This is an optimization exercise on Yosys and OpenROAD, whose aim is small area, not a production implementation.
RTL that was checked went through simulation tests only; none was proved equivalent to the original.
Not every run is shown, and edits may drop behaviour that the tests do not exercise.
Only the layout flow was run in run 2; the RTL was not checked for function there.
In runs 3 to 12 the design's own scripts or RTL, not TritonCTS, make the clock network.
No driver is modelled on the clock port, so clock power and skew are understated where the tree is cut down; a real chip needs a root buffer or a tree.

`design.v`:
```
module ssdd(in, out);
	input [3:0] in;
	output reg [6:0] out;
	always @(in)
		case (in)
			4'h0: out = 7'b1000000;
			4'h1: out = 7'b1111001;
			4'h2: out = 7'b0100100;
			4'h3: out = 7'b0110000;
			4'h4: out = 7'b0011001;
			4'h5: out = 7'b0010010;
			4'h6: out = 7'b0000010;
			4'h7: out = 7'b1111000;
			4'h8: out = 7'b0000000;
			4'h9: out = 7'b0011000;
			default: out = 7'bxxxxxxx;
		endcase
endmodule
module ssdd6(in, out);
	input [2:0] in;
	output reg [6:0] out;
	always @(in)
		case (in)
			3'd0: out = 7'b1000000;
			3'd1: out = 7'b1111001;
			3'd2: out = 7'b0100100;
			3'd3: out = 7'b0110000;
			3'd4: out = 7'b0011001;
			3'd5: out = 7'b0010010;
			default: out = 7'bxxxxxxx;
		endcase
endmodule
module clock_24hr(clk, rst, tick, sw0, sw1, sw2, sw3, btn0, btn1, btn2, ssd3, ssd2, ssd1, ssd0, alarm_set, leds);
	input clk;
	input rst;
	input tick;
	input sw0, sw1, sw2, sw3;
	input btn0, btn1, btn2;
	output [6:0] ssd0, ssd1, ssd2, ssd3;
	output alarm_set;
	output [9:0] leds;
	reg [6:0] cs;            
	reg [3:0] su;            
	reg [2:0] st;            
	reg [3:0] mu;            
	reg [2:0] mt;            
	reg [3:0] hu;            
	reg [1:0] ht;            
	reg [3:0] amu;
	reg [2:0] amt;
	reg [3:0] ahu;
	reg [1:0] aht;
	reg rp, rs, o0, o1, en1, led;
	reg [1:0] y;             
	assign alarm_set = ~sw3;
	assign leds = {10{led}};
	wire cs_wrap = cs[6] & cs[5] & cs[1] & cs[0];    
	wire cs98    = cs[6] & cs[5] & cs[1] & ~cs[0];   
	wire [6:0] cs_n = cs_wrap ? 7'd0 : cs + 7'd1;
	wire su9 = su[3] & su[0];
	wire st5 = st[2] & st[0];
	wire c_s = cs_wrap & su9;             
	wire c_m = c_s & st5;                 
	wire [3:0] su_n = cs_wrap ? (su9 ? 4'd0 : su + 4'd1) : su;
	wire [2:0] st_n = c_s ? (st5 ? 3'd0 : st + 3'd1) : st;
	wire setm = y[1];
	wire add_m = setm & ~btn0 & o0;
	wire add_h = setm & (btn0 == o0) & ~btn1 & o1;
	wire o0_n = setm ? btn0 : o0;
	wire o1_n = (setm & (btn0 == o0)) ? btn1 : o1;
	function [6:0] incm;         
		input [6:0] m;
		begin
			if (m[3:0] == 4'd9) incm = {(m[6:4] == 3'd5) ? 3'd0 : m[6:4] + 3'd1, 4'd0};
			else incm = {m[6:4], m[3:0] + 4'd1};
		end
	endfunction
	function [5:0] inch;         
		input [5:0] h;
		begin
			if (h[5:4] == 2'd2 && h[3:0] == 4'd3) inch = 6'd0;
			else if (h[3:0] == 4'd9) inch = {h[5:4] + 2'd1, 4'd0};
			else inch = {h[5:4], h[3:0] + 4'd1};
		end
	endfunction
	wire tC = ~y[0];
	wire [1:0] am_t = {1'b0, c_m} + {1'b0, tC & add_m};
	wire [4:0] mus = mu + am_t;
	wire mu_c = mus >= 5'd10;
	wire [3:0] mu_n = mu_c ? mus - 5'd10 : mus[3:0];
	wire mt5 = (mt == 3'd5);
	wire mt_c = mu_c & mt5;
	wire [2:0] mt_n = mu_c ? (mt5 ? 3'd0 : mt + 3'd1) : mt;
	wire [1:0] ah_t = {1'b0, mt_c} + {1'b0, tC & add_h};
	wire [4:0] hus = hu + ah_t;
	wire h_wrap = (ht == 2'd2) & (hus >= 5'd4);
	wire hu_c = hus >= 5'd10;
	wire [3:0] hu_n = h_wrap ? hus - 5'd4 : hu_c ? hus - 5'd10 : hus[3:0];
	wire [1:0] ht_n = h_wrap ? 2'd0 : hu_c ? ht + 2'd1 : ht;
	wire [6:0] tm2 = {mt_n, mu_n};
	wire [5:0] th2 = {ht_n, hu_n};
	wire aD = y[0];
	wire [6:0] am0 = {amt, amu};
	wire [5:0] ah0 = {aht, ahu};
	wire am0_wrap = (amt == 3'd5) & (amu == 4'd9);
	wire [6:0] am1 = (aD & add_m) ? incm(am0) : am0;
	wire [5:0] ah1 = (aD & ((add_m & am0_wrap) | add_h)) ? inch(ah0) : ah0;
	wire nobtn = btn0 & btn1 & btn2;
	wire match = (st == 3'd0) & (su == 4'd0) & ({mt, mu} == {amt, amu}) & ({ht, hu} == {aht, ahu});
	wire ring = rp | (rs & match);
	reg [1:0] Y;
	always @(*) begin
		case (y)
			2'd0: Y = sw0 ? 2'd1 : sw1 ? 2'd2 : sw2 ? 2'd3 : 2'd0;
			2'd1: Y = sw0 ? 2'd1 : 2'd0;
			2'd2: Y = sw1 ? 2'd2 : 2'd0;
			default: Y = sw2 ? 2'd3 : 2'd0;
		endcase
	end
	always @(posedge clk) begin
		en1 <= tick & cs98;
		if (rst) begin
			cs <= 7'd0; su <= 4'd0; st <= 3'd0; mu <= 4'd0; mt <= 3'd0; hu <= 4'd0; ht <= 2'd0;
			amu <= 4'd0; amt <= 3'd0; ahu <= 4'd0; aht <= 2'd0;
			rp <= 1'b0; rs <= 1'b0; o0 <= 1'b1; o1 <= 1'b1; y <= 2'd0; led <= 1'b0;
		end else begin
			if (en1) led <= ring & ~led;
			if (tick) begin
				cs <= cs_n;
				su <= su_n; st <= st_n;
				{mt, mu} <= tm2; {ht, hu} <= th2;
				{amt, amu} <= am1; {aht, ahu} <= ah1;
				rp <= ring & nobtn; rs <= sw3 & nobtn;
				o0 <= o0_n; o1 <= o1_n;
				y <= Y;
			end
		end
	end
	reg [2:0] d3; reg [3:0] d2; reg [2:0] d1; reg [3:0] d0;
	always @(*) begin
		case (y)
			2'd1: begin d3 = mt; d2 = mu; d1 = st; d0 = su; end
			2'd3: begin d3 = {1'b0, aht}; d2 = ahu; d1 = amt; d0 = amu; end
			default: begin d3 = {1'b0, ht}; d2 = hu; d1 = mt; d0 = mu; end
		endcase
	end
	ssdd6 seg3 (d3, ssd3);
	ssdd  seg2 (d2, ssd2);
	ssdd6 seg1 (d1, ssd1);
	ssdd  seg0 (d0, ssd0);
endmodule
```
`run.sh`:
```
#!/bin/bash
# synth_recipe.tcl (not shown) runs the flow's synth.tcl, then flattens the netlist and writes it again
# the make line also repeats each setting of config.mk as NAME=value (left out here)
make -C /OpenROAD-flow-scripts/flow DESIGN_CONFIG=/design/flow/config.mk WORK_HOME=/design/flow/orfs CLKGATE_MAP_FILE= SYNTH_SCRIPT=/design/flow/synth_recipe.tcl finish
```
`config.mk`:
```
export PLATFORM = sky130hd
export DESIGN_NAME = clock_24hr
export DESIGN_NICKNAME = clock_24hr
export VERILOG_FILES = /design/flow/design.v
export SDC_FILE = /design/flow/constraint.sdc
export NUM_CORES = 4
export LEC_CHECK = 0
export ABC_AREA = 1
export CAP_MARGIN = 20
export CORE_MARGIN = 2
export CORE_UTILIZATION = 40
export CTS_BUF_LIST = sky130_fd_sc_hd__clkbuf_8
export SLEW_MARGIN = 20
```
`constraint.sdc`:
```
create_clock -name core_clock -period 600.0 [get_ports {clk}]
set_input_delay 120.0000 -clock core_clock [delete_from_list [all_inputs] [get_ports {clk}]]
set_output_delay 120.0000 -clock core_clock [all_outputs]
set_load 0.01 [all_outputs]
```
==> run summary, run 1 <==
Share of the synthesized area in the top cell type -> 27.51%
Post-route cell area -> 4086 µm²
Most Crowded Layer GR -> met2
FF+latch count, synth -> 48
Final number of setup-violating endpoints -> 0
Mapped Nets -> 572
DP Area -> 3970 µm²
CTS clk-pin slew, worst paths -> 100 ps
DR WL met2 -> 4298 µm
CP Data Required Time -> 480000 ps
Biggest Area Class -> multi-input gates
Met2 track demand over resource -> 34.06%
RR Startpoint -> y[0]
Met1 Use GR -> 25.40%
Status -> timing/DRC/antenna clean
Hold Vio Cnt, Final -> 0
CTS Sinks -> 48
Clk root buf -> clkbuf_8
CTS Buf Count -> 5
Most common cell in the netlist -> nand2_1
Fin Setup TNS -> 0 ps
RSZ-0062 raised after global routing -> no
Critical R2R Capture -> ht[0]
Post-Layout Cell Count -> 680
Hold path depth -> 2
Iteration count of the initial detailed-routing pass -> 4
Wire per inst -> 13.28 µm
Tap cells -> 108
Synthesis warning total -> 3
EDFF count, synth -> 0
Post-Syn Area per Cell -> 6.469 µm²
Post-Route M1 WL -> 4249 µm
Pre-CTS setup slack -> 359000 ps
Critical Setup Path Class -> input pin to output pin
H-tree depth -> 2
Commonest non-fill, non-tap cell in the layout -> nand2_1
Area Growth Syn to Fin -> 16.98%
GRT Util Overall -> 19.72%
DRT antenna net count -> 0
Die ar. -> 9497 µm²
Worst hold margin -> 487.0 ps
Most area-consuming cells after synthesis -> dfxtp_1 28%, nand2_1 13%, inv_1 7.5%
R2r setup slk -> 595150 ps
Number of top-level pins -> 49
[run 1: cells by family after synthesis]
group | share of synthesized area [%]
compound gates | 16.08
xor+xnor | 2.758
fa+ha+maj | 8.310
buf+inv | 12.57
flops | 27.51
simple gates | 32.77
[run 1: registers in the layout (all words and copies together) (netlist names)]
name  count
cs        7
ahu       4
amu       4
hu        4
mu        4
su        4
amt       3
mt        3
st        3
aht       2
ht        2
y         2
en1       1
led       1
o0        1
o1        1
rp        1
rs        1
[run 1: critical path, cell delays in order]
cell             delay (ps)
clkdlybuf4s50_1         400
inv_1                    70
clkdlybuf4s50_1         530
[run 1: worst max-delay path by stage]
| stage | startpoint | end | slack [ps] | depth (start not counted) |
|---|---|---|---|---|
| finish | sw3 | alarm_set | 359010 | 3 |
| global route | sw3 | alarm_set | 358950 | 3 |
| CTS | sw3 | alarm_set | 359000 | 3 |
| detailed placement | sw3 | alarm_set | 359000 | 3 |
| global placement | sw3 | alarm_set | 359010 | 3 |
| floorplan | sw3 | alarm_set | 359920 | 1 |
### Floorplan with the power grid, run 1

Scale: 4 px per µm. Pins as bars on the die edge.
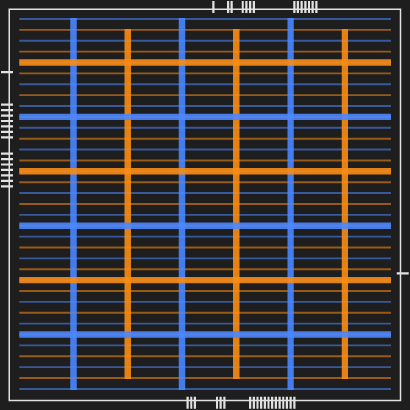
Key: VSS = blue; VDD = orange
49 signal pins sit on the boundary. The core has 34 rows.
Die Y: 97.45 µm
Die Span X: 97.45 µm
core area: 8593 µm²

### Cells colored by class, run 1

Scale: 4 px per µm.
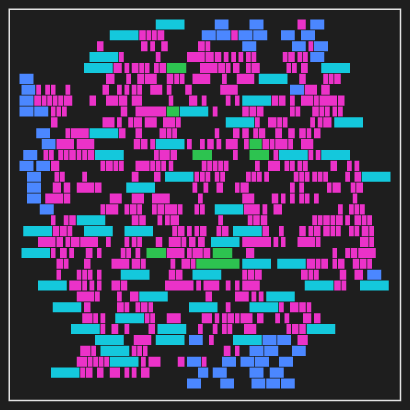
Key: all other logic = magenta [cells 467]; flip-flops = cyan [cells 48]; clock drivers and dummy loads = green [cells 8]; other buffers and delay cells = blue [cells 49]

### Clock network drawn from the DEF, run 1

Scale: 6 px per µm.
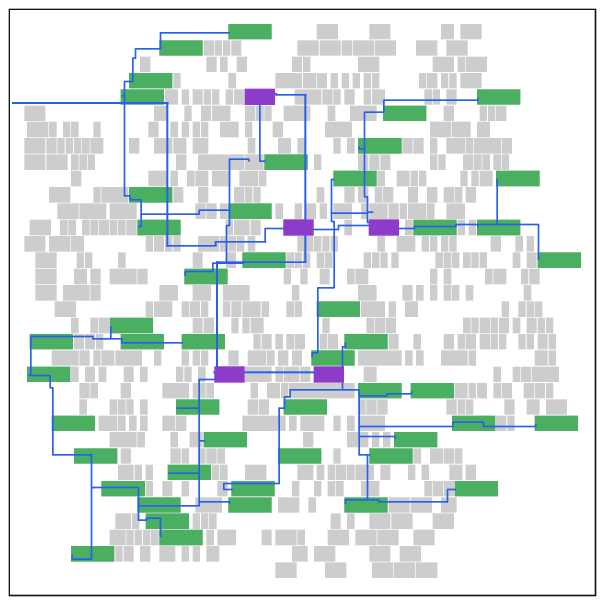
Key: cells driving clock nets = purple [count 5]; flip-flops = green [count 48]; clock wires = blue [length 713 µm]
Position of the flops: widely spread. There are 6 routed clock nets.
clock latency at the later pin of the worst-skew pair: 320 ps

### Signal wires by layer, run 1

Scale: 4 px per µm.
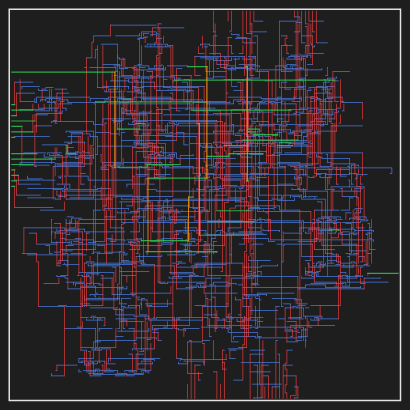
Key: met4 = orange [wire length 137 µm]; met2 = red [wire length 4300 µm]; met1 = blue [wire length 4250 µm]; met3 = green [wire length 342 µm]

### Routing congestion map, run 1

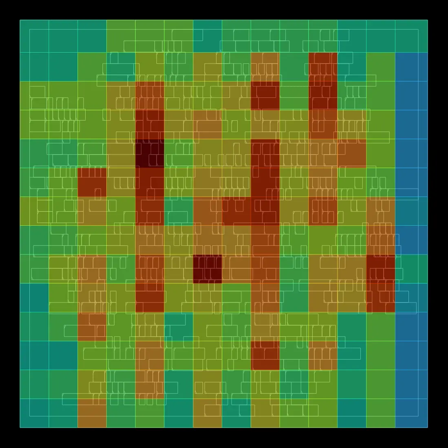

==> inputs of run 2 (changes only) <==
--- a/design.v
+++ b/design.v
@@ -51,5 +51,5 @@
 	reg [3:0] ahu;
 	reg [1:0] aht;
-	reg rp, rs, o0, o1, en1, led;
+	reg ring, o0, o1, en1, led;
 	reg [1:0] y;             
 	assign alarm_set = ~sw3;
@@ -85,19 +85,12 @@
 	endfunction
 	wire tC = ~y[0];
-	wire [1:0] am_t = {1'b0, c_m} + {1'b0, tC & add_m};
-	wire [4:0] mus = mu + am_t;
-	wire mu_c = mus >= 5'd10;
-	wire [3:0] mu_n = mu_c ? mus - 5'd10 : mus[3:0];
-	wire mt5 = (mt == 3'd5);
-	wire mt_c = mu_c & mt5;
-	wire [2:0] mt_n = mu_c ? (mt5 ? 3'd0 : mt + 3'd1) : mt;
-	wire [1:0] ah_t = {1'b0, mt_c} + {1'b0, tC & add_h};
-	wire [4:0] hus = hu + ah_t;
-	wire h_wrap = (ht == 2'd2) & (hus >= 5'd4);
-	wire hu_c = hus >= 5'd10;
-	wire [3:0] hu_n = h_wrap ? hus - 5'd4 : hu_c ? hus - 5'd10 : hus[3:0];
-	wire [1:0] ht_n = h_wrap ? 2'd0 : hu_c ? ht + 2'd1 : ht;
-	wire [6:0] tm2 = {mt_n, mu_n};
-	wire [5:0] th2 = {ht_n, hu_n};
+	wire [6:0] tm0 = {mt, mu};
+	wire [5:0] th0 = {ht, hu};
+	wire tm0_wrap = (mt == 3'd5) & (mu == 4'd9);
+	wire [6:0] tm1 = (tC & add_m) ? incm(tm0) : tm0;
+	wire [5:0] th1 = (tC & ((add_m & tm0_wrap) | add_h)) ? inch(th0) : th0;
+	wire tm1_wrap = (tm1[6:4] == 3'd5) & (tm1[3:0] == 4'd9);
+	wire [6:0] tm2 = c_m ? incm(tm1) : tm1;
+	wire [5:0] th2 = (c_m & tm1_wrap) ? inch(th1) : th1;
 	wire aD = y[0];
 	wire [6:0] am0 = {amt, amu};
@@ -106,7 +99,6 @@
 	wire [6:0] am1 = (aD & add_m) ? incm(am0) : am0;
 	wire [5:0] ah1 = (aD & ((add_m & am0_wrap) | add_h)) ? inch(ah0) : ah0;
-	wire nobtn = btn0 & btn1 & btn2;
-	wire match = (st == 3'd0) & (su == 4'd0) & ({mt, mu} == {amt, amu}) & ({ht, hu} == {aht, ahu});
-	wire ring = rp | (rs & match);
+	wire match = (st_n == 3'd0) & (su_n == 4'd0) & (tm2 == am1) & (th2 == ah1);
+	wire ring_n = (ring | (sw3 & match)) & btn0 & btn1 & btn2;
 	reg [1:0] Y;
 	always @(*) begin
@@ -123,5 +115,5 @@
 			cs <= 7'd0; su <= 4'd0; st <= 3'd0; mu <= 4'd0; mt <= 3'd0; hu <= 4'd0; ht <= 2'd0;
 			amu <= 4'd0; amt <= 3'd0; ahu <= 4'd0; aht <= 2'd0;
-			rp <= 1'b0; rs <= 1'b0; o0 <= 1'b1; o1 <= 1'b1; y <= 2'd0; led <= 1'b0;
+			ring <= 1'b0; o0 <= 1'b1; o1 <= 1'b1; y <= 2'd0; led <= 1'b0;
 		end else begin
 			if (en1) led <= ring & ~led;
@@ -131,5 +123,5 @@
 				{mt, mu} <= tm2; {ht, hu} <= th2;
 				{amt, amu} <= am1; {aht, ahu} <= ah1;
-				rp <= ring & nobtn; rs <= sw3 & nobtn;
+				ring <= ring_n;
 				o0 <= o0_n; o1 <= o1_n;
 				y <= Y;
--- a/config.mk
+++ b/config.mk
@@ -10,4 +10,3 @@
 export CORE_MARGIN = 2
 export CORE_UTILIZATION = 40
-export CTS_BUF_LIST = sky130_fd_sc_hd__clkbuf_8
 export SLEW_MARGIN = 20
### Routing congestion map, run 2

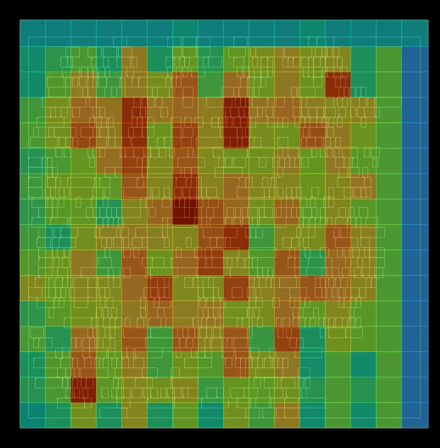
wire per inst: 13.58 µm
GRT Util Overall: 20.43%
global-route met3 utilization: 2.624%
met1 Use GR: 28.95%
met2 track demand over resource: 33.37%

==> run 2 against run 1 <==
Compared with the run above: still clean on timing, DRC and antenna; maximum frequency about the same; sequential share of layout area down 5.3 points; first-iteration DRC count up 140%.
==> run summary, run 2 <==
Status -> timing/DRC/antenna clean
CTS clk-pin slew, worst paths -> 80 ps (-20 ps)
Number of top-level pins -> 49 (unchanged)
FF+latch count, synth -> 47 (-2.1%)
CP most frequent cell -> clkdlybuf4s50_1
Die Span X -> 110.7 µm (+14%)
Commonest non-fill, non-tap cell in the layout -> nand2_1
Largest family of logic cells by synthesized area -> simple AND/OR/NAND/NOR gates
Final number of setup-violating endpoints -> 0 (unchanged)
R2r setup slk -> 596580 ps (+1430 ps)
Die ar. -> 12250 µm² (+29%)
Core area -> 10980 µm² (+28%)
Clock latency at the later pin of the worst-skew pair -> 300 ps (-20 ps)
Crit path largest cell delay -> 520 ps (about the same)
Multiplexer share of the synthesized area -> 0% (unchanged)
CTS Sinks -> 47 (-2.1%)
Hold Vio Cnt, Final -> 0 (unchanged)
Die Y -> 110.7 µm (+14%)
Most common cell in the netlist -> nand2_1
Area Growth Syn to Fin -> 13.52%
Most area-consuming cells after synthesis -> dfxtp_1 21%, nand2_1 14%, inv_1 9.6%
Compound-cell area share of the yosys netlist -> 18.27% (+2.2 points)
Mapped Nets -> 781 (+37%)
Post-synthesis simple-gate area fraction -> 38.22% (+5.5 points)
Number of cells on the critical path -> 3 (unchanged)
CP Buf/Inv Count -> 3 (unchanged)
Most Crowded Layer GR -> met2
Post-Route M1 WL -> 6148 µm (+45%)
Critical path, cell by cell -> clkdlybuf4s50_1, inv_1, clkdlybuf4s50_1
EDFF count, synth -> 0 (unchanged)
CP max-delay cell -> clkdlybuf4s50_1
Critical R2R Capture -> ring
Post-Layout Cell Count -> 911 (+34%)
Crit-path leading delay family -> buffers and inverters
DRT antenna net count -> 0 (unchanged)
Synthesis warning total -> 3 (unchanged)
### Clock nets, run 2

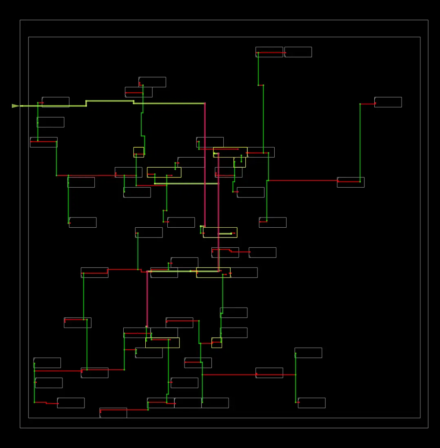
Seq Cell Count: 47
Final Skew: 10.52 ps
clock buf count: 5

[run 2: changes by cell type in the layout (fill, tap and decap cells not counted), moves of 6 or more]
cell,change
a21oi_1,+15
a22oi_1,+6
inv_1,+46
nand2_1,+51
nand2_2,+9
nand3_1,+34
nand4_1,+8
nor2_2,+6
o211ai_1,+6
o21a_1,+7
o21ai_0,+14
o221ai_1,-7
[run 2: per-stage QoR]
| stage | setup WS, ps | area [µm²] | hold WS (ps) |
|---|---|---|---|
| finish | 358970 | 5169 | 449.0 |
| global route | 358930 | 5169 | 480.3 |
| CTS | 358970 | 5169 | 454.5 |
| detailed placement | 358970 | 5020 | 432.9 |
| global placement | 359000 | 5020 | 425.5 |
| floorplan | 359930 | 4553 | 417.1 |
[run 2: final cells by class]
class	count	area share, %
clock buffer	5	2.421
tap	140	3.389
clock inverter	3	0.4599
sequential	47	18.20
timing repair buffer	50	9.586
inverter	124	9.102
multi-input combinational	542	56.84
### Floorplan with the power grid, run 2

Scale: 4 px per µm. Pins as bars on the die edge.
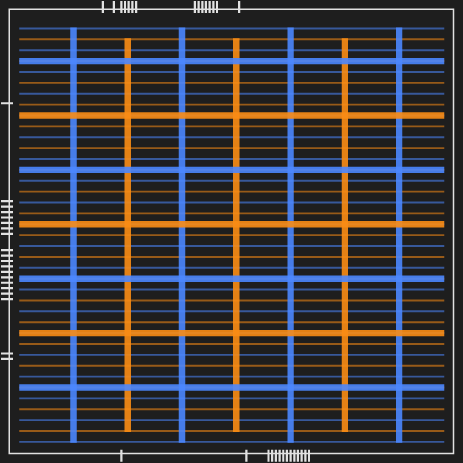

==> run 3: a larger rewrite; changed files in full <==
removed: run.sh
==> design.v <==
module ssdd(in, out);
	input [3:0] in;
	output reg [6:0] out;
	always @(in)
		case (in)
			4'h0: out = 7'b1000000;
			4'h1: out = 7'b1111001;
			4'h2: out = 7'b0100100;
			4'h3: out = 7'b0110000;
			4'h4: out = 7'b0011001;
			4'h5: out = 7'b0010010;
			4'h6: out = 7'b0000010;
			4'h7: out = 7'b1111000;
			4'h8: out = 7'b0000000;
			4'h9: out = 7'b0011000;
			default: out = 7'bxxxxxxx;
		endcase
endmodule
module ssdd6(in, out);
	input [2:0] in;
	output reg [6:0] out;
	always @(in)
		case (in)
			3'd0: out = 7'b1000000;
			3'd1: out = 7'b1111001;
			3'd2: out = 7'b0100100;
			3'd3: out = 7'b0110000;
			3'd4: out = 7'b0011001;
			3'd5: out = 7'b0010010;
			default: out = 7'bxxxxxxx;
		endcase
endmodule
module clock_24hr(clk, rst, tick, sw0, sw1, sw2, sw3, btn0, btn1, btn2, ssd3, ssd2, ssd1, ssd0, alarm_set, leds);
	input clk;
	input rst;
	input tick;
	input sw0, sw1, sw2, sw3;
	input btn0, btn1, btn2;
	output [6:0] ssd0, ssd1, ssd2, ssd3;
	output alarm_set;
	output [9:0] leds;
	reg [6:0] cs;            
	reg [3:0] su;            
	reg [2:0] st;            
	reg [3:0] mu;            
	reg [2:0] mt;            
	reg [3:0] hu;            
	reg [1:0] ht;            
	reg [3:0] amu;
	reg [2:0] amt;
	reg [3:0] ahu;
	reg [1:0] aht;
	reg rp, rs, o0, o1, en1, led;
	reg [1:0] y;             
	assign alarm_set = ~sw3;
	assign leds = {10{led}};
	wire cs_wrap = cs[6] & cs[5] & cs[1] & cs[0];    
	wire cs98    = cs[6] & cs[5] & cs[1] & ~cs[0];   
	wire [6:0] cs_n = cs_wrap ? 7'd0 : cs + 7'd1;
	wire su9 = su[3] & su[0];
	wire st5 = st[2] & st[0];
	wire c_s = cs_wrap & su9;             
	wire c_m = c_s & st5;                 
	wire [3:0] su_n = cs_wrap ? (su9 ? 4'd0 : su + 4'd1) : su;
	wire [2:0] st_n = c_s ? (st5 ? 3'd0 : st + 3'd1) : st;
	wire setm = y[1];
	wire add_m = setm & ~btn0 & o0;
	wire add_h = setm & (btn0 == o0) & ~btn1 & o1;
	wire o0_n = setm ? btn0 : o0;
	wire o1_n = (setm & (btn0 == o0)) ? btn1 : o1;
	function [6:0] incm;         
		input [6:0] m;
		begin
			if (m[3:0] == 4'd9) incm = {(m[6:4] == 3'd5) ? 3'd0 : m[6:4] + 3'd1, 4'd0};
			else incm = {m[6:4], m[3:0] + 4'd1};
		end
	endfunction
	function [5:0] inch;         
		input [5:0] h;
		begin
			if (h[5:4] == 2'd2 && h[3:0] == 4'd3) inch = 6'd0;
			else if (h[3:0] == 4'd9) inch = {h[5:4] + 2'd1, 4'd0};
			else inch = {h[5:4], h[3:0] + 4'd1};
		end
	endfunction
	wire tC = ~y[0];
	wire [1:0] am_t = {1'b0, c_m} + {1'b0, tC & add_m};
	wire [4:0] mus = mu + am_t;
	wire mu_c = mus >= 5'd10;
	wire [3:0] mu_n = mu_c ? mus - 5'd10 : mus[3:0];
	wire mt5 = (mt == 3'd5);
	wire mt_c = mu_c & mt5;
	wire [2:0] mt_n = mu_c ? (mt5 ? 3'd0 : mt + 3'd1) : mt;
	wire [1:0] ah_t = {1'b0, mt_c} + {1'b0, tC & add_h};
	wire [4:0] hus = hu + ah_t;
	wire h_wrap = (ht == 2'd2) & (hus >= 5'd4);
	wire hu_c = hus >= 5'd10;
	wire [3:0] hu_n = h_wrap ? hus - 5'd4 : hu_c ? hus - 5'd10 : hus[3:0];
	wire [1:0] ht_n = h_wrap ? 2'd0 : hu_c ? ht + 2'd1 : ht;
	wire [6:0] tm2 = {mt_n, mu_n};
	wire [5:0] th2 = {ht_n, hu_n};
	wire aD = y[0];
	wire [6:0] am0 = {amt, amu};
	wire [5:0] ah0 = {aht, ahu};
	wire am0_wrap = (amt == 3'd5) & (amu == 4'd9);
	wire [6:0] am1 = (aD & add_m) ? incm(am0) : am0;
	wire [5:0] ah1 = (aD & ((add_m & am0_wrap) | add_h)) ? inch(ah0) : ah0;
	wire nobtn = btn0 & btn1 & btn2;
	wire match = (st == 3'd0) & (su == 4'd0) & ({mt, mu} == {amt, amu}) & ({ht, hu} == {aht, ahu});
	wire ring = rp | (rs & match);
	reg [1:0] Y;
	always @(*) begin
		case (y)
			2'd0: Y = sw0 ? 2'd1 : sw1 ? 2'd2 : sw2 ? 2'd3 : 2'd0;
			2'd1: Y = sw0 ? 2'd1 : 2'd0;
			2'd2: Y = sw1 ? 2'd2 : 2'd0;
			default: Y = sw2 ? 2'd3 : 2'd0;
		endcase
	end
	always @(posedge clk) begin
		en1 <= tick & cs98;
		if (rst) begin
			cs <= 7'd0; su <= 4'd0; st <= 3'd0; mu <= 4'd0; mt <= 3'd0; hu <= 4'd0; ht <= 2'd0;
			amu <= 4'd0; amt <= 3'd0; ahu <= 4'd0; aht <= 2'd0;
			rp <= 1'b0; rs <= 1'b0; o0 <= 1'b1; o1 <= 1'b1; y <= 2'd0; led <= 1'b0;
		end else begin
			if (en1) led <= ring & ~led;
			if (tick) begin
				cs <= cs_n;
				su <= su_n; st <= st_n;
				{mt, mu} <= tm2; {ht, hu} <= th2;
				{amt, amu} <= am1; {aht, ahu} <= ah1;
				rp <= ring & nobtn; rs <= sw3 & nobtn;
				o0 <= o0_n; o1 <= o1_n;
				y <= Y;
			end
		end
	end
	reg [2:0] d3; reg [3:0] d2; reg [2:0] d1; reg [3:0] d0;
	always @(*) begin
		case (y)
			2'd1: begin d3 = mt; d2 = mu; d1 = st; d0 = su; end
			2'd3: begin d3 = {1'b0, aht}; d2 = ahu; d1 = amt; d0 = amu; end
			default: begin d3 = {1'b0, ht}; d2 = hu; d1 = mt; d0 = mu; end
		endcase
	end
	ssdd6 seg3 (d3, ssd3);
	ssdd  seg2 (d2, ssd2);
	ssdd6 seg1 (d1, ssd1);
	ssdd  seg0 (d0, ssd0);
endmodule
==> flow/run.sh <==
#!/bin/bash
# Own layout flow: the standard synthesis, then the combinational logic between
# the registers re-mapped by ABC for area (registers kept as they are, by name
# and cell), then the standard layout with single-size port buffers.
set -euo pipefail
W=$(pwd)
F=$W/flow
R=$W/orfs/results/$FLOW_PLATFORM/clock_24hr/base
LIB=$FLOW_HOME/platforms/sky130hd/lib/sky130_fd_sc_hd__tt_025C_1v80.lib
YOSYS=$FLOW_HOME/../tools/install/yosys/bin/yosys

# 1. standard synthesis (the standard flow's script, unchanged)
bash standard.sh "$R/1_2_yosys.v" > "$W/1_standard_synth.log" 2>&1
cp "$R/1_2_yosys.v" "$W/standard_1_2_yosys.v"

# 2. re-map the combinational cells; flip-flops stay as black boxes
DONT_USE=""
for c in $(sed -n '/^export DONT_USE_CELLS/,/^$/p' "$FLOW_HOME/platforms/sky130hd/config.mk" | grep -o 'sky130_fd_sc_hd__[a-z0-9_]*'); do
  DONT_USE="$DONT_USE -dont_use $c"
done
cat > "$W/remap.ys" <<EOY
read_liberty -ignore_miss_func $LIB
blackbox sky130_fd_sc_hd__dfxtp_1
read_verilog $W/standard_1_2_yosys.v
hierarchy -top $FLOW_TOP
flatten
opt_clean
tee -o $W/remap_before.txt stat -liberty $LIB
abc -script $F/remap.abc -liberty $LIB $DONT_USE
opt_clean
write_verilog -noattr -nohex -nodec $W/remapped_raw.v
design -reset
read_liberty -lib $LIB
read_verilog $W/remapped_raw.v
hierarchy -top $FLOW_TOP
setundef -zero
splitnets
opt_clean -purge
hilomap -singleton -hicell sky130_fd_sc_hd__conb_1 HI -locell sky130_fd_sc_hd__conb_1 LO
insbuf -buf sky130_fd_sc_hd__buf_1 A X
opt_clean -purge
check -assert -mapped
tee -o $W/remap_after.txt stat -liberty $LIB
write_verilog -noattr -nohex -nodec $W/remapped.v
EOY
"$YOSYS" -s "$W/remap.ys" > "$W/2_remap.log" 2>&1
cp "$W/remapped.v" "$R/1_2_yosys.v"

# 3. the standard placement from the re-mapped netlist, with single-size port buffers
export BUFFER_PORTS_ARGS="-buffer_cell sky130_fd_sc_hd__buf_1"
bash standard.sh place > "$W/3_place.log" 2>&1

# 4. clock buffers in place of CTS
RESULTS=$R CLKBUF=${CLKBUF:-sky130_fd_sc_hd__clkbuf_8} CLKBUF_NX=${CLKBUF_NX:-2} CLKBUF_NY=${CLKBUF_NY:-2} \
  openroad -no_init -exit "$F/clock.tcl" > "$W/4_clock.log" 2>&1
cp "$R/3_place.sdc" "$R/4_cts.sdc"

# 5. the rest of the standard flow
bash standard.sh finish > "$W/5_finish.log" 2>&1
==> flow/clock.tcl <==
# Clock buffering in place of CTS: the flip-flops are split by position into
# CLKBUF_NX x CLKBUF_NY groups, each driven by one CLKBUF cell fed from the
# clock port.
set R $::env(RESULTS)
read_db $R/3_place.odb
set block [ord::get_db_block]
set master [[ord::get_db] findMaster $::env(CLKBUF)]
set clk [$block findNet clk]
set lst {}
foreach it [$clk getITerms] {
  set inst [$it getInst]
  set box [$inst getBBox]
  lappend lst [list [expr {([$box xMin] + [$box xMax]) / 2}] [expr {([$box yMin] + [$box yMax]) / 2}] $it]
}
# CLKBUF_NX strips by x, each split into CLKBUF_NY groups by y
set nx $::env(CLKBUF_NX)
set ny $::env(CLKBUF_NY)
proc chunks {l k} {
  set out {}
  set n [llength $l]
  for {set i 0} {$i < $k} {incr i} {
    lappend out [lrange $l [expr {($i * $n) / $k}] [expr {(($i + 1) * $n) / $k - 1}]]
  }
  return $out
}
set groups {}
foreach strip [chunks [lsort -integer -index 0 $lst] $nx] {
  foreach grp [chunks [lsort -integer -index 1 $strip] $ny] { lappend groups $grp }
}
set g 0
foreach grp $groups {
  if {[llength $grp] == 0} { continue }
  set sx 0; set sy 0
  foreach e $grp { incr sx [lindex $e 0]; incr sy [lindex $e 1] }
  set cx [expr {$sx / [llength $grp]}]
  set cy [expr {$sy / [llength $grp]}]
  set net [odb::dbNet_create $block clknet_$g]
  $net setSigType CLOCK
  set buf [odb::dbInst_create $block $master clkbuf_$g]
  $buf setLocation $cx $cy
  $buf setPlacementStatus PLACED
  foreach e $grp {
    set it [lindex $e 2]
    $it disconnect
    $it connect $net
  }
  [$buf findITerm A] connect $clk
  [$buf findITerm X] connect $net
  puts "clock group $g: [llength $grp] sinks, buffer at $cx $cy"
  incr g
}
global_connect
detailed_placement
check_placement -verbose
write_db $R/4_1_cts.odb
==> flow/remap.abc <==
strash
balance
rewrite
refactor
balance
rewrite
rewrite -z
balance
refactor -z
rewrite -z
balance
&get -n
&deepsyn -T 60
&put
balance
rewrite
refactor
balance
rewrite
rewrite -z
balance
refactor -z
rewrite -z
balance
dch -f
amap
==> standard.sh <==
#!/bin/bash
# synth_recipe.tcl (not shown) runs the flow's synth.tcl, then flattens the netlist and writes it again
# the make line also repeats each setting of config.mk as NAME=value (left out here)
make -C /OpenROAD-flow-scripts/flow DESIGN_CONFIG=/design/flow/config.mk WORK_HOME=/design/flow/orfs CLKGATE_MAP_FILE= SYNTH_SCRIPT=/design/flow/synth_recipe.tcl "${@:-finish}"
==> config.mk <==
export PLATFORM = sky130hd
export DESIGN_NAME = clock_24hr
export DESIGN_NICKNAME = clock_24hr
export VERILOG_FILES = /design/flow/design.v
export SDC_FILE = /design/flow/constraint.sdc
export NUM_CORES = 4
export LEC_CHECK = 0
export ABC_AREA = 1
export CAP_MARGIN = 20
export CORE_MARGIN = 2
export CORE_UTILIZATION = 40
export CTS_BUF_LIST = sky130_fd_sc_hd__clkbuf_8
export SLEW_MARGIN = 20
### Floorplan with the power grid, run 3

Scale: 6 px per µm. Pins as bars on the die edge.
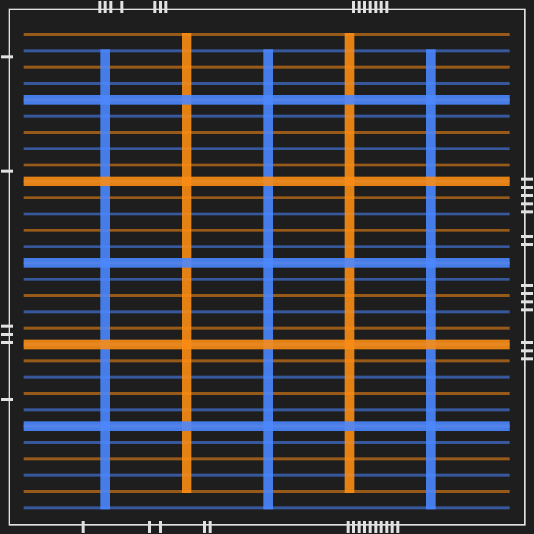
Key: VSS = blue; VDD = orange
30 met1 rails follow the rows. 5 straps on met4. 5 straps on met5. 49 signal pins sit on the boundary.
Die Y: 85.68 µm
Die Span X: 85.68 µm
core area: 6386 µm²

==> run 3 against run 2 <==
Compared with the run above: clock skew is essentially flat; design area shrank 44%; die area shrank 40%; critical path depth is the same; setup slack gained 770 ps; via count shrank 44%; register-to-register slack lost 490 ps; maximum frequency grew 0.32%; worst hold slack gained 7.8 ps; sequential share of layout area grew 15 points; synthesized cell count shrank 48%; final cell count shrank 47%; highest routed layer unchanged.
==> run summary, run 3 <==
Status -> timing/DRC/antenna clean
Nets -> 418
CP most frequent cell -> buf_1
RR Startpoint -> y[0]
Critical R2R Capture -> aht[1]
Synthesis warning total -> 3 (unchanged)
DRT antenna net count -> 0 (unchanged)
Minimum clock period -> 240260 ps
Hold path depth -> 1
Area Growth Syn to Fin -> 7.923%
First-pass GRT wire length -> 11850 µm
PortBufs -> 48
Max frequency -> 0.004162 GHz
Wire per inst -> 14.51 µm (+6.8%)
Crit path largest cell delay -> 120 ps (-400 ps)
HPWL after DPL -> 5252 µm
Die ar. -> 7341 µm² (-40%)
Via density per instance -> 5.598
Iteration count of the initial detailed-routing pass -> 5
Share of cells above drive strength 1 -> 1.724%
Antenna cells -> 0
Number of top-level pins -> 49 (unchanged)
Critical path, cell by cell -> buf_1, clkinv_1, buf_1
CP max-delay cell -> buf_1
Hold Vio Cnt, Final -> 0 (unchanged)
Critical Setup Path Class -> input pin to output pin
R2r setup slk -> 596090 ps (-490 ps)
Filler Cell Count -> 650
Hold_sp -> cs[0]
Final number of setup-violating endpoints -> 0 (unchanged)
Most frequent cells in the layout -> 67 x nor2_1, 52 x clkinv_1, 48 x dfxtp_1, 48 x buf_1, 31 x nand2_1
Mapped Nets -> 399 (-49%)
Commonest non-fill, non-tap cell in the layout -> nor2_1
CTS clk-pin slew, worst paths -> 80 ps (about the same)
Vias in the first global route -> 2463
Worst hold path class -> flip-flop to flip-flop
Worst hold margin -> 456.8 ps (+7.771 ps)
Drt drc -> 0
Worst Max-Slew Pin Slew -> 670.4 ps
CP Data Required Time -> 480000 ps
GRT Util Overall -> 19.27% (-1.2 points)
### Clock nets, run 3

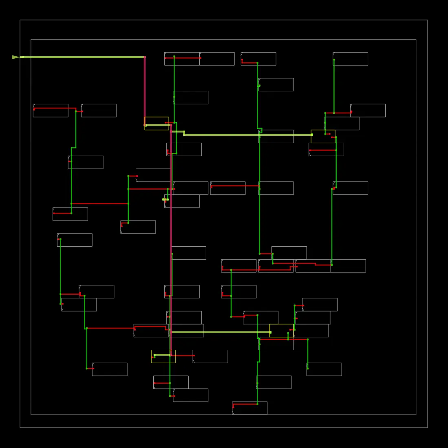
Final Skew: 10.09 ps
Seq Cell Count: 48
clock latency at the later pin of the worst-skew pair: 150 ps

[run 3: per-stage QoR]
| step | cells | setup slack [ps] | instance area (µm²) |
|---|---|---|---|
| 6_report | 483 | 359740 | 2880 |
| 3_3_place_gp | 479 | 359740 | 2825 |
| 5_1_grt | 483 | 359720 | 2880 |
| 2_1_floorplan | 389 | 359910 | 2669 |
| 3_5_place_dp | 479 | 359740 | 2825 |
[run 3: layout make-up]
class / instances / area [µm²] / share of cell area [%]
Buffer: 4 / 55.05 / 1.911
Inverter: 52 / 195.2 / 6.777
Multi-Input combinational cell: 251 / 1370 / 47.57
Sequential cell: 48 / 960.9 / 33.36
Tap cell: 77 / 96.34 / 3.345
Timing Repair Buffer: 51 / 202.7 / 7.037
[run 3: worst max-delay path: cells and delay by family]
kind | cells | cell delay (ps)
buffers and inverters | 3 | 250
[run 3: per-layer routing]
metal | GRT usage [%] | up-vias | part of all wire [%]
met5 | 0 | - | 0
met4 | 2.309 | 0 | 1.1
met3 | 1.347 | 10 | 5.9
met2 | 31.89 | 83 | 45
met1 | 28.44 | 1212 | 48
li1 | - | 1399 | -
### Clock network drawn from the DEF, run 3

Scale: 6 px per µm.
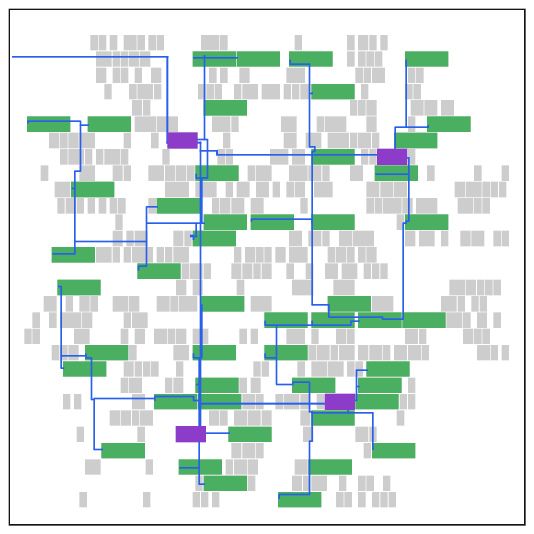

==> inputs of run 4 (changes only) <==
--- a/flow/run.sh
+++ b/flow/run.sh
@@ -52,5 +52,5 @@
 
 # 4. clock buffers in place of CTS
-RESULTS=$R CLKBUF=${CLKBUF:-sky130_fd_sc_hd__clkbuf_8} CLKBUF_NX=${CLKBUF_NX:-2} CLKBUF_NY=${CLKBUF_NY:-2} \
+RESULTS=$R CLKBUF=${CLKBUF:-sky130_fd_sc_hd__clkbuf_8} CLKBUF_N=${CLKBUF_N:-3} \
   openroad -no_init -exit "$F/clock.tcl" > "$W/4_clock.log" 2>&1
 cp "$R/3_place.sdc" "$R/4_cts.sdc"
==> flow/clock.tcl (replaced) <==
# Clock buffering in place of CTS: the flip-flops are split by position into
# CLKBUF_N groups, each driven by one CLKBUF cell fed from the clock port.
set R $::env(RESULTS)
read_db $R/3_place.odb
set block [ord::get_db_block]
set master [[ord::get_db] findMaster $::env(CLKBUF)]
set n $::env(CLKBUF_N)
set clk [$block findNet clk]
set lst {}
foreach it [$clk getITerms] {
  set inst [$it getInst]
  set box [$inst getBBox]
  lappend lst [list [expr {([$box xMin] + [$box xMax]) / 2}] [expr {([$box yMin] + [$box yMax]) / 2}] $it]
}
set lst [lsort -integer -index 0 $lst]
set per [expr {int(ceil([llength $lst] / double($n)))}]
for {set g 0} {$g < $n} {incr g} {
  set grp [lrange $lst [expr {$g * $per}] [expr {($g + 1) * $per - 1}]]
  if {[llength $grp] == 0} { continue }
  set grp [lsort -integer -index 1 $grp]
  set sx 0; set sy 0
  foreach e $grp { incr sx [lindex $e 0]; incr sy [lindex $e 1] }
  set cx [expr {$sx / [llength $grp]}]
  set cy [expr {$sy / [llength $grp]}]
  set net [odb::dbNet_create $block clknet_$g]
  $net setSigType CLOCK
  set buf [odb::dbInst_create $block $master clkbuf_$g]
  $buf setLocation $cx $cy
  $buf setPlacementStatus PLACED
  foreach e $grp {
    set it [lindex $e 2]
    $it disconnect
    $it connect $net
  }
  [$buf findITerm A] connect $clk
  [$buf findITerm X] connect $net
  puts "clock group $g: [llength $grp] sinks, buffer at $cx $cy"
}
global_connect
detailed_placement
check_placement -verbose
write_db $R/4_1_cts.odb
### Clock network drawn from the DEF, run 4

Scale: 6 px per µm.
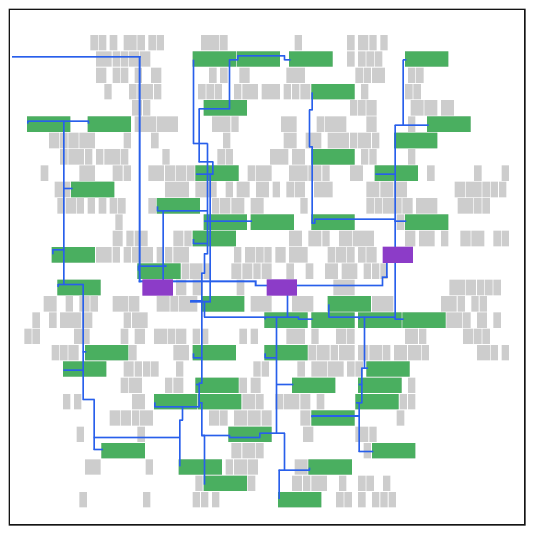
Key: clock wires = blue [length 632 µm]; flip-flops = green [count 48]; cells driving clock nets = purple [count 3]
There are 4 routed clock nets.
clock latency at the later pin of the worst-skew pair: 170 ps
Final Skew: 16.16 ps

### Clock nets, run 4

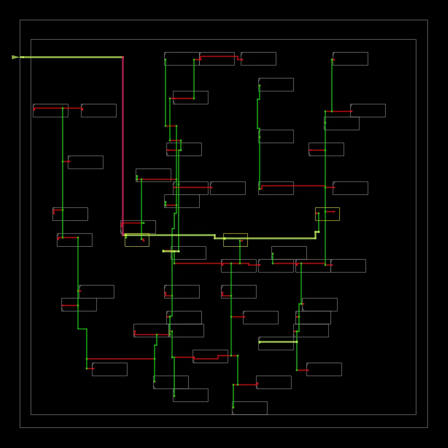

==> run 4 against run 3 <==
Compared with the run above: synthesized cell count did not move; wire length rose by 0.17%; final cell count fell by 0.21%; worst hold slack improved by 5.9 ps; global-route usage rose by 0.12 points; still clean on timing, DRC and antenna.
==> run summary, run 4 <==
Vias in the first global route -> 2468 (+0.20%)
Minimum clock period -> 240260 ps (unchanged)
CP Data Required Time -> 480000 ps (about the same)
Share of cells above drive strength 1 -> 1.481% (-0.24 points)
Filler Cell Count -> 657 (+1.1%)
Hold Vio Cnt, Final -> 0 (unchanged)
HPWL after DPL -> 5252 µm (unchanged)
Status -> timing/DRC/antenna clean
Most frequent cells in the layout -> 67 x nor2_1, 52 x clkinv_1, 48 x dfxtp_1, 48 x buf_1, 31 x nand2_1
Crit path largest cell delay -> 120 ps (about the same)
Core area -> 6386 µm² (unchanged)
GRT Util Overall -> 19.40% (+0.12 points)
Max frequency -> 0.004162 GHz (unchanged)
Antenna cells -> 0 (unchanged)
Crit-path leading delay family -> buffers and inverters
Critical Setup Path Class -> input pin to output pin
Final WS setup -> 359740 ps (unchanged)
PortBufs -> 48 (unchanged)
Hold_sp -> cs[0]
CTS clk-pin slew, worst paths -> 110 ps (+30 ps)
## run 4: worst paths after layout
kind	depth (start not counted)	slack, ps	end
setup / recovery	3	359740	alarm_set
hold / removal	1	460	en1
setup reg to reg	18	596070	aht[1]
hold reg to reg	1	460	en1
## run 4: layout make-up
| cell class | instances | area, µm² | area share (%) |
|---|---|---|---|
| sequential | 48 | 960.9 | 33.52 |
| tap | 77 | 96.34 | 3.361 |
| buffer | 3 | 41.29 | 1.440 |
| multi-input combinational | 251 | 1370 | 47.80 |
| inverter | 52 | 195.2 | 6.809 |
| timing repair buffer | 51 | 202.7 | 7.071 |
## run 4: layer usage
layer,GRT usage (%),wire length [µm]
met1,28.38,3330
met2,32.32,3158
met3,1.251,463
met4,2.597,68
met5,0,0
## run 4: per-stage QoR
| step | util [%] | cell area, µm² | std cells | hold slack (ps) |
|---|---|---|---|---|
| floorplan | - | 2669 | 389 | 412.7 |
| global placement | 44.24 | 2825 | 479 | 438.3 |
| detailed placement | 44.24 | 2825 | 479 | 443.2 |
| global route | 44.89 | 2867 | 482 | 479.1 |
| finish | 44.89 | 2867 | 482 | 462.7 |
### Routing congestion map, run 4

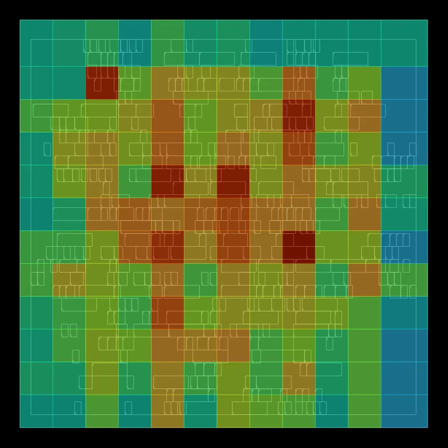

## Run 5: files that changed since run 4, shown whole
==> design.v <==
module ssdd(in, out);
	input [3:0] in;
	output reg [6:0] out;
	always @(in)
		case (in)
			4'h0: out = 7'b1000000;
			4'h1: out = 7'b1111001;
			4'h2: out = 7'b0100100;
			4'h3: out = 7'b0110000;
			4'h4: out = 7'b0011001;
			4'h5: out = 7'b0010010;
			4'h6: out = 7'b0000010;
			4'h7: out = 7'b1111000;
			4'h8: out = 7'b0000000;
			4'h9: out = 7'b0011000;
			default: out = 7'bxxxxxxx;
		endcase
endmodule
module ssdd6(in, out);
	input [2:0] in;
	output reg [6:0] out;
	always @(in)
		case (in)
			3'd0: out = 7'b1000000;
			3'd1: out = 7'b1111001;
			3'd2: out = 7'b0100100;
			3'd3: out = 7'b0110000;
			3'd4: out = 7'b0011001;
			3'd5: out = 7'b0010010;
			default: out = 7'bxxxxxxx;
		endcase
endmodule
module clock_24hr(clk, rst, tick, sw0, sw1, sw2, sw3, btn0, btn1, btn2, ssd3, ssd2, ssd1, ssd0, alarm_set, leds);
	input clk;
	input rst;
	input tick;
	input sw0, sw1, sw2, sw3;
	input btn0, btn1, btn2;
	output [6:0] ssd0, ssd1, ssd2, ssd3;
	output alarm_set;
	output [9:0] leds;
	reg [6:0] cs;            
	reg [5:0] sec;           
	reg [5:0] mn;            
	reg [4:0] hr;            
	reg [5:0] amn;           
	reg [4:0] ahr;           
	reg rp, rs, o0, o1, en1, led;
	reg [1:0] y;             
	assign alarm_set = ~sw3;
	assign leds = {10{led}};
	wire cs_wrap = cs[6] & cs[5] & cs[1] & cs[0];    
	wire cs98    = cs[6] & cs[5] & cs[1] & ~cs[0];   
	wire [6:0] cs_n = cs_wrap ? 7'd0 : cs + 7'd1;
	wire sec59 = (sec == 6'd59);
	wire c_m = cs_wrap & sec59;           
	wire [5:0] sec_n = cs_wrap ? (sec59 ? 6'd0 : sec + 6'd1) : sec;
	wire setm = y[1];
	wire add_m = setm & ~btn0 & o0;
	wire add_h = setm & (btn0 == o0) & ~btn1 & o1;
	wire o0_n = setm ? btn0 : o0;
	wire o1_n = (setm & (btn0 == o0)) ? btn1 : o1;
	wire tC = ~y[0];
	wire [1:0] am_t = {1'b0, c_m} + {1'b0, tC & add_m};
	wire [6:0] mns = mn + am_t;
	wire mn_c = mns >= 7'd60;
	wire [5:0] mn_n = mn_c ? mns - 7'd60 : mns[5:0];
	wire [1:0] ah_t = {1'b0, mn_c} + {1'b0, tC & add_h};
	wire [5:0] hrs = hr + ah_t;
	wire [4:0] hr_n = (hrs >= 6'd24) ? hrs - 6'd24 : hrs[4:0];
	wire aD = y[0];
	wire amn59 = (amn == 6'd59);
	wire [5:0] amn_n = (aD & add_m) ? (amn59 ? 6'd0 : amn + 6'd1) : amn;
	wire [4:0] ahr_n = (aD & ((add_m & amn59) | add_h)) ? ((ahr == 5'd23) ? 5'd0 : ahr + 5'd1) : ahr;
	wire nobtn = btn0 & btn1 & btn2;
	wire match = (sec == 6'd0) & (mn == amn) & (hr == ahr);
	wire ring = rp | (rs & match);
	reg [1:0] Y;
	always @(*) begin
		case (y)
			2'd0: Y = sw0 ? 2'd1 : sw1 ? 2'd2 : sw2 ? 2'd3 : 2'd0;
			2'd1: Y = sw0 ? 2'd1 : 2'd0;
			2'd2: Y = sw1 ? 2'd2 : 2'd0;
			default: Y = sw2 ? 2'd3 : 2'd0;
		endcase
	end
	always @(posedge clk) begin
		en1 <= tick & cs98;
		if (rst) begin
			cs <= 7'd0; sec <= 6'd0; mn <= 6'd0; hr <= 5'd0; amn <= 6'd0; ahr <= 5'd0;
			rp <= 1'b0; rs <= 1'b0; o0 <= 1'b1; o1 <= 1'b1; y <= 2'd0; led <= 1'b0;
		end else begin
			if (en1) led <= ring & ~led;
			if (tick) begin
				cs <= cs_n;
				sec <= sec_n;
				mn <= mn_n; hr <= hr_n;
				amn <= amn_n; ahr <= ahr_n;
				rp <= ring & nobtn; rs <= sw3 & nobtn;
				o0 <= o0_n; o1 <= o1_n;
				y <= Y;
			end
		end
	end
	wire [5:0] left  = (y == 2'd1) ? mn : {1'b0, y[0] ? ahr : hr};
	wire [5:0] right = (y == 2'd1) ? sec : (y[0] ? amn : mn);
	wire [2:0] d3, d1;
	wire [3:0] d2, d0;
	bin2bcd b2l (left, d3, d2);
	bin2bcd b2r (right, d1, d0);
	ssdd6 seg3 (d3, ssd3);
	ssdd  seg2 (d2, ssd2);
	ssdd6 seg1 (d1, ssd1);
	ssdd  seg0 (d0, ssd0);
endmodule
module bin2bcd(in, tens, units);
	input [5:0] in;
	output [2:0] tens;
	output [3:0] units;
	assign tens = in / 10;
	assign units = in % 10;
endmodule
==> flow/run.sh <==
#!/bin/bash
# Own layout flow: the standard synthesis, then the combinational logic between
# the registers re-mapped by ABC for area (registers kept as they are, by name
# and cell), then the standard layout with single-size port buffers.
set -euo pipefail
W=$(pwd)
F=$W/flow
R=$W/orfs/results/$FLOW_PLATFORM/clock_24hr/base
LIB=$FLOW_HOME/platforms/sky130hd/lib/sky130_fd_sc_hd__tt_025C_1v80.lib
YOSYS=$FLOW_HOME/../tools/install/yosys/bin/yosys

# 1. standard synthesis (the standard flow's script, unchanged)
bash standard.sh "$R/1_2_yosys.v" > "$W/1_standard_synth.log" 2>&1
cp "$R/1_2_yosys.v" "$W/standard_1_2_yosys.v"

# 2. re-map the combinational cells; flip-flops stay as black boxes
DONT_USE=""
for c in $(sed -n '/^export DONT_USE_CELLS/,/^$/p' "$FLOW_HOME/platforms/sky130hd/config.mk" | grep -o 'sky130_fd_sc_hd__[a-z0-9_]*'); do
  DONT_USE="$DONT_USE -dont_use $c"
done
cat > "$W/remap.ys" <<EOY
read_liberty -ignore_miss_func $LIB
blackbox sky130_fd_sc_hd__dfxtp_1
read_verilog $W/standard_1_2_yosys.v
hierarchy -top $FLOW_TOP
flatten
opt_clean
tee -o $W/remap_before.txt stat -liberty $LIB
abc -script $F/remap.abc -liberty $LIB $DONT_USE
opt_clean
write_verilog -noattr -nohex -nodec $W/remapped_raw.v
design -reset
read_liberty -lib $LIB
read_verilog $W/remapped_raw.v
hierarchy -top $FLOW_TOP
setundef -zero
splitnets
opt_clean -purge
hilomap -singleton -hicell sky130_fd_sc_hd__conb_1 HI -locell sky130_fd_sc_hd__conb_1 LO
insbuf -buf sky130_fd_sc_hd__buf_1 A X
opt_clean -purge
check -assert -mapped
tee -o $W/remap_after.txt stat -liberty $LIB
write_verilog -noattr -nohex -nodec $W/remapped.v
EOY
"$YOSYS" -s "$W/remap.ys" > "$W/2_remap.log" 2>&1
cp "$W/remapped.v" "$R/1_2_yosys.v"

# 3. the standard placement from the re-mapped netlist, with single-size port buffers
export BUFFER_PORTS_ARGS="-buffer_cell sky130_fd_sc_hd__buf_1"
bash standard.sh place > "$W/3_place.log" 2>&1

# 4. clock buffers in place of CTS
RESULTS=$R CLKBUF=${CLKBUF:-sky130_fd_sc_hd__clkbuf_8} CLKBUF_NX=${CLKBUF_NX:-2} CLKBUF_NY=${CLKBUF_NY:-2} \
  openroad -no_init -exit "$F/clock.tcl" > "$W/4_clock.log" 2>&1
cp "$R/3_place.sdc" "$R/4_cts.sdc"

# 5. the rest of the standard flow
bash standard.sh finish > "$W/5_finish.log" 2>&1
==> flow/clock.tcl <==
# Clock buffering in place of CTS: the flip-flops are split by position into
# CLKBUF_NX x CLKBUF_NY groups, each driven by one CLKBUF cell fed from the
# clock port.
set R $::env(RESULTS)
read_db $R/3_place.odb
set block [ord::get_db_block]
set master [[ord::get_db] findMaster $::env(CLKBUF)]
set clk [$block findNet clk]
set lst {}
foreach it [$clk getITerms] {
  set inst [$it getInst]
  set box [$inst getBBox]
  lappend lst [list [expr {([$box xMin] + [$box xMax]) / 2}] [expr {([$box yMin] + [$box yMax]) / 2}] $it]
}
# CLKBUF_NX strips by x, each split into CLKBUF_NY groups by y
set nx $::env(CLKBUF_NX)
set ny $::env(CLKBUF_NY)
proc chunks {l k} {
  set out {}
  set n [llength $l]
  for {set i 0} {$i < $k} {incr i} {
    lappend out [lrange $l [expr {($i * $n) / $k}] [expr {(($i + 1) * $n) / $k - 1}]]
  }
  return $out
}
set groups {}
foreach strip [chunks [lsort -integer -index 0 $lst] $nx] {
  foreach grp [chunks [lsort -integer -index 1 $strip] $ny] { lappend groups $grp }
}
set g 0
foreach grp $groups {
  if {[llength $grp] == 0} { continue }
  set sx 0; set sy 0
  foreach e $grp { incr sx [lindex $e 0]; incr sy [lindex $e 1] }
  set cx [expr {$sx / [llength $grp]}]
  set cy [expr {$sy / [llength $grp]}]
  set net [odb::dbNet_create $block clknet_$g]
  $net setSigType CLOCK
  set buf [odb::dbInst_create $block $master clkbuf_$g]
  $buf setLocation $cx $cy
  $buf setPlacementStatus PLACED
  foreach e $grp {
    set it [lindex $e 2]
    $it disconnect
    $it connect $net
  }
  [$buf findITerm A] connect $clk
  [$buf findITerm X] connect $net
  puts "clock group $g: [llength $grp] sinks, buffer at $cx $cy"
  incr g
}
global_connect
detailed_placement
check_placement -verbose
write_db $R/4_1_cts.odb
### Routing congestion map, run 5

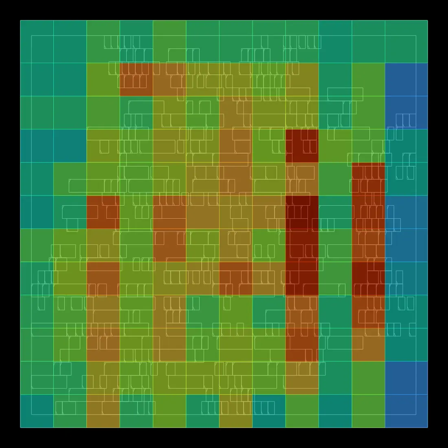
met2 track demand over resource: 28.27%
Most Crowded Layer GR: met2

### Clock network drawn from the DEF, run 5

Scale: 6 px per µm.
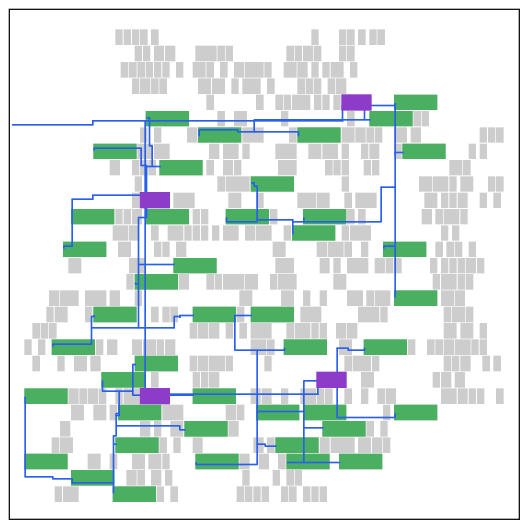
Key: flip-flops = green [count 43]; clock wires = blue [length 581 µm]; cells driving clock nets = purple [count 4]
There are 5 routed clock nets.
clock latency at the later pin of the worst-skew pair: 140 ps
Final Skew: 14.16 ps

==> run 5 against run 4 <==
Compared with the run above: still clean on timing, DRC and antenna; global-route usage shrank 2.4 points; area after synthesis down 2.3%; clock skew decreased by 2.0 ps.
==> run summary, run 5 <==
Max Slew Vio Count -> 0
GPL Wtd Cong -> 0.8698
Share of cells above drive strength 1 -> 1.193% (-0.29 points)
Most frequent cells in the layout -> 88 x nor2_1, 65 x clkinv_1, 48 x buf_1
Top reg by flops -> cs
Synthesis warning total -> 3
Core area -> 6314 µm² (-1.1%)
HPWL after DPL -> 4791 µm (-8.8%)
Mapped Nets -> 414
Hold_sp -> cs[0]
Hold Vio Cnt, Final -> 0 (unchanged)
Area Growth Syn to Fin -> 7.530%
Minimum clock period -> 240260 ps (-2.000 ps)
CP most frequent cell -> buf_1
RSZ-0062 raised after global routing -> no
R2r setup slk -> 596230 ps (+160 ps)
Initial antenna violation count -> 0
CP startpoint kind -> input pin
Worst Hold Path EP -> en1
Detailed-route via count -> 2671
Initial DRC Count -> 227
PortBufs -> 48 (unchanged)
Hold path depth -> 1 (unchanged)
Cell Area, Synth -> 2609 µm²
Worst setup endpoint -> alarm_set
Filler Cell Count -> 664 (+1.1%)
Critical path endpoint category -> output pin
Critical Setup Path Class -> input pin to output pin
First-pass GRT wire length -> 10560 µm
Starting density of the core -> 41.32%
Antenna cells -> 0 (unchanged)
Iteration count of the initial detailed-routing pass -> 4
Max frequency -> 0.004162 GHz (about the same)
Drt drc -> 0
CP Data Required Time -> 480000 ps (about the same)
Wire per inst -> 12.66 µm
Crit Path Max Fanout -> 2
Status -> timing/DRC/antenna clean
Crit path largest cell delay -> 120 ps (about the same)
Worst Max-Slew Pin Slew -> 952.8 ps
CTS clk-pin slew, worst paths -> 80 ps (-30 ps)
GRT Util Overall -> 17.00% (-2.4 points)
Worst slew margin -> 36.25%
Vias in the first global route -> 2315 (-6.2%)
Fin Setup TNS -> 0 ps
CP max-delay cell -> buf_1
Fin util -> 44.43% (-0.46 points)
Critical R2R Capture -> hr[3]
CP Launch Point -> sw3
FF-to-FF path depth -> 20 (+2)
Final wirelength -> 6279 µm
Max capacitance violation total -> 0
[run 5: per-stage QoR]
stage,setup WS [ps],hold slack (ps),cells,instance area (µm²)
final,359750,450.5,496,2805
after global routing,359720,472.1,496,2805
after detailed placement,359740,451.4,492,2750
after global placement,359740,455.8,492,2750
after floorplan,359910,425.9,404,2609
[run 5: metal layers]
metal	part of all wire (%)	up-vias	GRT usage, %
li1	-	1395	-
met1	50	1202	24.34
met2	43	67	28.27
met3	5.6	7	1.770
met4	1.3	0	2.597
met5	0	-	0
[run 5: final cells by class]
type,count,area [µm²],area share (%)
tap,77,96.34,3.434
inverter,65,244.0,8.698
multi-input combinational,258,1361,48.53
sequential,43,860.8,30.69
buffer,4,55.05,1.963
timing repair buffer,49,187.7,6.690
[run 5: worst max-delay path, delay by kind of cell]
kind	cells	cell delay, ps
buf+inv	3	250
### Cells colored by class, run 5

Scale: 4 px per µm.
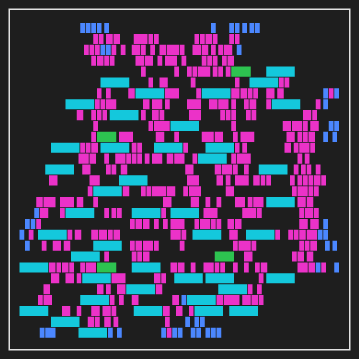

==> inputs of run 6 (changes only) <==
--- a/flow/run.sh
+++ b/flow/run.sh
@@ -49,8 +49,9 @@
 # 3. the standard placement from the re-mapped netlist, with single-size port buffers
 export BUFFER_PORTS_ARGS="-buffer_cell sky130_fd_sc_hd__buf_1"
+export PRE_GLOBAL_PLACE_TCL="$F/pre_gpl.tcl"
 bash standard.sh place > "$W/3_place.log" 2>&1
 
 # 4. clock buffers in place of CTS
-RESULTS=$R CLKBUF=${CLKBUF:-sky130_fd_sc_hd__clkbuf_8} CLKBUF_NX=${CLKBUF_NX:-2} CLKBUF_NY=${CLKBUF_NY:-2} \
+RESULTS=$R CLKBUF=${CLKBUF:-sky130_fd_sc_hd__clkbuf_4} CLKBUF_NX=${CLKBUF_NX:-2} CLKBUF_NY=${CLKBUF_NY:-2} \
   openroad -no_init -exit "$F/clock.tcl" > "$W/4_clock.log" 2>&1
 cp "$R/3_place.sdc" "$R/4_cts.sdc"
==> flow/pre_gpl.tcl (new file) <==
# Global placement runs without timing-driven mode (the clock period is far
# longer than any path), so remove synthesis's pass-through buffers here, as
# the timing-driven mode would.
remove_buffers
--- a/config.mk
+++ b/config.mk
@@ -9,5 +9,5 @@
 export CAP_MARGIN = 20
 export CORE_MARGIN = 2
-export CORE_UTILIZATION = 40
-export CTS_BUF_LIST = sky130_fd_sc_hd__clkbuf_8
+export CORE_UTILIZATION = 70
+export GPL_TIMING_DRIVEN = 0
 export SLEW_MARGIN = 20
### Cells colored by class, run 6

Scale: 6 px per µm.
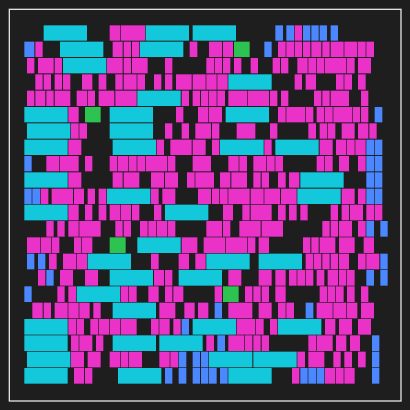
Key: flip-flops = cyan [cells 43]; all other logic = magenta [cells 323]; cells driving clock nets = green [cells 4]; other buffers and delay cells = blue [cells 48]

### Floorplan with the power grid, run 6

Scale: 8 px per µm. Pins as bars on the die edge.
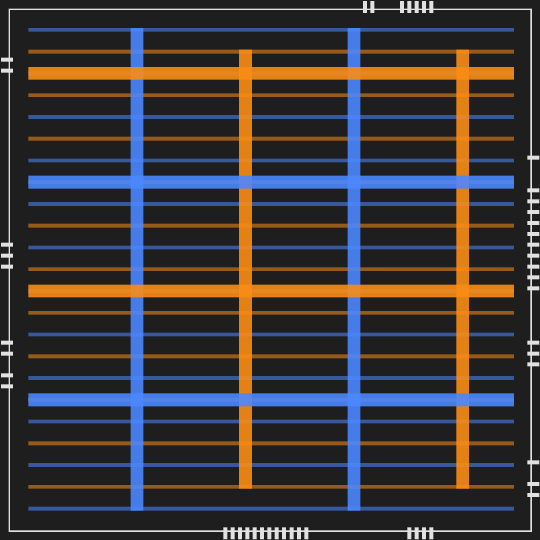
Key: VSS = blue; VDD = orange
49 signal pins sit on the boundary. 4 straps on met4. 4 straps on met5. 23 met1 rails follow the rows. The core has 22 rows.

==> run 6 against run 5 <==
Compared with the run above: still clean; die area is 41% lower; design area is 2.4% lower; synthesized cell count stayed put; clock skew up 2.9 ps; sequential share of layout area up 0.76 points; global-route usage grew 11 points; sequential cell count unchanged; utilization increased by 31 points.
==> run summary, run 6 <==
Worst slew margin -> 41.54% (+5.3 points)
GRT Util Overall -> 28.36% (+11 points)
Critical Setup Path Class -> input pin to output pin
Number of cells on the critical path -> 3 (unchanged)
Antenna cells -> 0 (unchanged)
Crit-path leading delay family -> buffers and inverters
DP Area -> 2706 µm² (-1.6%)
Filler Cell Count -> 315 (-53%)
Top reg by flops -> cs
Placed insts -> 462 (-6.1%)
Minimum clock period -> 240280 ps (+25.00 ps)
Fin util -> 75.34% (+31 points)
GPL Wtd Cong -> 0.9282 (+6.7%)
Most Crowded Layer GR -> met2
Crit path largest cell delay -> 130 ps (about the same)
RSZ-0062 raised after global routing -> no
FF/Latch Area -> 860.8 µm² (unchanged)
Most frequent cells in the layout -> 88 x nor2_1, 65 x clkinv_1, 47 x buf_1
Synthesis warning total -> 3 (unchanged)
Cell Area, Synth -> 2609 µm² (unchanged)
Worst setup endpoint -> alarm_set
Met2 track demand over resource -> 51.68% (+23 points)
Hold Vio Cnt, Final -> 0 (unchanged)
CP Buf/Inv Count -> 3 (unchanged)
Met1 Use GR -> 37.96% (+14 points)
Wire per inst -> 12.56 µm (-0.78%)
CP most frequent cell -> buf_1
CP max-delay cell -> buf_1
Fin Setup TNS -> 0 ps (unchanged)
Max capacitance violation total -> 0 (unchanged)
Vias in the first global route -> 2366 (+2.2%)
Crit Path Max Fanout -> 2 (unchanged)
FF-to-FF path depth -> 20 (unchanged)
CTS clk-pin slew, worst paths -> 100 ps (+20 ps)
Initial DRC Count -> 171 (-25%)
Core area -> 3633 µm² (-42%)
CP Launch Point -> sw3
Area Growth Syn to Fin -> 4.940%
Clock latency at the later pin of the worst-skew pair -> 180 ps (+40 ps)
Status -> timing/DRC/antenna clean
Starting density of the core -> 71.80% (+30 points)
R2r setup slk -> 596380 ps (+150 ps)
Post-Layout Cell Count -> 466 (-6.0%)
Critical path endpoint category -> output pin
Initial antenna violation count -> 0 (unchanged)
Post-route cell area -> 2738 µm² (-2.4%)
Area occupied by multi-input gates -> 1361 µm² (unchanged)
HPWL after DPL -> 4492 µm (-6.2%)
CP startpoint kind -> input pin
CP Data Required Time -> 480000 ps (about the same)
Drt drc -> 0 (unchanged)
run 6: cell type report:
type,count,share of cell area (%)
Timing Repair Buffer,48,6.627
Tap cell,48,2.194
Buffer,4,1.097
Multi-Input combinational cell,258,49.73
Sequential cell,43,31.44
Inverter,65,8.912
run 6: worst min path at each step:
stage             to  depth (start not counted)   from  slack (ps)
2_1_floorplan    en1                          1  cs[0]         430
3_3_place_gp     en1                          1  cs[0]         450
3_5_place_dp     en1                          1  cs[0]         460
5_1_grt        cs[6]                          1  cs[6]         500
6_report         en1                          1  cs[0]         480
run 6: routing by layer:
layer  up-vias  wire length [µm]
met2       104              2741
met4         0                30
met1      1222              2618
met5         -                 0
met3         3               462
li1       1395                 -
run 6: through the flow:
step	hold WS, ps	setup WS [ps]
floorplan	425.9	359910
finish	476.3	359720
global placement	446.0	359730
detailed placement	456.2	359720
global route	497.6	359650
### Clock nets, run 6

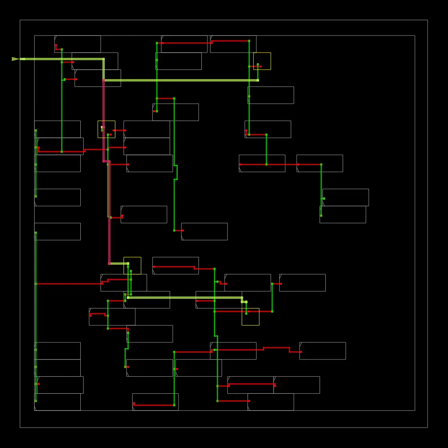

==> inputs of run 7 (changes only) <==
--- a/flow/run.sh
+++ b/flow/run.sh
@@ -53,5 +53,5 @@
 
 # 4. clock buffers in place of CTS
-RESULTS=$R CLKBUF=${CLKBUF:-sky130_fd_sc_hd__clkbuf_4} CLKBUF_NX=${CLKBUF_NX:-2} CLKBUF_NY=${CLKBUF_NY:-2} \
+RESULTS=$R CLKBUF=${CLKBUF:-sky130_fd_sc_hd__clkbuf_8} CLKBUF_NX=${CLKBUF_NX:-3} CLKBUF_NY=${CLKBUF_NY:-1} \
   openroad -no_init -exit "$F/clock.tcl" > "$W/4_clock.log" 2>&1
 cp "$R/3_place.sdc" "$R/4_cts.sdc"
### Clock nets, run 7

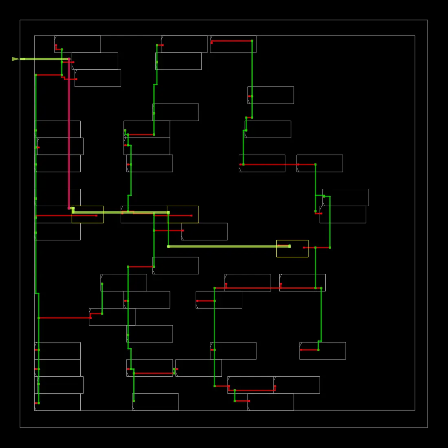
Seq Cell Count: 43
Final Skew: 12.53 ps
clock latency at the later pin of the worst-skew pair: 150 ps

### Routing congestion map, run 7

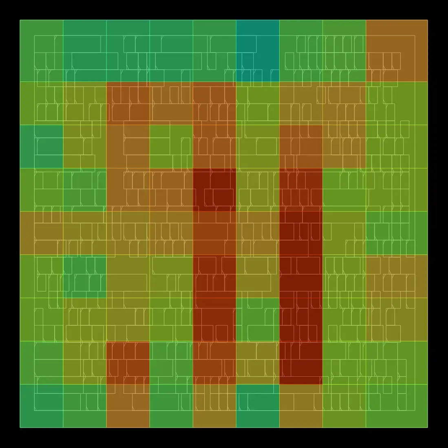
met1 Use GR: 37.75%
global-route met3 utilization: 1.215%

==> run 7 against run 6 <==
Compared with the run above: clock skew shrank 4.5 ps; critical path type unchanged.
==> run summary, run 7 <==
Status -> timing/DRC/antenna clean
HPWL after DPL -> 4492 µm (unchanged)
Crit Path Max Fanout -> 2 (unchanged)
CTS clk-pin slew, worst paths -> 80 ps (-20 ps)
CP max-delay cell -> buf_1
Hold Vio Cnt, Final -> 0 (unchanged)
Most frequent cells in the layout -> 88 x nor2_1, 65 x clkinv_1, 47 x buf_1
RR Startpoint -> cs[1]
Core area -> 3633 µm² (unchanged)
Commonest non-fill, non-tap cell in the layout -> nor2_1
Drt drc -> 0 (unchanged)
Area occupied by multi-input gates -> 1361 µm² (unchanged)
CP Launch Point -> sw3
Initial DRC Count -> 157 (-8.2%)
Die Y -> 65.05 µm
CP most frequent cell -> buf_1
Die ar. -> 4231 µm²
DR WL met2 -> 2820 µm (+2.9%)
Fin util -> 75.65% (+0.31 points)
GPL Wtd Cong -> 0.9282 (unchanged)
Wire length on met3 -> 358 µm (-23%)
Filler Cell Count -> 312 (-0.95%)
Initial antenna violation count -> 0 (unchanged)
Via density per instance -> 5.778
Vias in the first global route -> 2369 (+0.13%)
Cell Area, Synth -> 2609 µm² (unchanged)
Max capacitance violation total -> 0 (unchanged)
Minimum clock period -> 240290 ps (+11.00 ps)
Met2 track demand over resource -> 53.09% (+1.4 points)
CP arrival -> 120290 ps
CP Data Required Time -> 480000 ps (about the same)
Critical path endpoint category -> output pin
Top Metal Used -> met4
RSZ-0062 raised after global routing -> no
Fin Setup TNS -> 0 ps (unchanged)
Gate Count Post-Synth -> 404
CP startpoint kind -> input pin
Crit path largest cell delay -> 140 ps (about the same)
Most Crowded Layer GR -> met2
Wire per inst -> 12.61 µm (+0.42%)
Hold_sp -> cs[0]
Antenna cells -> 0 (unchanged)
Post-Route M1 WL -> 2651 µm (+1.3%)
Worst slew margin -> 42.66% (+1.1 points)
FF/Latch Area -> 860.8 µm² (unchanged)
Starting density of the core -> 71.80% (unchanged)
Max Slew Vio Count -> 0
Top reg by flops -> cs
GRT Util Overall -> 28.47% (+0.11 points)
First-pass GRT wire length -> 9963 µm
Area Growth Syn to Fin -> 5.372%
Synthesis warning total -> 3 (unchanged)
Critical Setup Path Class -> input pin to output pin
-- run 7: final timing paths --
| kind | end | slack, ps | depth (start not counted) |
|---|---|---|---|
| hold reg to reg | en1 | 470 | 1 |
| setup reg to reg | hr[3] | 596400 | 20 |
| hold / removal | en1 | 470 | 1 |
| setup / recovery | alarm_set | 359710 | 3 |
-- run 7: metrics by stage --
stage,setup slack (ps),cell area [µm²],instances,hold WS [ps]
after floorplan,359910,2609,404,425.9
after global placement,359730,2706,462,446.0
after detailed placement,359720,2706,462,456.2
after global routing,359650,2749,465,493.7
final,359710,2749,465,471.2
-- run 7: final cells by class --
class | instances | area share, %
Multi-Input combinational cell | 258 | 49.52
Sequential cell | 43 | 31.32
Inverter | 65 | 8.876
Timing Repair Buffer | 48 | 6.600
Tap cell | 48 | 2.185
Buffer | 3 | 1.502
-- run 7: critical path: cells and delay by family --
kind                   cells  cell delay (ps)
buffers and inverters      3              290
### Cells colored by class, run 7

Scale: 6 px per µm.
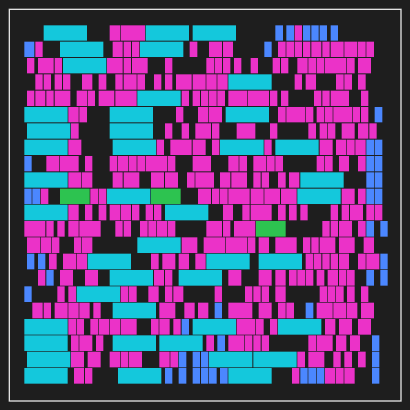

==> inputs of run 8 (changes only) <==
--- a/design.v
+++ b/design.v
@@ -62,11 +62,12 @@
 	wire o1_n = (setm & (btn0 == o0)) ? btn1 : o1;
 	wire tC = ~y[0];
-	wire [1:0] am_t = {1'b0, c_m} + {1'b0, tC & add_m};
-	wire [6:0] mns = mn + am_t;
-	wire mn_c = mns >= 7'd60;
-	wire [5:0] mn_n = mn_c ? mns - 7'd60 : mns[5:0];
-	wire [1:0] ah_t = {1'b0, mn_c} + {1'b0, tC & add_h};
-	wire [5:0] hrs = hr + ah_t;
-	wire [4:0] hr_n = (hrs >= 6'd24) ? hrs - 6'd24 : hrs[4:0];
+	wire bm = tC & add_m, bh = tC & add_h;
+	wire mn59 = (mn == 6'd59);
+	wire [5:0] mn1 = bm ? (mn59 ? 6'd0 : mn + 6'd1) : mn;
+	wire mn1_59 = (mn1 == 6'd59);
+	wire [5:0] mn_n = c_m ? (mn1_59 ? 6'd0 : mn1 + 6'd1) : mn1;
+	wire hr23 = (hr == 5'd23);
+	wire [4:0] hr1 = (bh | (bm & mn59)) ? (hr23 ? 5'd0 : hr + 5'd1) : hr;
+	wire [4:0] hr_n = (c_m & mn1_59) ? ((hr1 == 5'd23) ? 5'd0 : hr1 + 5'd1) : hr1;
 	wire aD = y[0];
 	wire amn59 = (amn == 6'd59);
--- a/flow/run.sh
+++ b/flow/run.sh
@@ -19,5 +19,9 @@
   DONT_USE="$DONT_USE -dont_use $c"
 done
-cat > "$W/remap.ys" <<EOY
+# ABC's deepsyn is randomised: map with several seeds in parallel, keep the smallest
+remap() {
+  local S=$1
+  sed "s/@SEED@/$S/" "$F/remap.abc" > "$W/remap_$S.abc"
+  cat > "$W/remap_$S.ys" <<EOY
 read_liberty -ignore_miss_func $LIB
 blackbox sky130_fd_sc_hd__dfxtp_1
@@ -26,11 +30,10 @@
 flatten
 opt_clean
-tee -o $W/remap_before.txt stat -liberty $LIB
-abc -script $F/remap.abc -liberty $LIB $DONT_USE
+abc -script $W/remap_$S.abc -liberty $LIB $DONT_USE
 opt_clean
-write_verilog -noattr -nohex -nodec $W/remapped_raw.v
+write_verilog -noattr -nohex -nodec $W/remapped_raw_$S.v
 design -reset
 read_liberty -lib $LIB
-read_verilog $W/remapped_raw.v
+read_verilog $W/remapped_raw_$S.v
 hierarchy -top $FLOW_TOP
 setundef -zero
@@ -41,8 +44,20 @@
 opt_clean -purge
 check -assert -mapped
-tee -o $W/remap_after.txt stat -liberty $LIB
-write_verilog -noattr -nohex -nodec $W/remapped.v
+tee -o $W/remap_after_$S.txt stat -liberty $LIB
+write_verilog -noattr -nohex -nodec $W/remapped_$S.v
 EOY
-"$YOSYS" -s "$W/remap.ys" > "$W/2_remap.log" 2>&1
+  "$YOSYS" -s "$W/remap_$S.ys" > "$W/2_remap_$S.log" 2>&1
+}
+pids=""
+for S in 1 2 3 4; do remap $S & pids="$pids $!"; done
+for p in $pids; do wait $p; done
+best=""; bestarea=""
+for S in 1 2 3 4; do
+  a=$(grep -o "Chip area for module .*: [0-9.]*" "$W/remap_after_$S.txt" | awk '{print $NF}')
+  echo "seed $S: $a" >> "$W/2_remap_choice.log"
+  if [[ -z "$best" ]] || awk -v x="$a" -v y="$bestarea" 'BEGIN{exit !(x < y)}'; then best=$S; bestarea=$a; fi
+done
+echo "kept seed $best" >> "$W/2_remap_choice.log"
+cp "$W/remapped_$best.v" "$W/remapped.v"
 cp "$W/remapped.v" "$R/1_2_yosys.v"
 
--- a/flow/remap.abc
+++ b/flow/remap.abc
@@ -11,5 +11,5 @@
 balance
 &get -n
-&deepsyn -T 60
+&deepsyn -T 60 -S @SEED@
 &put
 balance
### Cells colored by class, run 8

Scale: 6 px per µm.
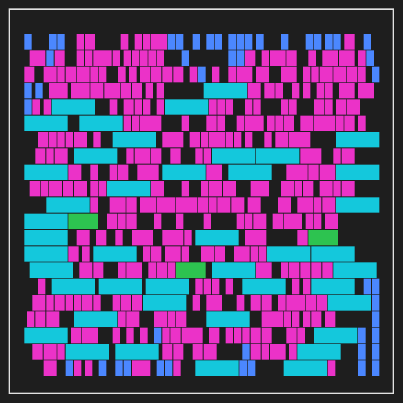
Key: all other logic = magenta [cells 292]; flip-flops = cyan [cells 43]; other buffers and delay cells = blue [cells 48]; cells driving clock nets = green [cells 3]

==> run 8 against run 7 <==
Compared with the run above: utilization rose by 2.2 points; still clean on timing, DRC and antenna; first-iteration DRC count rose by 33%; highest routed layer unchanged; critical path type unchanged; worst hold slack got worse by 3.8 ps; die area fell by 3.9%; wire length fell by 6.6%; critical endpoint unchanged; synthesized cell count fell by 7.7%; final cell count fell by 7.1%; via count fell by 4.3%.
==> run summary, run 8 <==
HPWL after DPL -> 4192 µm (-6.7%)
Gate Count Post-Synth -> 373 (-7.7%)
Worst slew margin -> 41.95% (-0.70 points)
CP most frequent cell -> buf_1
Final WS setup -> 359730 ps (+19.00 ps)
Hold_sp -> cs[1]
Synthesis warning total -> 3 (unchanged)
Worst Hold Path EP -> en1
Clock latency at the later pin of the worst-skew pair -> 150 ps (about the same)
Starting density of the core -> 73.79% (+2.0 points)
Die ar. -> 4067 µm² (-3.9%)
Status -> timing/DRC/antenna clean
Cell Area, Synth -> 2501 µm² (-4.1%)
Die Y -> 63.78 µm (-2.0%)
Commonest non-fill, non-tap cell in the layout -> nor2_1
CP Buf/Inv Count -> 3 (unchanged)
Initial DRC Count -> 209 (+33%)
CP startpoint kind -> input pin
Crit path largest cell delay -> 120 ps (-20 ps)
Critical path endpoint category -> output pin
FF-to-FF path depth -> 15 (-25%)
Via density per instance -> 5.954 (+3.0%)
### Routing congestion map, run 8

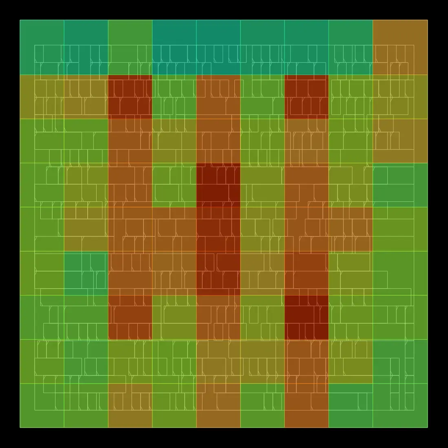
wire per inst: 12.68 µm
met1 Use GR: 38.93%

==> run 8: per-layer routing <==
layer	global-route usage [%]	wire [µm]	vias to the layer above
met5	0	0	-
met4	4.076	80	0
met3	1.937	353	11
met2	51.05	2643	89
met1	38.93	2401	1149
li1	-	-	1323
==> run 8: through the flow <==
stage | util [%] | hold slack (ps) | cells
detailed placement | 76.60 | 464.0 | 429
finish | 77.81 | 467.3 | 432
global placement | 76.60 | 455.9 | 429
floorplan | - | 428.4 | 373
global route | 77.81 | 501.4 | 432
==> run 8: worst max path at each step <==
stage,start,to,slack (ps),depth (start not counted)
floorplan,sw3,alarm_set,359910,1
detailed placement,sw3,alarm_set,359720,3
finish,sw3,alarm_set,359730,3
global route,sw3,alarm_set,359710,3
global placement,sw3,alarm_set,359740,3
==> run 8: final cells by class <==
type,instances,area (µm²)
Buffer,3,41.29
Fill cell,268,752.0
Inverter,45,168.9
Multi-Input combinational cell,247,1329
Sequential cell,43,860.8
Tap cell,46,57.56
Timing Repair Buffer,48,180.2
### Clock nets, run 8

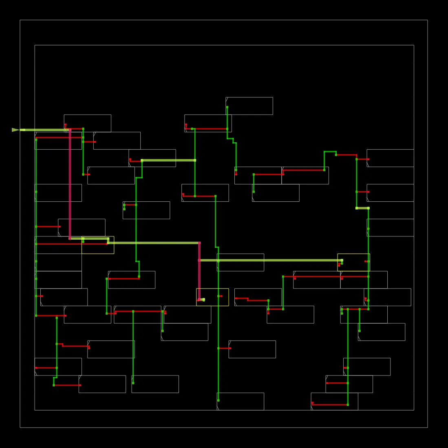

==> inputs of run 9 (changes only) <==
--- a/flow/run.sh
+++ b/flow/run.sh
@@ -37,4 +37,5 @@
 read_verilog $W/remapped_raw_$S.v
 hierarchy -top $FLOW_TOP
+tee -o $W/remap_after_$S.txt stat -liberty $LIB
 setundef -zero
 splitnets
@@ -44,5 +45,4 @@
 opt_clean -purge
 check -assert -mapped
-tee -o $W/remap_after_$S.txt stat -liberty $LIB
 write_verilog -noattr -nohex -nodec $W/remapped_$S.v
 EOY
--- a/flow/remap.abc
+++ b/flow/remap.abc
@@ -24,3 +24,3 @@
 balance
 dch -f
-amap
+amap -m
### Clock nets, run 9

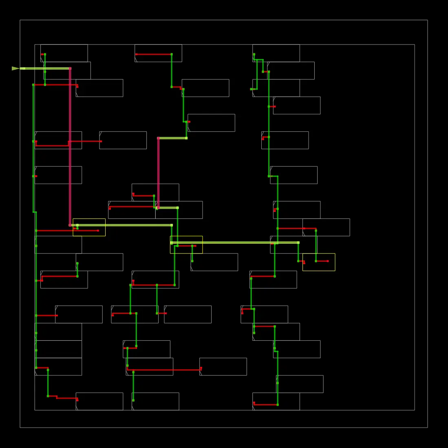
Final Skew: 8.018 ps

### Signal wires by layer, run 9

Scale: 6 px per µm.
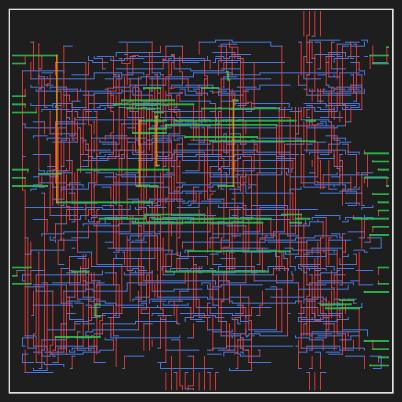
Key: met1 = blue [wire length 2550 µm]; met2 = red [wire length 2570 µm]; met3 = green [wire length 389 µm]; met4 = orange [wire length 57.8 µm]

==> run 9 against run 8 <==
Compared with the run above: still clean on timing, DRC and antenna; die area fell by 0.33%; via count rose by 0.43%; maximum frequency barely moved; register-to-register slack got worse by 210 ps; area after synthesis fell by 0.35%; first-iteration DRC count fell by 35%; sequential share of layout area rose by 0.11 points; design area fell by 0.33%; clock skew fell by 5.5 ps; utilization fell by 0.26 points; global-route usage fell by 0.081 points; critical path type unchanged; highest routed layer unchanged.
==> run summary, run 9 <==
CP Buf/Inv Count -> 3 (unchanged)
Die ar. -> 4054 µm² (-0.33%)
Crit Path Max Fanout -> 2
Iteration count of the initial detailed-routing pass -> 5
Clock latency at the later pin of the worst-skew pair -> 150 ps (about the same)
Crit path largest cell delay -> 130 ps (about the same)
Fin util -> 77.56% (-0.26 points)
PortBufs -> 48
Commonest non-fill, non-tap cell in the layout -> nor2_1
Worst hold margin -> 469.9 ps (+2.544 ps)
Worst slew margin -> 42.98% (+1.0 points)
Drt drc -> 0
Initial antenna violation count -> 0
Synthesis warning total -> 3 (unchanged)
Vias in the first global route -> 2257
Gate Count Post-Synth -> 376 (+0.80%)
Die Y -> 63.67 µm (-0.16%)
Post-route cell area -> 2629 µm²
CP arrival -> 120290 ps
Detailed-route via count -> 2583
Status -> timing/DRC/antenna clean
CP max-delay cell -> buf_1
Final Cycle Share -> 40.05%
Post-Syn Area per Cell -> 6.629 µm²
Starting density of the core -> 73.53% (-0.26 points)
Max capacitance violation total -> 0
Max Slew Vio Count -> 0
Cell Area, Synth -> 2492 µm² (-0.35%)
Post-Layout Cell Count -> 435 (+0.69%)
Placed insts -> 432 (+0.70%)
Final WS setup -> 359710 ps (-17.00 ps)
Fin Setup TNS -> 0 ps
Share of cells above drive strength 1 -> 0.7712%
Most frequent cells in the layout -> 72 x nor2_1, 48 x buf_1, 46 x clkinv_1
Critical path endpoint category -> output pin
GR Overflow Total -> 0
First-pass GRT wire length -> 9784 µm
HPWL after DPL -> 4250 µm (+1.4%)
Initial DRC Count -> 136 (-35%)
CTS clk-pin slew, worst paths -> 90 ps
Area Growth Syn to Fin -> 5.472%
GPL Wtd Cong -> 0.8721
Number of top-level pins -> 49
Wire per inst -> 12.81 µm (+1.0%)
Max reg flops -> 7
CP startpoint kind -> input pin
CP most frequent cell -> buf_1
Via density per instance -> 5.938 (-0.26%)
Mapped Nets -> 386
DP Area -> 2587 µm²
Antenna cells -> 0
Rows -> 21
Hold Vio Cnt, Final -> 0
-- run 9: metal layers --
layer  vias up  track usage [%]  routed length [µm]
li1       1317                -                   -
met3         8            1.964                 388
met5         -                0                   0
met1      1150            38.31                2554
met4         0            2.717                  57
met2       108            51.97                2574
-- run 9: worst paths after layout --
kind         start        end  slack (ps)  cells after the start
max            sw3  alarm_set      359710                      3
min          cs[0]        en1         470                      1
max reg2reg   y[1]      hr[4]      596300                     16
min reg2reg  cs[0]        en1         470                      1
-- run 9: area by class of cell --
type                            instances  area (µm²)
Sequential cell                        43       860.8
Buffer                                  3       41.29
Multi-Input combinational cell        249        1316
Tap cell                               46       57.56
Fill cell                             268       760.7
Inverter                               46       172.7
Timing Repair Buffer                   48       180.2
### Clock network drawn from the DEF, run 9

Scale: 10 px per µm.
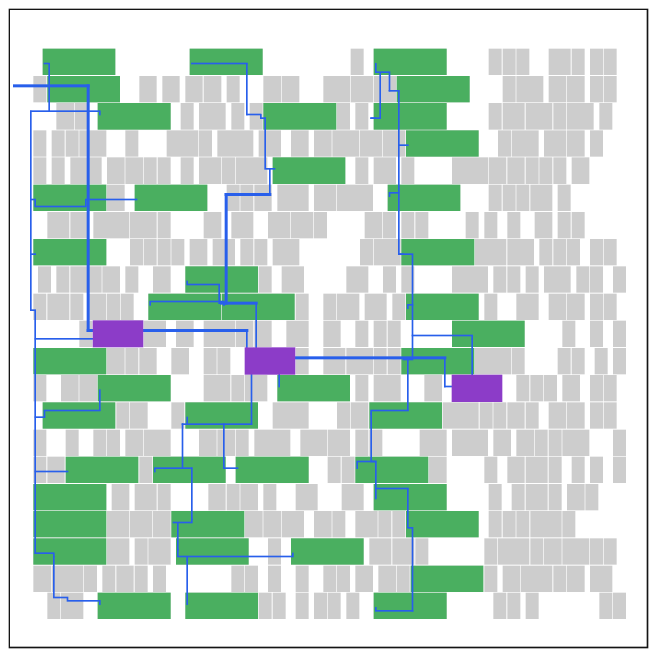

==> inputs of run 10 (changes only) <==
==> design.v (replaced) <==
module ssdd(in, out);
	input [3:0] in;
	output [6:0] out;
	assign out[0] = (~in[0] & ~in[1] & in[2]) | (in[0] & ~in[1] & ~in[2] & ~in[3]);
	assign out[1] = (~in[0] & in[1] & in[2]) | (in[0] & ~in[1] & in[2]);
	assign out[2] = (~in[0] & in[1] & ~in[2]);
	assign out[3] = (in[0] & ~in[1] & ~in[2]) | (~in[0] & ~in[1] & in[2]) | (in[0] & in[1] & in[2]);
	assign out[4] = (in[0]) | (~in[1] & in[2]);
	assign out[5] = (in[1] & ~in[2]) | (in[0] & in[1]) | (in[0] & ~in[2] & ~in[3]);
	assign out[6] = (~in[1] & ~in[2] & ~in[3]) | (in[0] & in[1] & in[2]);
endmodule
module ssdd6(in, out);
	input [2:0] in;
	output [6:0] out;
	assign out[0] = (~in[0] & in[2]) | (in[0] & ~in[1] & ~in[2]);
	assign out[1] = (in[0] & in[2]);
	assign out[2] = (~in[0] & in[1]);
	assign out[3] = (~in[0] & in[2]) | (in[0] & ~in[1] & ~in[2]);
	assign out[4] = (in[0]) | (in[2]);
	assign out[5] = (in[1]) | (in[0] & ~in[2]);
	assign out[6] = (~in[1] & ~in[2]);
endmodule
module inc10(in, out);
	input [3:0] in;
	output [3:0] out;
	assign out[0] = (~in[0]);
	assign out[1] = (~in[0] & in[1]) | (in[0] & ~in[1] & ~in[3]);
	assign out[2] = (~in[0] & in[2]) | (~in[1] & in[2]) | (in[0] & in[1] & ~in[2]);
	assign out[3] = (~in[0] & in[3]) | (in[0] & in[1] & in[2]);
endmodule
module inc6(in, out);
	input [2:0] in;
	output [2:0] out;
	assign out[0] = (~in[0]);
	assign out[1] = (~in[0] & in[1]) | (in[0] & ~in[1] & ~in[2]);
	assign out[2] = (~in[0] & in[2]) | (in[0] & in[1]);
endmodule
module hour2dig(in, out);
	input [4:0] in;
	output [6:0] out;
	assign out[0] = (in[0]);
	assign out[1] = (in[1] & ~in[3] & ~in[4]) | (in[1] & in[2] & ~in[3]) | (~in[1] & ~in[2] & in[4]) | (~in[1] & in[2] & in[3]);
	assign out[2] = (in[1] & in[2] & ~in[4]) | (~in[1] & ~in[2] & in[4]) | (in[2] & ~in[3] & ~in[4]);
	assign out[3] = (in[1] & ~in[2] & in[4]) | (~in[1] & ~in[2] & in[3]);
	assign out[4] = (~in[2] & in[4]) | (in[2] & in[3]) | (in[1] & in[3]);
	assign out[5] = (in[2] & in[4]);
	assign out[6] = 1'b0;
endmodule
module clock_24hr(clk, rst, tick, sw0, sw1, sw2, sw3, btn0, btn1, btn2, ssd3, ssd2, ssd1, ssd0, alarm_set, leds);
	input clk;
	input rst;
	input tick;
	input sw0, sw1, sw2, sw3;
	input btn0, btn1, btn2;
	output [6:0] ssd0, ssd1, ssd2, ssd3;
	output alarm_set;
	output [9:0] leds;
	reg [6:0] cs;            
	reg [3:0] su, mu;        
	reg [2:0] st, mt;        
	reg [4:0] hr;            
	reg [3:0] amu;           
	reg [2:0] amt;           
	reg [4:0] ahr;           
	reg rp, rs, o0, o1, en1, led;
	reg [1:0] y;             
	assign alarm_set = ~sw3;
	assign leds = {10{led}};
	wire [3:0] su_i, mu_i, amu_i, mu1_i;
	wire [2:0] st_i, mt_i, amt_i, mt1_i;
	inc10 i_su (su, su_i);
	inc6  i_st (st, st_i);
	wire cs_wrap = cs[6] & cs[5] & cs[1] & cs[0];    
	wire cs98    = cs[6] & cs[5] & cs[1] & ~cs[0];   
	wire [6:0] cs_n = cs_wrap ? 7'd0 : cs + 7'd1;
	wire su9 = (su == 4'd9);
	wire st5 = (st == 3'd5);
	wire c_s = cs_wrap & su9;             
	wire c_m = c_s & st5;                 
	wire [3:0] su_n = cs_wrap ? (su9 ? 4'd0 : su_i) : su;
	wire [2:0] st_n = c_s ? (st5 ? 3'd0 : st_i) : st;
	wire setm = y[1];
	wire add_m = setm & ~btn0 & o0;
	wire add_h = setm & (btn0 == o0) & ~btn1 & o1;
	wire o0_n = setm ? btn0 : o0;
	wire o1_n = (setm & (btn0 == o0)) ? btn1 : o1;
	wire bm = ~y[0] & add_m, bh = ~y[0] & add_h;
	inc10 i_mu (mu, mu_i);
	inc6  i_mt (mt, mt_i);
	wire mu9 = (mu == 4'd9), mt5 = (mt == 3'd5);
	wire [3:0] mu1 = bm ? (mu9 ? 4'd0 : mu_i) : mu;
	wire [2:0] mt1 = (bm & mu9) ? (mt5 ? 3'd0 : mt_i) : mt;
	wire bhr = bh | (bm & mu9 & mt5);
	wire [4:0] hr1 = bhr ? ((hr == 5'd23) ? 5'd0 : hr + 5'd1) : hr;
	inc10 i_mu1 (mu1, mu1_i);
	inc6  i_mt1 (mt1, mt1_i);
	wire mu19 = (mu1 == 4'd9), mt15 = (mt1 == 3'd5);
	wire chr = c_m & mu19 & mt15;
	wire [3:0] mu_n = c_m ? (mu19 ? 4'd0 : mu1_i) : mu1;
	wire [2:0] mt_n = (c_m & mu19) ? (mt15 ? 3'd0 : mt1_i) : mt1;
	wire [4:0] hr_n = chr ? ((hr1 == 5'd23) ? 5'd0 : hr1 + 5'd1) : hr1;
	wire am = y[0] & add_m, ah = y[0] & add_h;
	inc10 i_amu (amu, amu_i);
	inc6  i_amt (amt, amt_i);
	wire amu9 = (amu == 4'd9), amt5 = (amt == 3'd5);
	wire [3:0] amu_n = am ? (amu9 ? 4'd0 : amu_i) : amu;
	wire [2:0] amt_n = (am & amu9) ? (amt5 ? 3'd0 : amt_i) : amt;
	wire ahinc = ah | (am & amu9 & amt5);
	wire [4:0] ahr_n = ahinc ? ((ahr == 5'd23) ? 5'd0 : ahr + 5'd1) : ahr;
	wire nobtn = btn0 & btn1 & btn2;
	wire match = (su == 4'd0) & (st == 3'd0) & (mu == amu) & (mt == amt) & (hr == ahr);
	wire ring = rp | (rs & match);
	reg [1:0] Y;
	always @(*) begin
		case (y)
			2'd0: Y = sw0 ? 2'd1 : sw1 ? 2'd2 : sw2 ? 2'd3 : 2'd0;
			2'd1: Y = sw0 ? 2'd1 : 2'd0;
			2'd2: Y = sw1 ? 2'd2 : 2'd0;
			default: Y = sw2 ? 2'd3 : 2'd0;
		endcase
	end
	always @(posedge clk) begin
		en1 <= tick & cs98;
		if (rst) begin
			cs <= 7'd0;
			su <= 4'd0; st <= 3'd0; mu <= 4'd0; mt <= 3'd0; hr <= 5'd0;
			amu <= 4'd0; amt <= 3'd0; ahr <= 5'd0;
			rp <= 1'b0; rs <= 1'b0; o0 <= 1'b1; o1 <= 1'b1; y <= 2'd0; led <= 1'b0;
		end else begin
			if (en1) led <= ring & ~led;
			if (tick) begin
				cs <= cs_n;
				su <= su_n; st <= st_n;
				mu <= mu_n; mt <= mt_n; hr <= hr_n;
				amu <= amu_n; amt <= amt_n; ahr <= ahr_n;
				rp <= ring & nobtn; rs <= sw3 & nobtn;
				o0 <= o0_n; o1 <= o1_n;
				y <= Y;
			end
		end
	end
	wire isB = ~y[1] & y[0], isD = y[1] & y[0];
	wire [2:0] ht;
	wire [3:0] hu;
	hour2dig h2d (isD ? ahr : hr, {ht, hu});
	wire [2:0] d3 = isB ? mt : ht;
	wire [3:0] d2 = isB ? mu : hu;
	wire [2:0] d1 = isB ? st : isD ? amt : mt;
	wire [3:0] d0 = isB ? su : isD ? amu : mu;
	ssdd6 seg3 (d3, ssd3);
	ssdd  seg2 (d2, ssd2);
	ssdd6 seg1 (d1, ssd1);
	ssdd  seg0 (d0, ssd0);
endmodule
### Clock network drawn from the DEF, run 10

Scale: 10 px per µm.
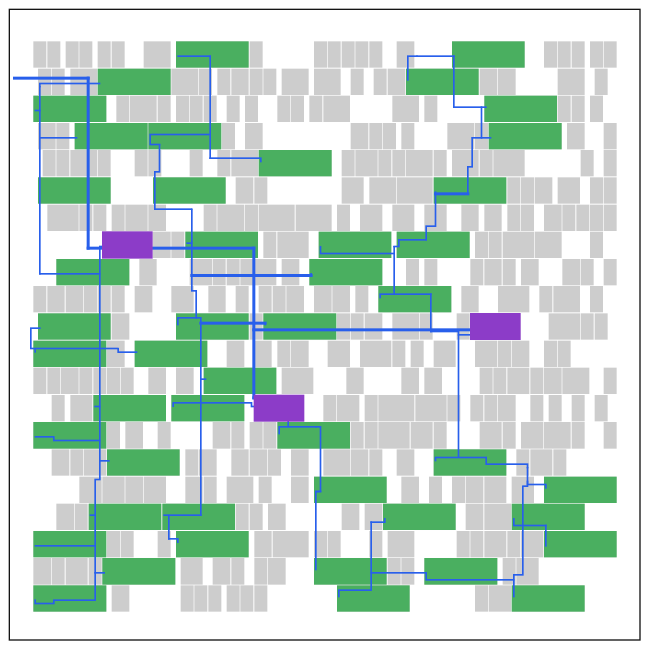
Key: flip-flops = green [count 46]; clock wires = blue [length 466 µm]; cells driving clock nets = purple [count 3]
Position of the flops: widely spread. There are 4 routed clock nets.

### Routing congestion map, run 10

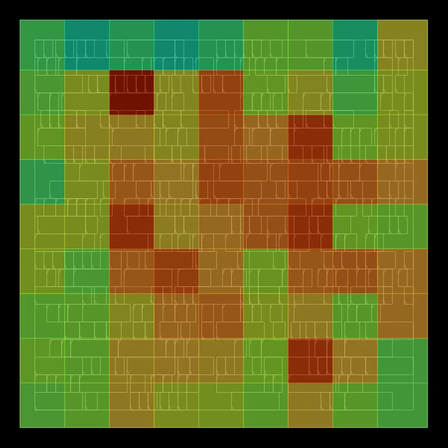
met2 track demand over resource: 56.52%
global-route met3 utilization: 1.622%
fin util: 76.98%
GRT Util Overall: 29.24%

==> run 10 against run 9 <==
Compared with the run above: utilization fell by 0.58 points; largest cell class unchanged; critical path type unchanged; critical endpoint unchanged; sequential cell count up 3; via count shrank 3.8%.
==> run summary, run 10 <==
Hold path depth -> 1 (unchanged)
Status -> timing/DRC/antenna clean
Crit Path Max Fanout -> 2 (unchanged)
Mapped Nets -> 367 (-4.9%)
Critical path endpoint category -> output pin
Clock latency at the later pin of the worst-skew pair -> 160 ps (about the same)
CTS clk-pin slew, worst paths -> 90 ps (about the same)
Rows -> 21 (unchanged)
Number of top-level pins -> 49 (unchanged)
Detailed-route via count -> 2486 (-3.8%)
Post-Syn Area per Cell -> 6.810 µm² (+2.7%)
Share of cells above drive strength 1 -> 1.081% (+0.31 points)
Worst hold margin -> 469.8 ps (-0.05000 ps)
Area Growth Syn to Fin -> 5.661%
Iteration count of the initial detailed-routing pass -> 8 (+3)
GPL Wtd Cong -> 0.8609 (-1.3%)
Hold_sp -> cs[0]
Final WS setup -> 359720 ps (+8.000 ps)
Via density per instance -> 5.976 (+0.64%)
DP Area -> 2526 µm² (-2.4%)
Filler Cell Count -> 269 (+0.37%)
Starting density of the core -> 72.85% (-0.68 points)
Fin Setup TNS -> 0 ps (unchanged)
Hold Vio Cnt, Final -> 0 (unchanged)
==> run 10: cell types whose count changed in the layout (fill, tap and decap cells not counted), sizes merged, moves of 3 or more <==
cell | previous run | this run
or2 | 8 | 2
nor2 | 72 | 68
a21oi | 22 | 25
nor4 | 4 | 1
and2 | 4 | 1
a222oi | 9 | 5
dfxtp | 43 | 46
nor3 | 20 | 15
clkinv | 46 | 41
a22oi | 3 | 6
==> run 10: area by class of cell <==
| type | count | area (µm²) | share of cell area, % |
|---|---|---|---|
| Multi-Input combinational cell | 232 | 1214 | 47.25 |
| Tap cell | 46 | 57.56 | 2.241 |
| Timing Repair Buffer | 48 | 181.4 | 7.063 |
| Inverter | 41 | 153.9 | 5.991 |
| Sequential cell | 46 | 920.9 | 35.85 |
| Buffer | 3 | 41.29 | 1.607 |
==> run 10: per-layer routing <==
| layer | wire length (µm) | track usage [%] | vias to the layer above |
|---|---|---|---|
| li1 | - | - | 1264 |
| met1 | 2425 | 36.03 | 1106 |
| met2 | 2886 | 56.52 | 107 |
| met3 | 383 | 1.622 | 9 |
| met4 | 59 | 4.167 | 0 |
| met5 | 0 | 0 | - |
==> run 10: critical path: stages <==
cell      delay (ps)
buf_1             80
clkinv_1          70
buf_1            130
==> inputs of run 11 (changes only) <==
--- a/flow/run.sh
+++ b/flow/run.sh
@@ -49,9 +49,11 @@
   "$YOSYS" -s "$W/remap_$S.ys" > "$W/2_remap_$S.log" 2>&1
 }
-pids=""
-for S in 1 2 3 4; do remap $S & pids="$pids $!"; done
-for p in $pids; do wait $p; done
+for round in 0 1; do
+  pids=""
+  for k in 1 2 3 4; do remap $((round * 4 + k)) & pids="$pids $!"; done
+  for p in $pids; do wait $p; done
+done
 best=""; bestarea=""
-for S in 1 2 3 4; do
+for S in 1 2 3 4 5 6 7 8; do
   a=$(grep -o "Chip area for module .*: [0-9.]*" "$W/remap_after_$S.txt" | awk '{print $NF}')
   echo "seed $S: $a" >> "$W/2_remap_choice.log"
### Floorplan with the power grid, run 11

Scale: 8 px per µm. Pins as bars on the die edge.
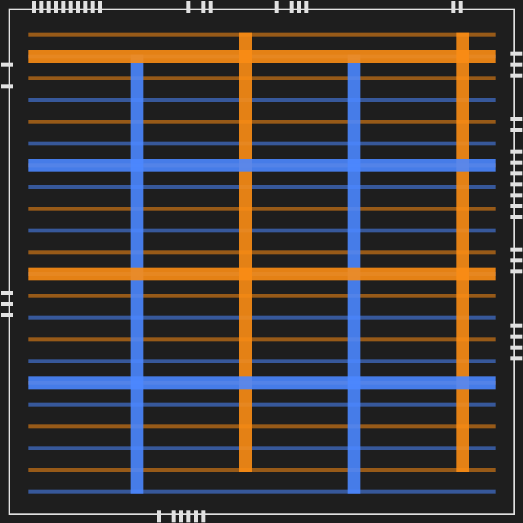
Key: VDD = orange; VSS = blue
4 straps on met5. The core has 21 rows.
core area: 3337 µm²
Die Span X: 62.93 µm

==> run 11 against run 10 <==
Compared with the run above: critical path type unchanged; critical path depth unchanged; still clean; synthesized cell count unchanged; register-to-register slack about the same; die area unchanged; first-iteration DRC count unchanged; via count unchanged; worst hold slack unchanged.
==> run summary, run 11 <==
Status -> timing/DRC/antenna clean
Nets -> 382
Post-Layout Cell Count -> 416
Share of cells above drive strength 1 -> 1.081% (unchanged)
Fin Setup TNS -> 0 ps (unchanged)
CP Data Required Time -> 480000 ps
Hold path depth -> 1 (unchanged)
DP Area -> 2526 µm² (unchanged)
Largest registers in the final layout -> cs x7, ahr x5, hr x5
CP arrival -> 120280 ps
Via density per instance -> 5.976 (unchanged)
Die ar. -> 3960 µm²
Pre-CTS setup slack -> 359710 ps
Most frequent cells in the layout -> 68 x nor2_1, 47 x buf_1, 46 x dfxtp_1
Iteration count of the initial detailed-routing pass -> 8 (unchanged)
Area Growth Syn to Fin -> 5.661% (unchanged)
Critical path endpoint category -> output pin
Final number of setup-violating endpoints -> 0
Filler Cell Count -> 269 (unchanged)
Cell Area, Synth -> 2431 µm²
HPWL after DPL -> 4316 µm
Mapped Nets -> 367 (unchanged)
Rows -> 21 (unchanged)
GPL Wtd Cong -> 0.8609 (unchanged)
Final WS setup -> 359720 ps (unchanged)
Worst slew margin -> 49.32%
Hold_sp -> cs[0]
Starting density of the core -> 72.85% (unchanged)
Final Cycle Share -> 40.05%
RR Startpoint -> cs[1]
Max reg flops -> 7
Hold Vio Cnt, Final -> 0 (unchanged)
Gate Count Post-Synth -> 357
Fin util -> 76.98% (unchanged)
FF-to-FF path depth -> 19
GRT Util Overall -> 29.24% (unchanged)
Detailed-route via count -> 2486 (unchanged)
Antenna cells -> 0
Post-route cell area -> 2569 µm²
GR Overflow Total -> 0
Final wirelength -> 5755 µm
PortBufs -> 48
Number of top-level pins -> 49 (unchanged)
Worst hold path class -> flip-flop to flip-flop
Crit Path Max Fanout -> 2 (unchanged)
Worst Max-Slew Pin Slew -> 757.3 ps
Worst hold margin -> 469.8 ps (unchanged)
CTS clk-pin slew, worst paths -> 90 ps (about the same)
Drt drc -> 0
Post-Syn Area per Cell -> 6.810 µm² (unchanged)
### Clock nets, run 11

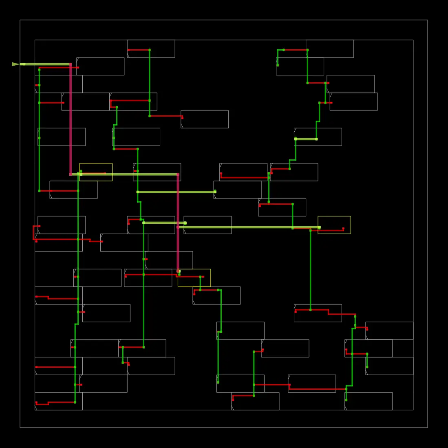
Seq Cell Count: 46
Final Skew: 13.55 ps
clock latency at the later pin of the worst-skew pair: 160 ps

run 11: final timing paths:
path | to | slack (ps)
worst min register to register | en1 | 470
worst min-delay path | en1 | 470
worst max-delay path | alarm_set | 359720
worst max register to register | hr[4] | 596010
run 11: layout make-up:
| cell class | count | area [µm²] | share of cell area (%) |
|---|---|---|---|
| buffer | 3 | 41.29 | 1.607 |
| inverter | 41 | 153.9 | 5.991 |
| multi-input combinational | 232 | 1214 | 47.25 |
| tap | 46 | 57.56 | 2.241 |
| timing repair buffer | 48 | 181.4 | 7.063 |
| sequential | 46 | 920.9 | 35.85 |
run 11: routing by layer:
layer / vias up / global-route usage, % / routed length (µm)
li1: 1264 / - / -
met1: 1106 / 36.03 / 2425
met2: 107 / 56.52 / 2886
met3: 9 / 1.622 / 383
met4: 0 / 4.167 / 59
met5: - / 0 / 0
run 11: worst max-delay path, stage by stage:
cell and delay (ps):
buf_1 80, clkinv_1 70, buf_1 130
### Signal wires by layer, run 11

Scale: 6 px per µm.
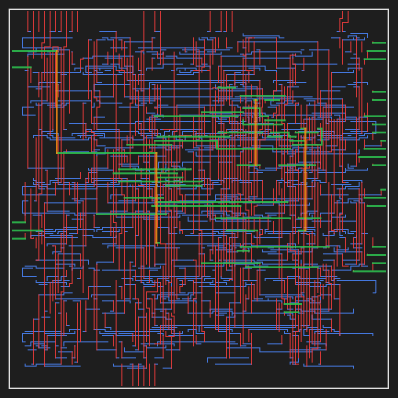

==> inputs of run 12 (changes only) <==
--- a/design.v
+++ b/design.v
@@ -121,6 +121,6 @@
 	end
 	always @(posedge clk) begin
-		en1 <= tick & cs98;
 		if (rst) begin
+			en1 <= 1'b0;
 			cs <= 7'd0;
 			su <= 4'd0; st <= 3'd0; mu <= 4'd0; mt <= 3'd0; hr <= 5'd0;
@@ -128,4 +128,5 @@
 			rp <= 1'b0; rs <= 1'b0; o0 <= 1'b1; o1 <= 1'b1; y <= 2'd0; led <= 1'b0;
 		end else begin
+			en1 <= tick & cs98;
 			if (en1) led <= ring & ~led;
 			if (tick) begin
### Signal wires by layer, run 12

Scale: 6 px per µm.
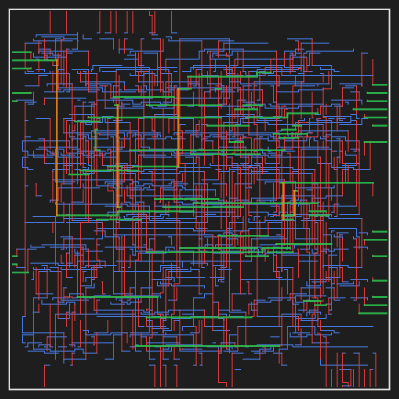
Key: met4 = orange [wire length 66.0 µm]; met1 = blue [wire length 2450 µm]; met3 = green [wire length 460 µm]; met2 = red [wire length 2480 µm]

==> run 12 against run 11 <==
Compared with the run above: still clean; wire length down 5.2%; worst hold slack better by 11 ps; sequential share of layout area down 0.21 points; final cell count down 0.48%; synthesized cell count down 0.56%; first-iteration DRC count down 11%; design area up 0.58%; register-to-register slack worse by 560 ps.
==> run summary, run 12 <==
Most frequent cells in the layout -> 62 x nor2_1, 48 x buf_1, 46 x dfxtp_1
Met1 Use GR -> 40.66% (+4.6 points)
Die ar. -> 3985 µm² (+0.64%)
Rows -> 21 (unchanged)
Largest registers in the final layout -> cs x7, ahr x5, hr x5
GRT Util Overall -> 28.11% (-1.1 points)
RR Startpoint -> cs[0]
Worst Max-Slew Pin Slew -> 1110 ps (+353.0 ps)
Hold Vio Cnt, Final -> 0 (unchanged)
Nets -> 380 (-0.52%)
Area Growth Syn to Fin -> 5.573% (about the same)
Share of cells above drive strength 1 -> 0.8152% (-0.27 points)
Core area -> 3337 µm² (unchanged)
Starting density of the core -> 73.34% (+0.49 points)
GR Overflow Total -> 0 (unchanged)
HPWL after DPL -> 4022 µm (-6.8%)
Status -> timing/DRC/antenna clean
Iteration count of the initial detailed-routing pass -> 5 (-3)
Top Metal Used -> met4
CP Data Required Time -> 480000 ps (about the same)
Wire length on met3 -> 459 µm (+20%)
Fin Setup TNS -> 0 ps (unchanged)
Detailed-route via count -> 2508 (+0.88%)
Met2 track demand over resource -> 47.47% (-9.0 points)
Via density per instance -> 6.058 (+1.4%)
PortBufs -> 48 (unchanged)
Worst hold path class -> flip-flop to flip-flop
Most Crowded Layer GR -> met2
Pre-CTS setup slack -> 359740 ps (+25.00 ps)
### Clock network drawn from the DEF, run 12

Scale: 10 px per µm.
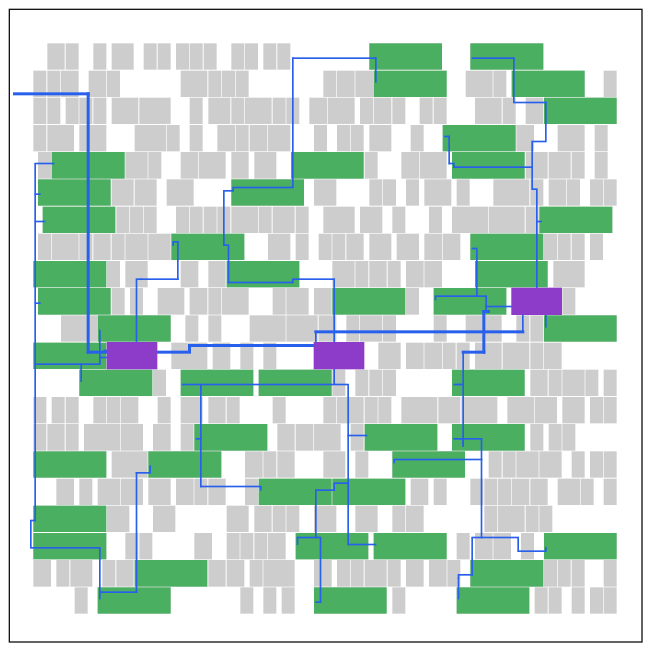
Key: flip-flops = green [count 46]; clock wires = blue [length 449 µm]; cells driving clock nets = purple [count 3]
There are 4 routed clock nets. Position of the flops: widely spread.

-- run 12: cell types whose count changed in the layout (fill, tap and decap cells not counted), sizes merged, moves of 3 or more --
cell,before,now
a211oi,10,7
a21oi,25,17
a221oi,5,2
nand2,25,28
nor2,68,62
nor2b,1,4
or2,2,7
-- run 12: final cells by class --
type                            instances  area [µm²]  area share [%]
Buffer                                  3       41.29           1.598
Inverter                               39       146.4           5.666
Multi-Input combinational cell        232        1237           47.89
Sequential cell                        46       920.9           35.64
Tap cell                               46       57.56           2.228
Timing Repair Buffer                   48       180.2           6.973
-- run 12: stage by stage --
step                      area (µm²)  hold WS [ps]
after detailed placement        2542         464.3
after global routing            2584         502.8
after global placement          2542         453.5
final                           2584         481.3
after floorplan                 2447         435.3
-- run 12: path summary, 6_finish.rpt --
path,endpoint,slack (ps),cells after the start
setup / recovery,alarm_set,359740,3
hold / removal,cs[6],480,2
setup reg to reg,hr[4],595450,21
hold reg to reg,cs[6],480,2
-- run 12: worst max-delay path: stages --
cell and delay, ps:
buf_1 70, clkinv_1 70, buf_1 130

==> gallery <==
Cells colored by class.
Plate I
Scale: 6 px per µm.
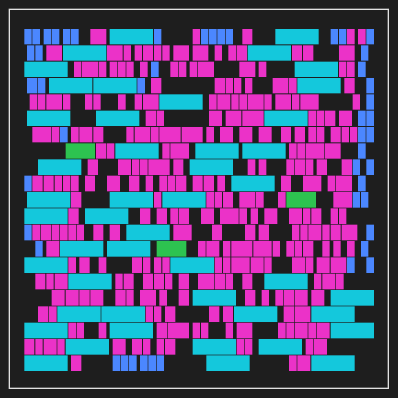
Plate II
Scale: 4 px per µm.
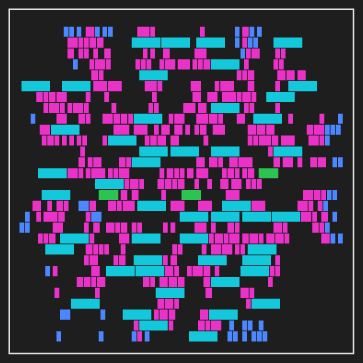
Plate III
Scale: 6 px per µm.
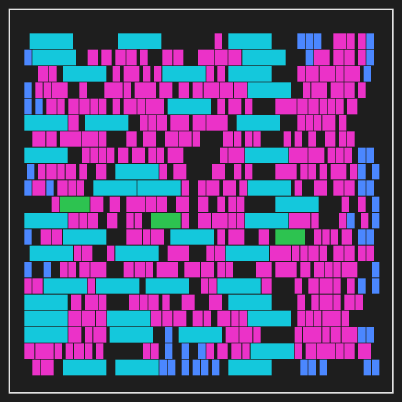
Plate IV
Scale: 6 px per µm.
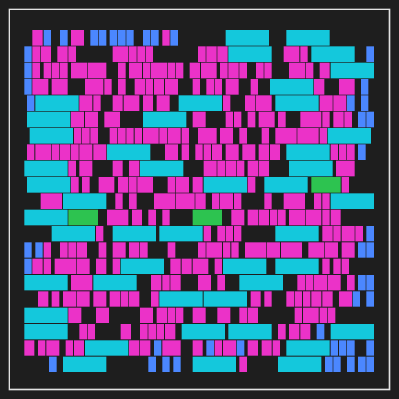
Plate V
Scale: 3 px per µm.
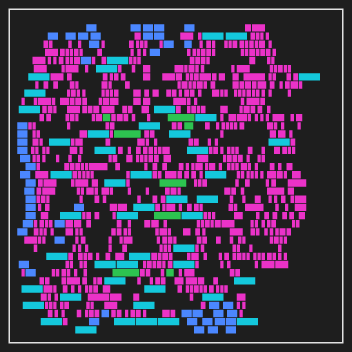
Plate II -> run 4
Plate V -> run 2
Plate I -> run 11
Plate III -> run 9
Plate IV -> run 12
Of these, most cells: Plate V
Of these, largest die: Plate V

Key to Plate II:
Key: other buffers and delay cells = blue [cells 51]; flip-flops = cyan [cells 48]; cells driving clock nets = green [cells 3]; all other logic = magenta [cells 303]


## Gallery

Clock network drawn from the DEF.
image #1
Scale: 10 px per µm.
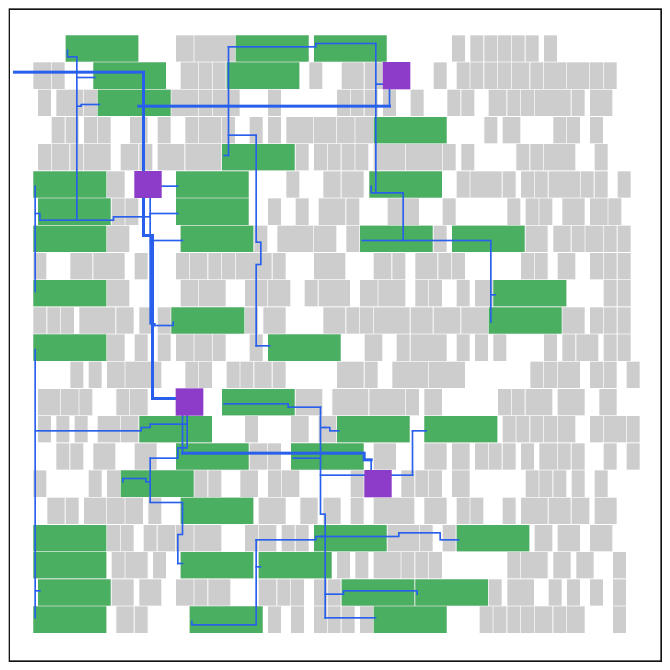
image #2
Scale: 4 px per µm.
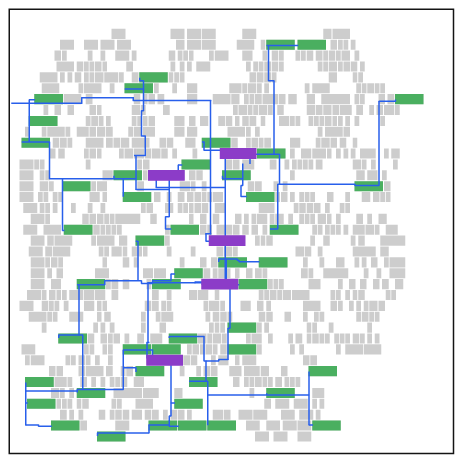
image #3
Scale: 10 px per µm.
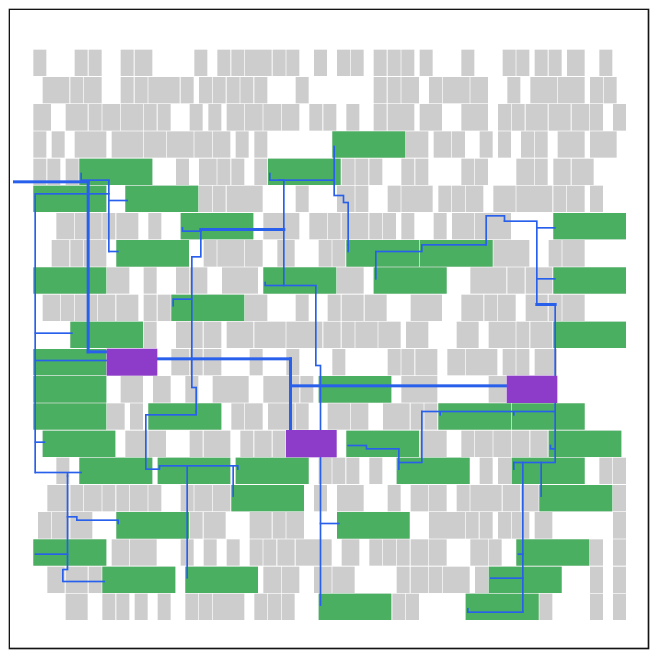
Image #1 is run 6.
Image #2 is run 2.
Image #3 is run 8.
The one with the largest die is image #2.

Key to image #1:
Key: clock wires = blue [length 447 µm]; flip-flops = green [count 43]; cells driving clock nets = purple [count 4]
There are 5 routed clock nets.

==> re-timing with driven ports <==
The flow's constraints put no driver on any port. The routed layouts listed below were extracted and timed again, unchanged, in two steps.
Step 1: set_driving_cell puts a clkbuf_16 on clk and a buf_2 on each other input, an assumption about the parent block.
Step 2 also shifts input and output timing later by t, the mid clock arrival at the registers, as if the neighbouring blocks saw the same clock.
a / b / c = ideal / step 1 / step 2; a / b = the first two.
| run | shift t [ns] | setup WS [ns] | hold slack, ns | worst slew at a driven data input, ns |
|---|---|---|---|---|
| run 1 | 0.341 | 359.005 / 358.978 / 358.978 | 0.487 / 0.487 / 0.487 | 0.03 |
| run 2 | 0.331 | 358.973 / 358.953 / 358.953 | 0.449 / 0.449 / 0.449 | 0.04 |
| run 3 | 0.202 | 359.743 / 359.721 / 359.721 | 0.457 / 0.457 / 0.457 | 0.03 |
| run 4 | 0.213 | 359.743 / 359.721 / 359.721 | 0.463 / 0.463 / 0.463 | 0.03 |
| run 5 | 0.192 | 359.745 / 359.723 / 359.723 | 0.450 / 0.450 / 0.450 | 0.03 |
| run 6 | 0.211 | 359.720 / 359.696 / 359.696 | 0.476 / 0.476 / 0.476 | 0.03 |
| run 7 | 0.189 | 359.709 / 359.685 / 359.685 | 0.471 / 0.471 / 0.471 | 0.03 |
| run 8 | 0.192 | 359.728 / 359.704 / 359.704 | 0.467 / 0.467 / 0.467 | 0.03 |
| run 9 | 0.191 | 359.711 / 359.690 / 359.690 | 0.470 / 0.470 / 0.470 | 0.03 |
| run 10 | 0.198 | 359.719 / 359.693 / 359.693 | 0.470 / 0.470 / 0.470 | 0.03 |
| run 11 | 0.198 | 359.719 / 359.693 / 359.693 | 0.470 / 0.470 / 0.470 | 0.03 |
| run 12 | 0.196 | 359.736 / 359.710 / 359.710 | 0.481 / 0.481 / 0.481 | 0.03 |
After both steps every run listed still meets setup and hold. The setup slack of run 1, which loses most, moves by -0.027 ns with the drivers and by -0.027 ns with both steps.
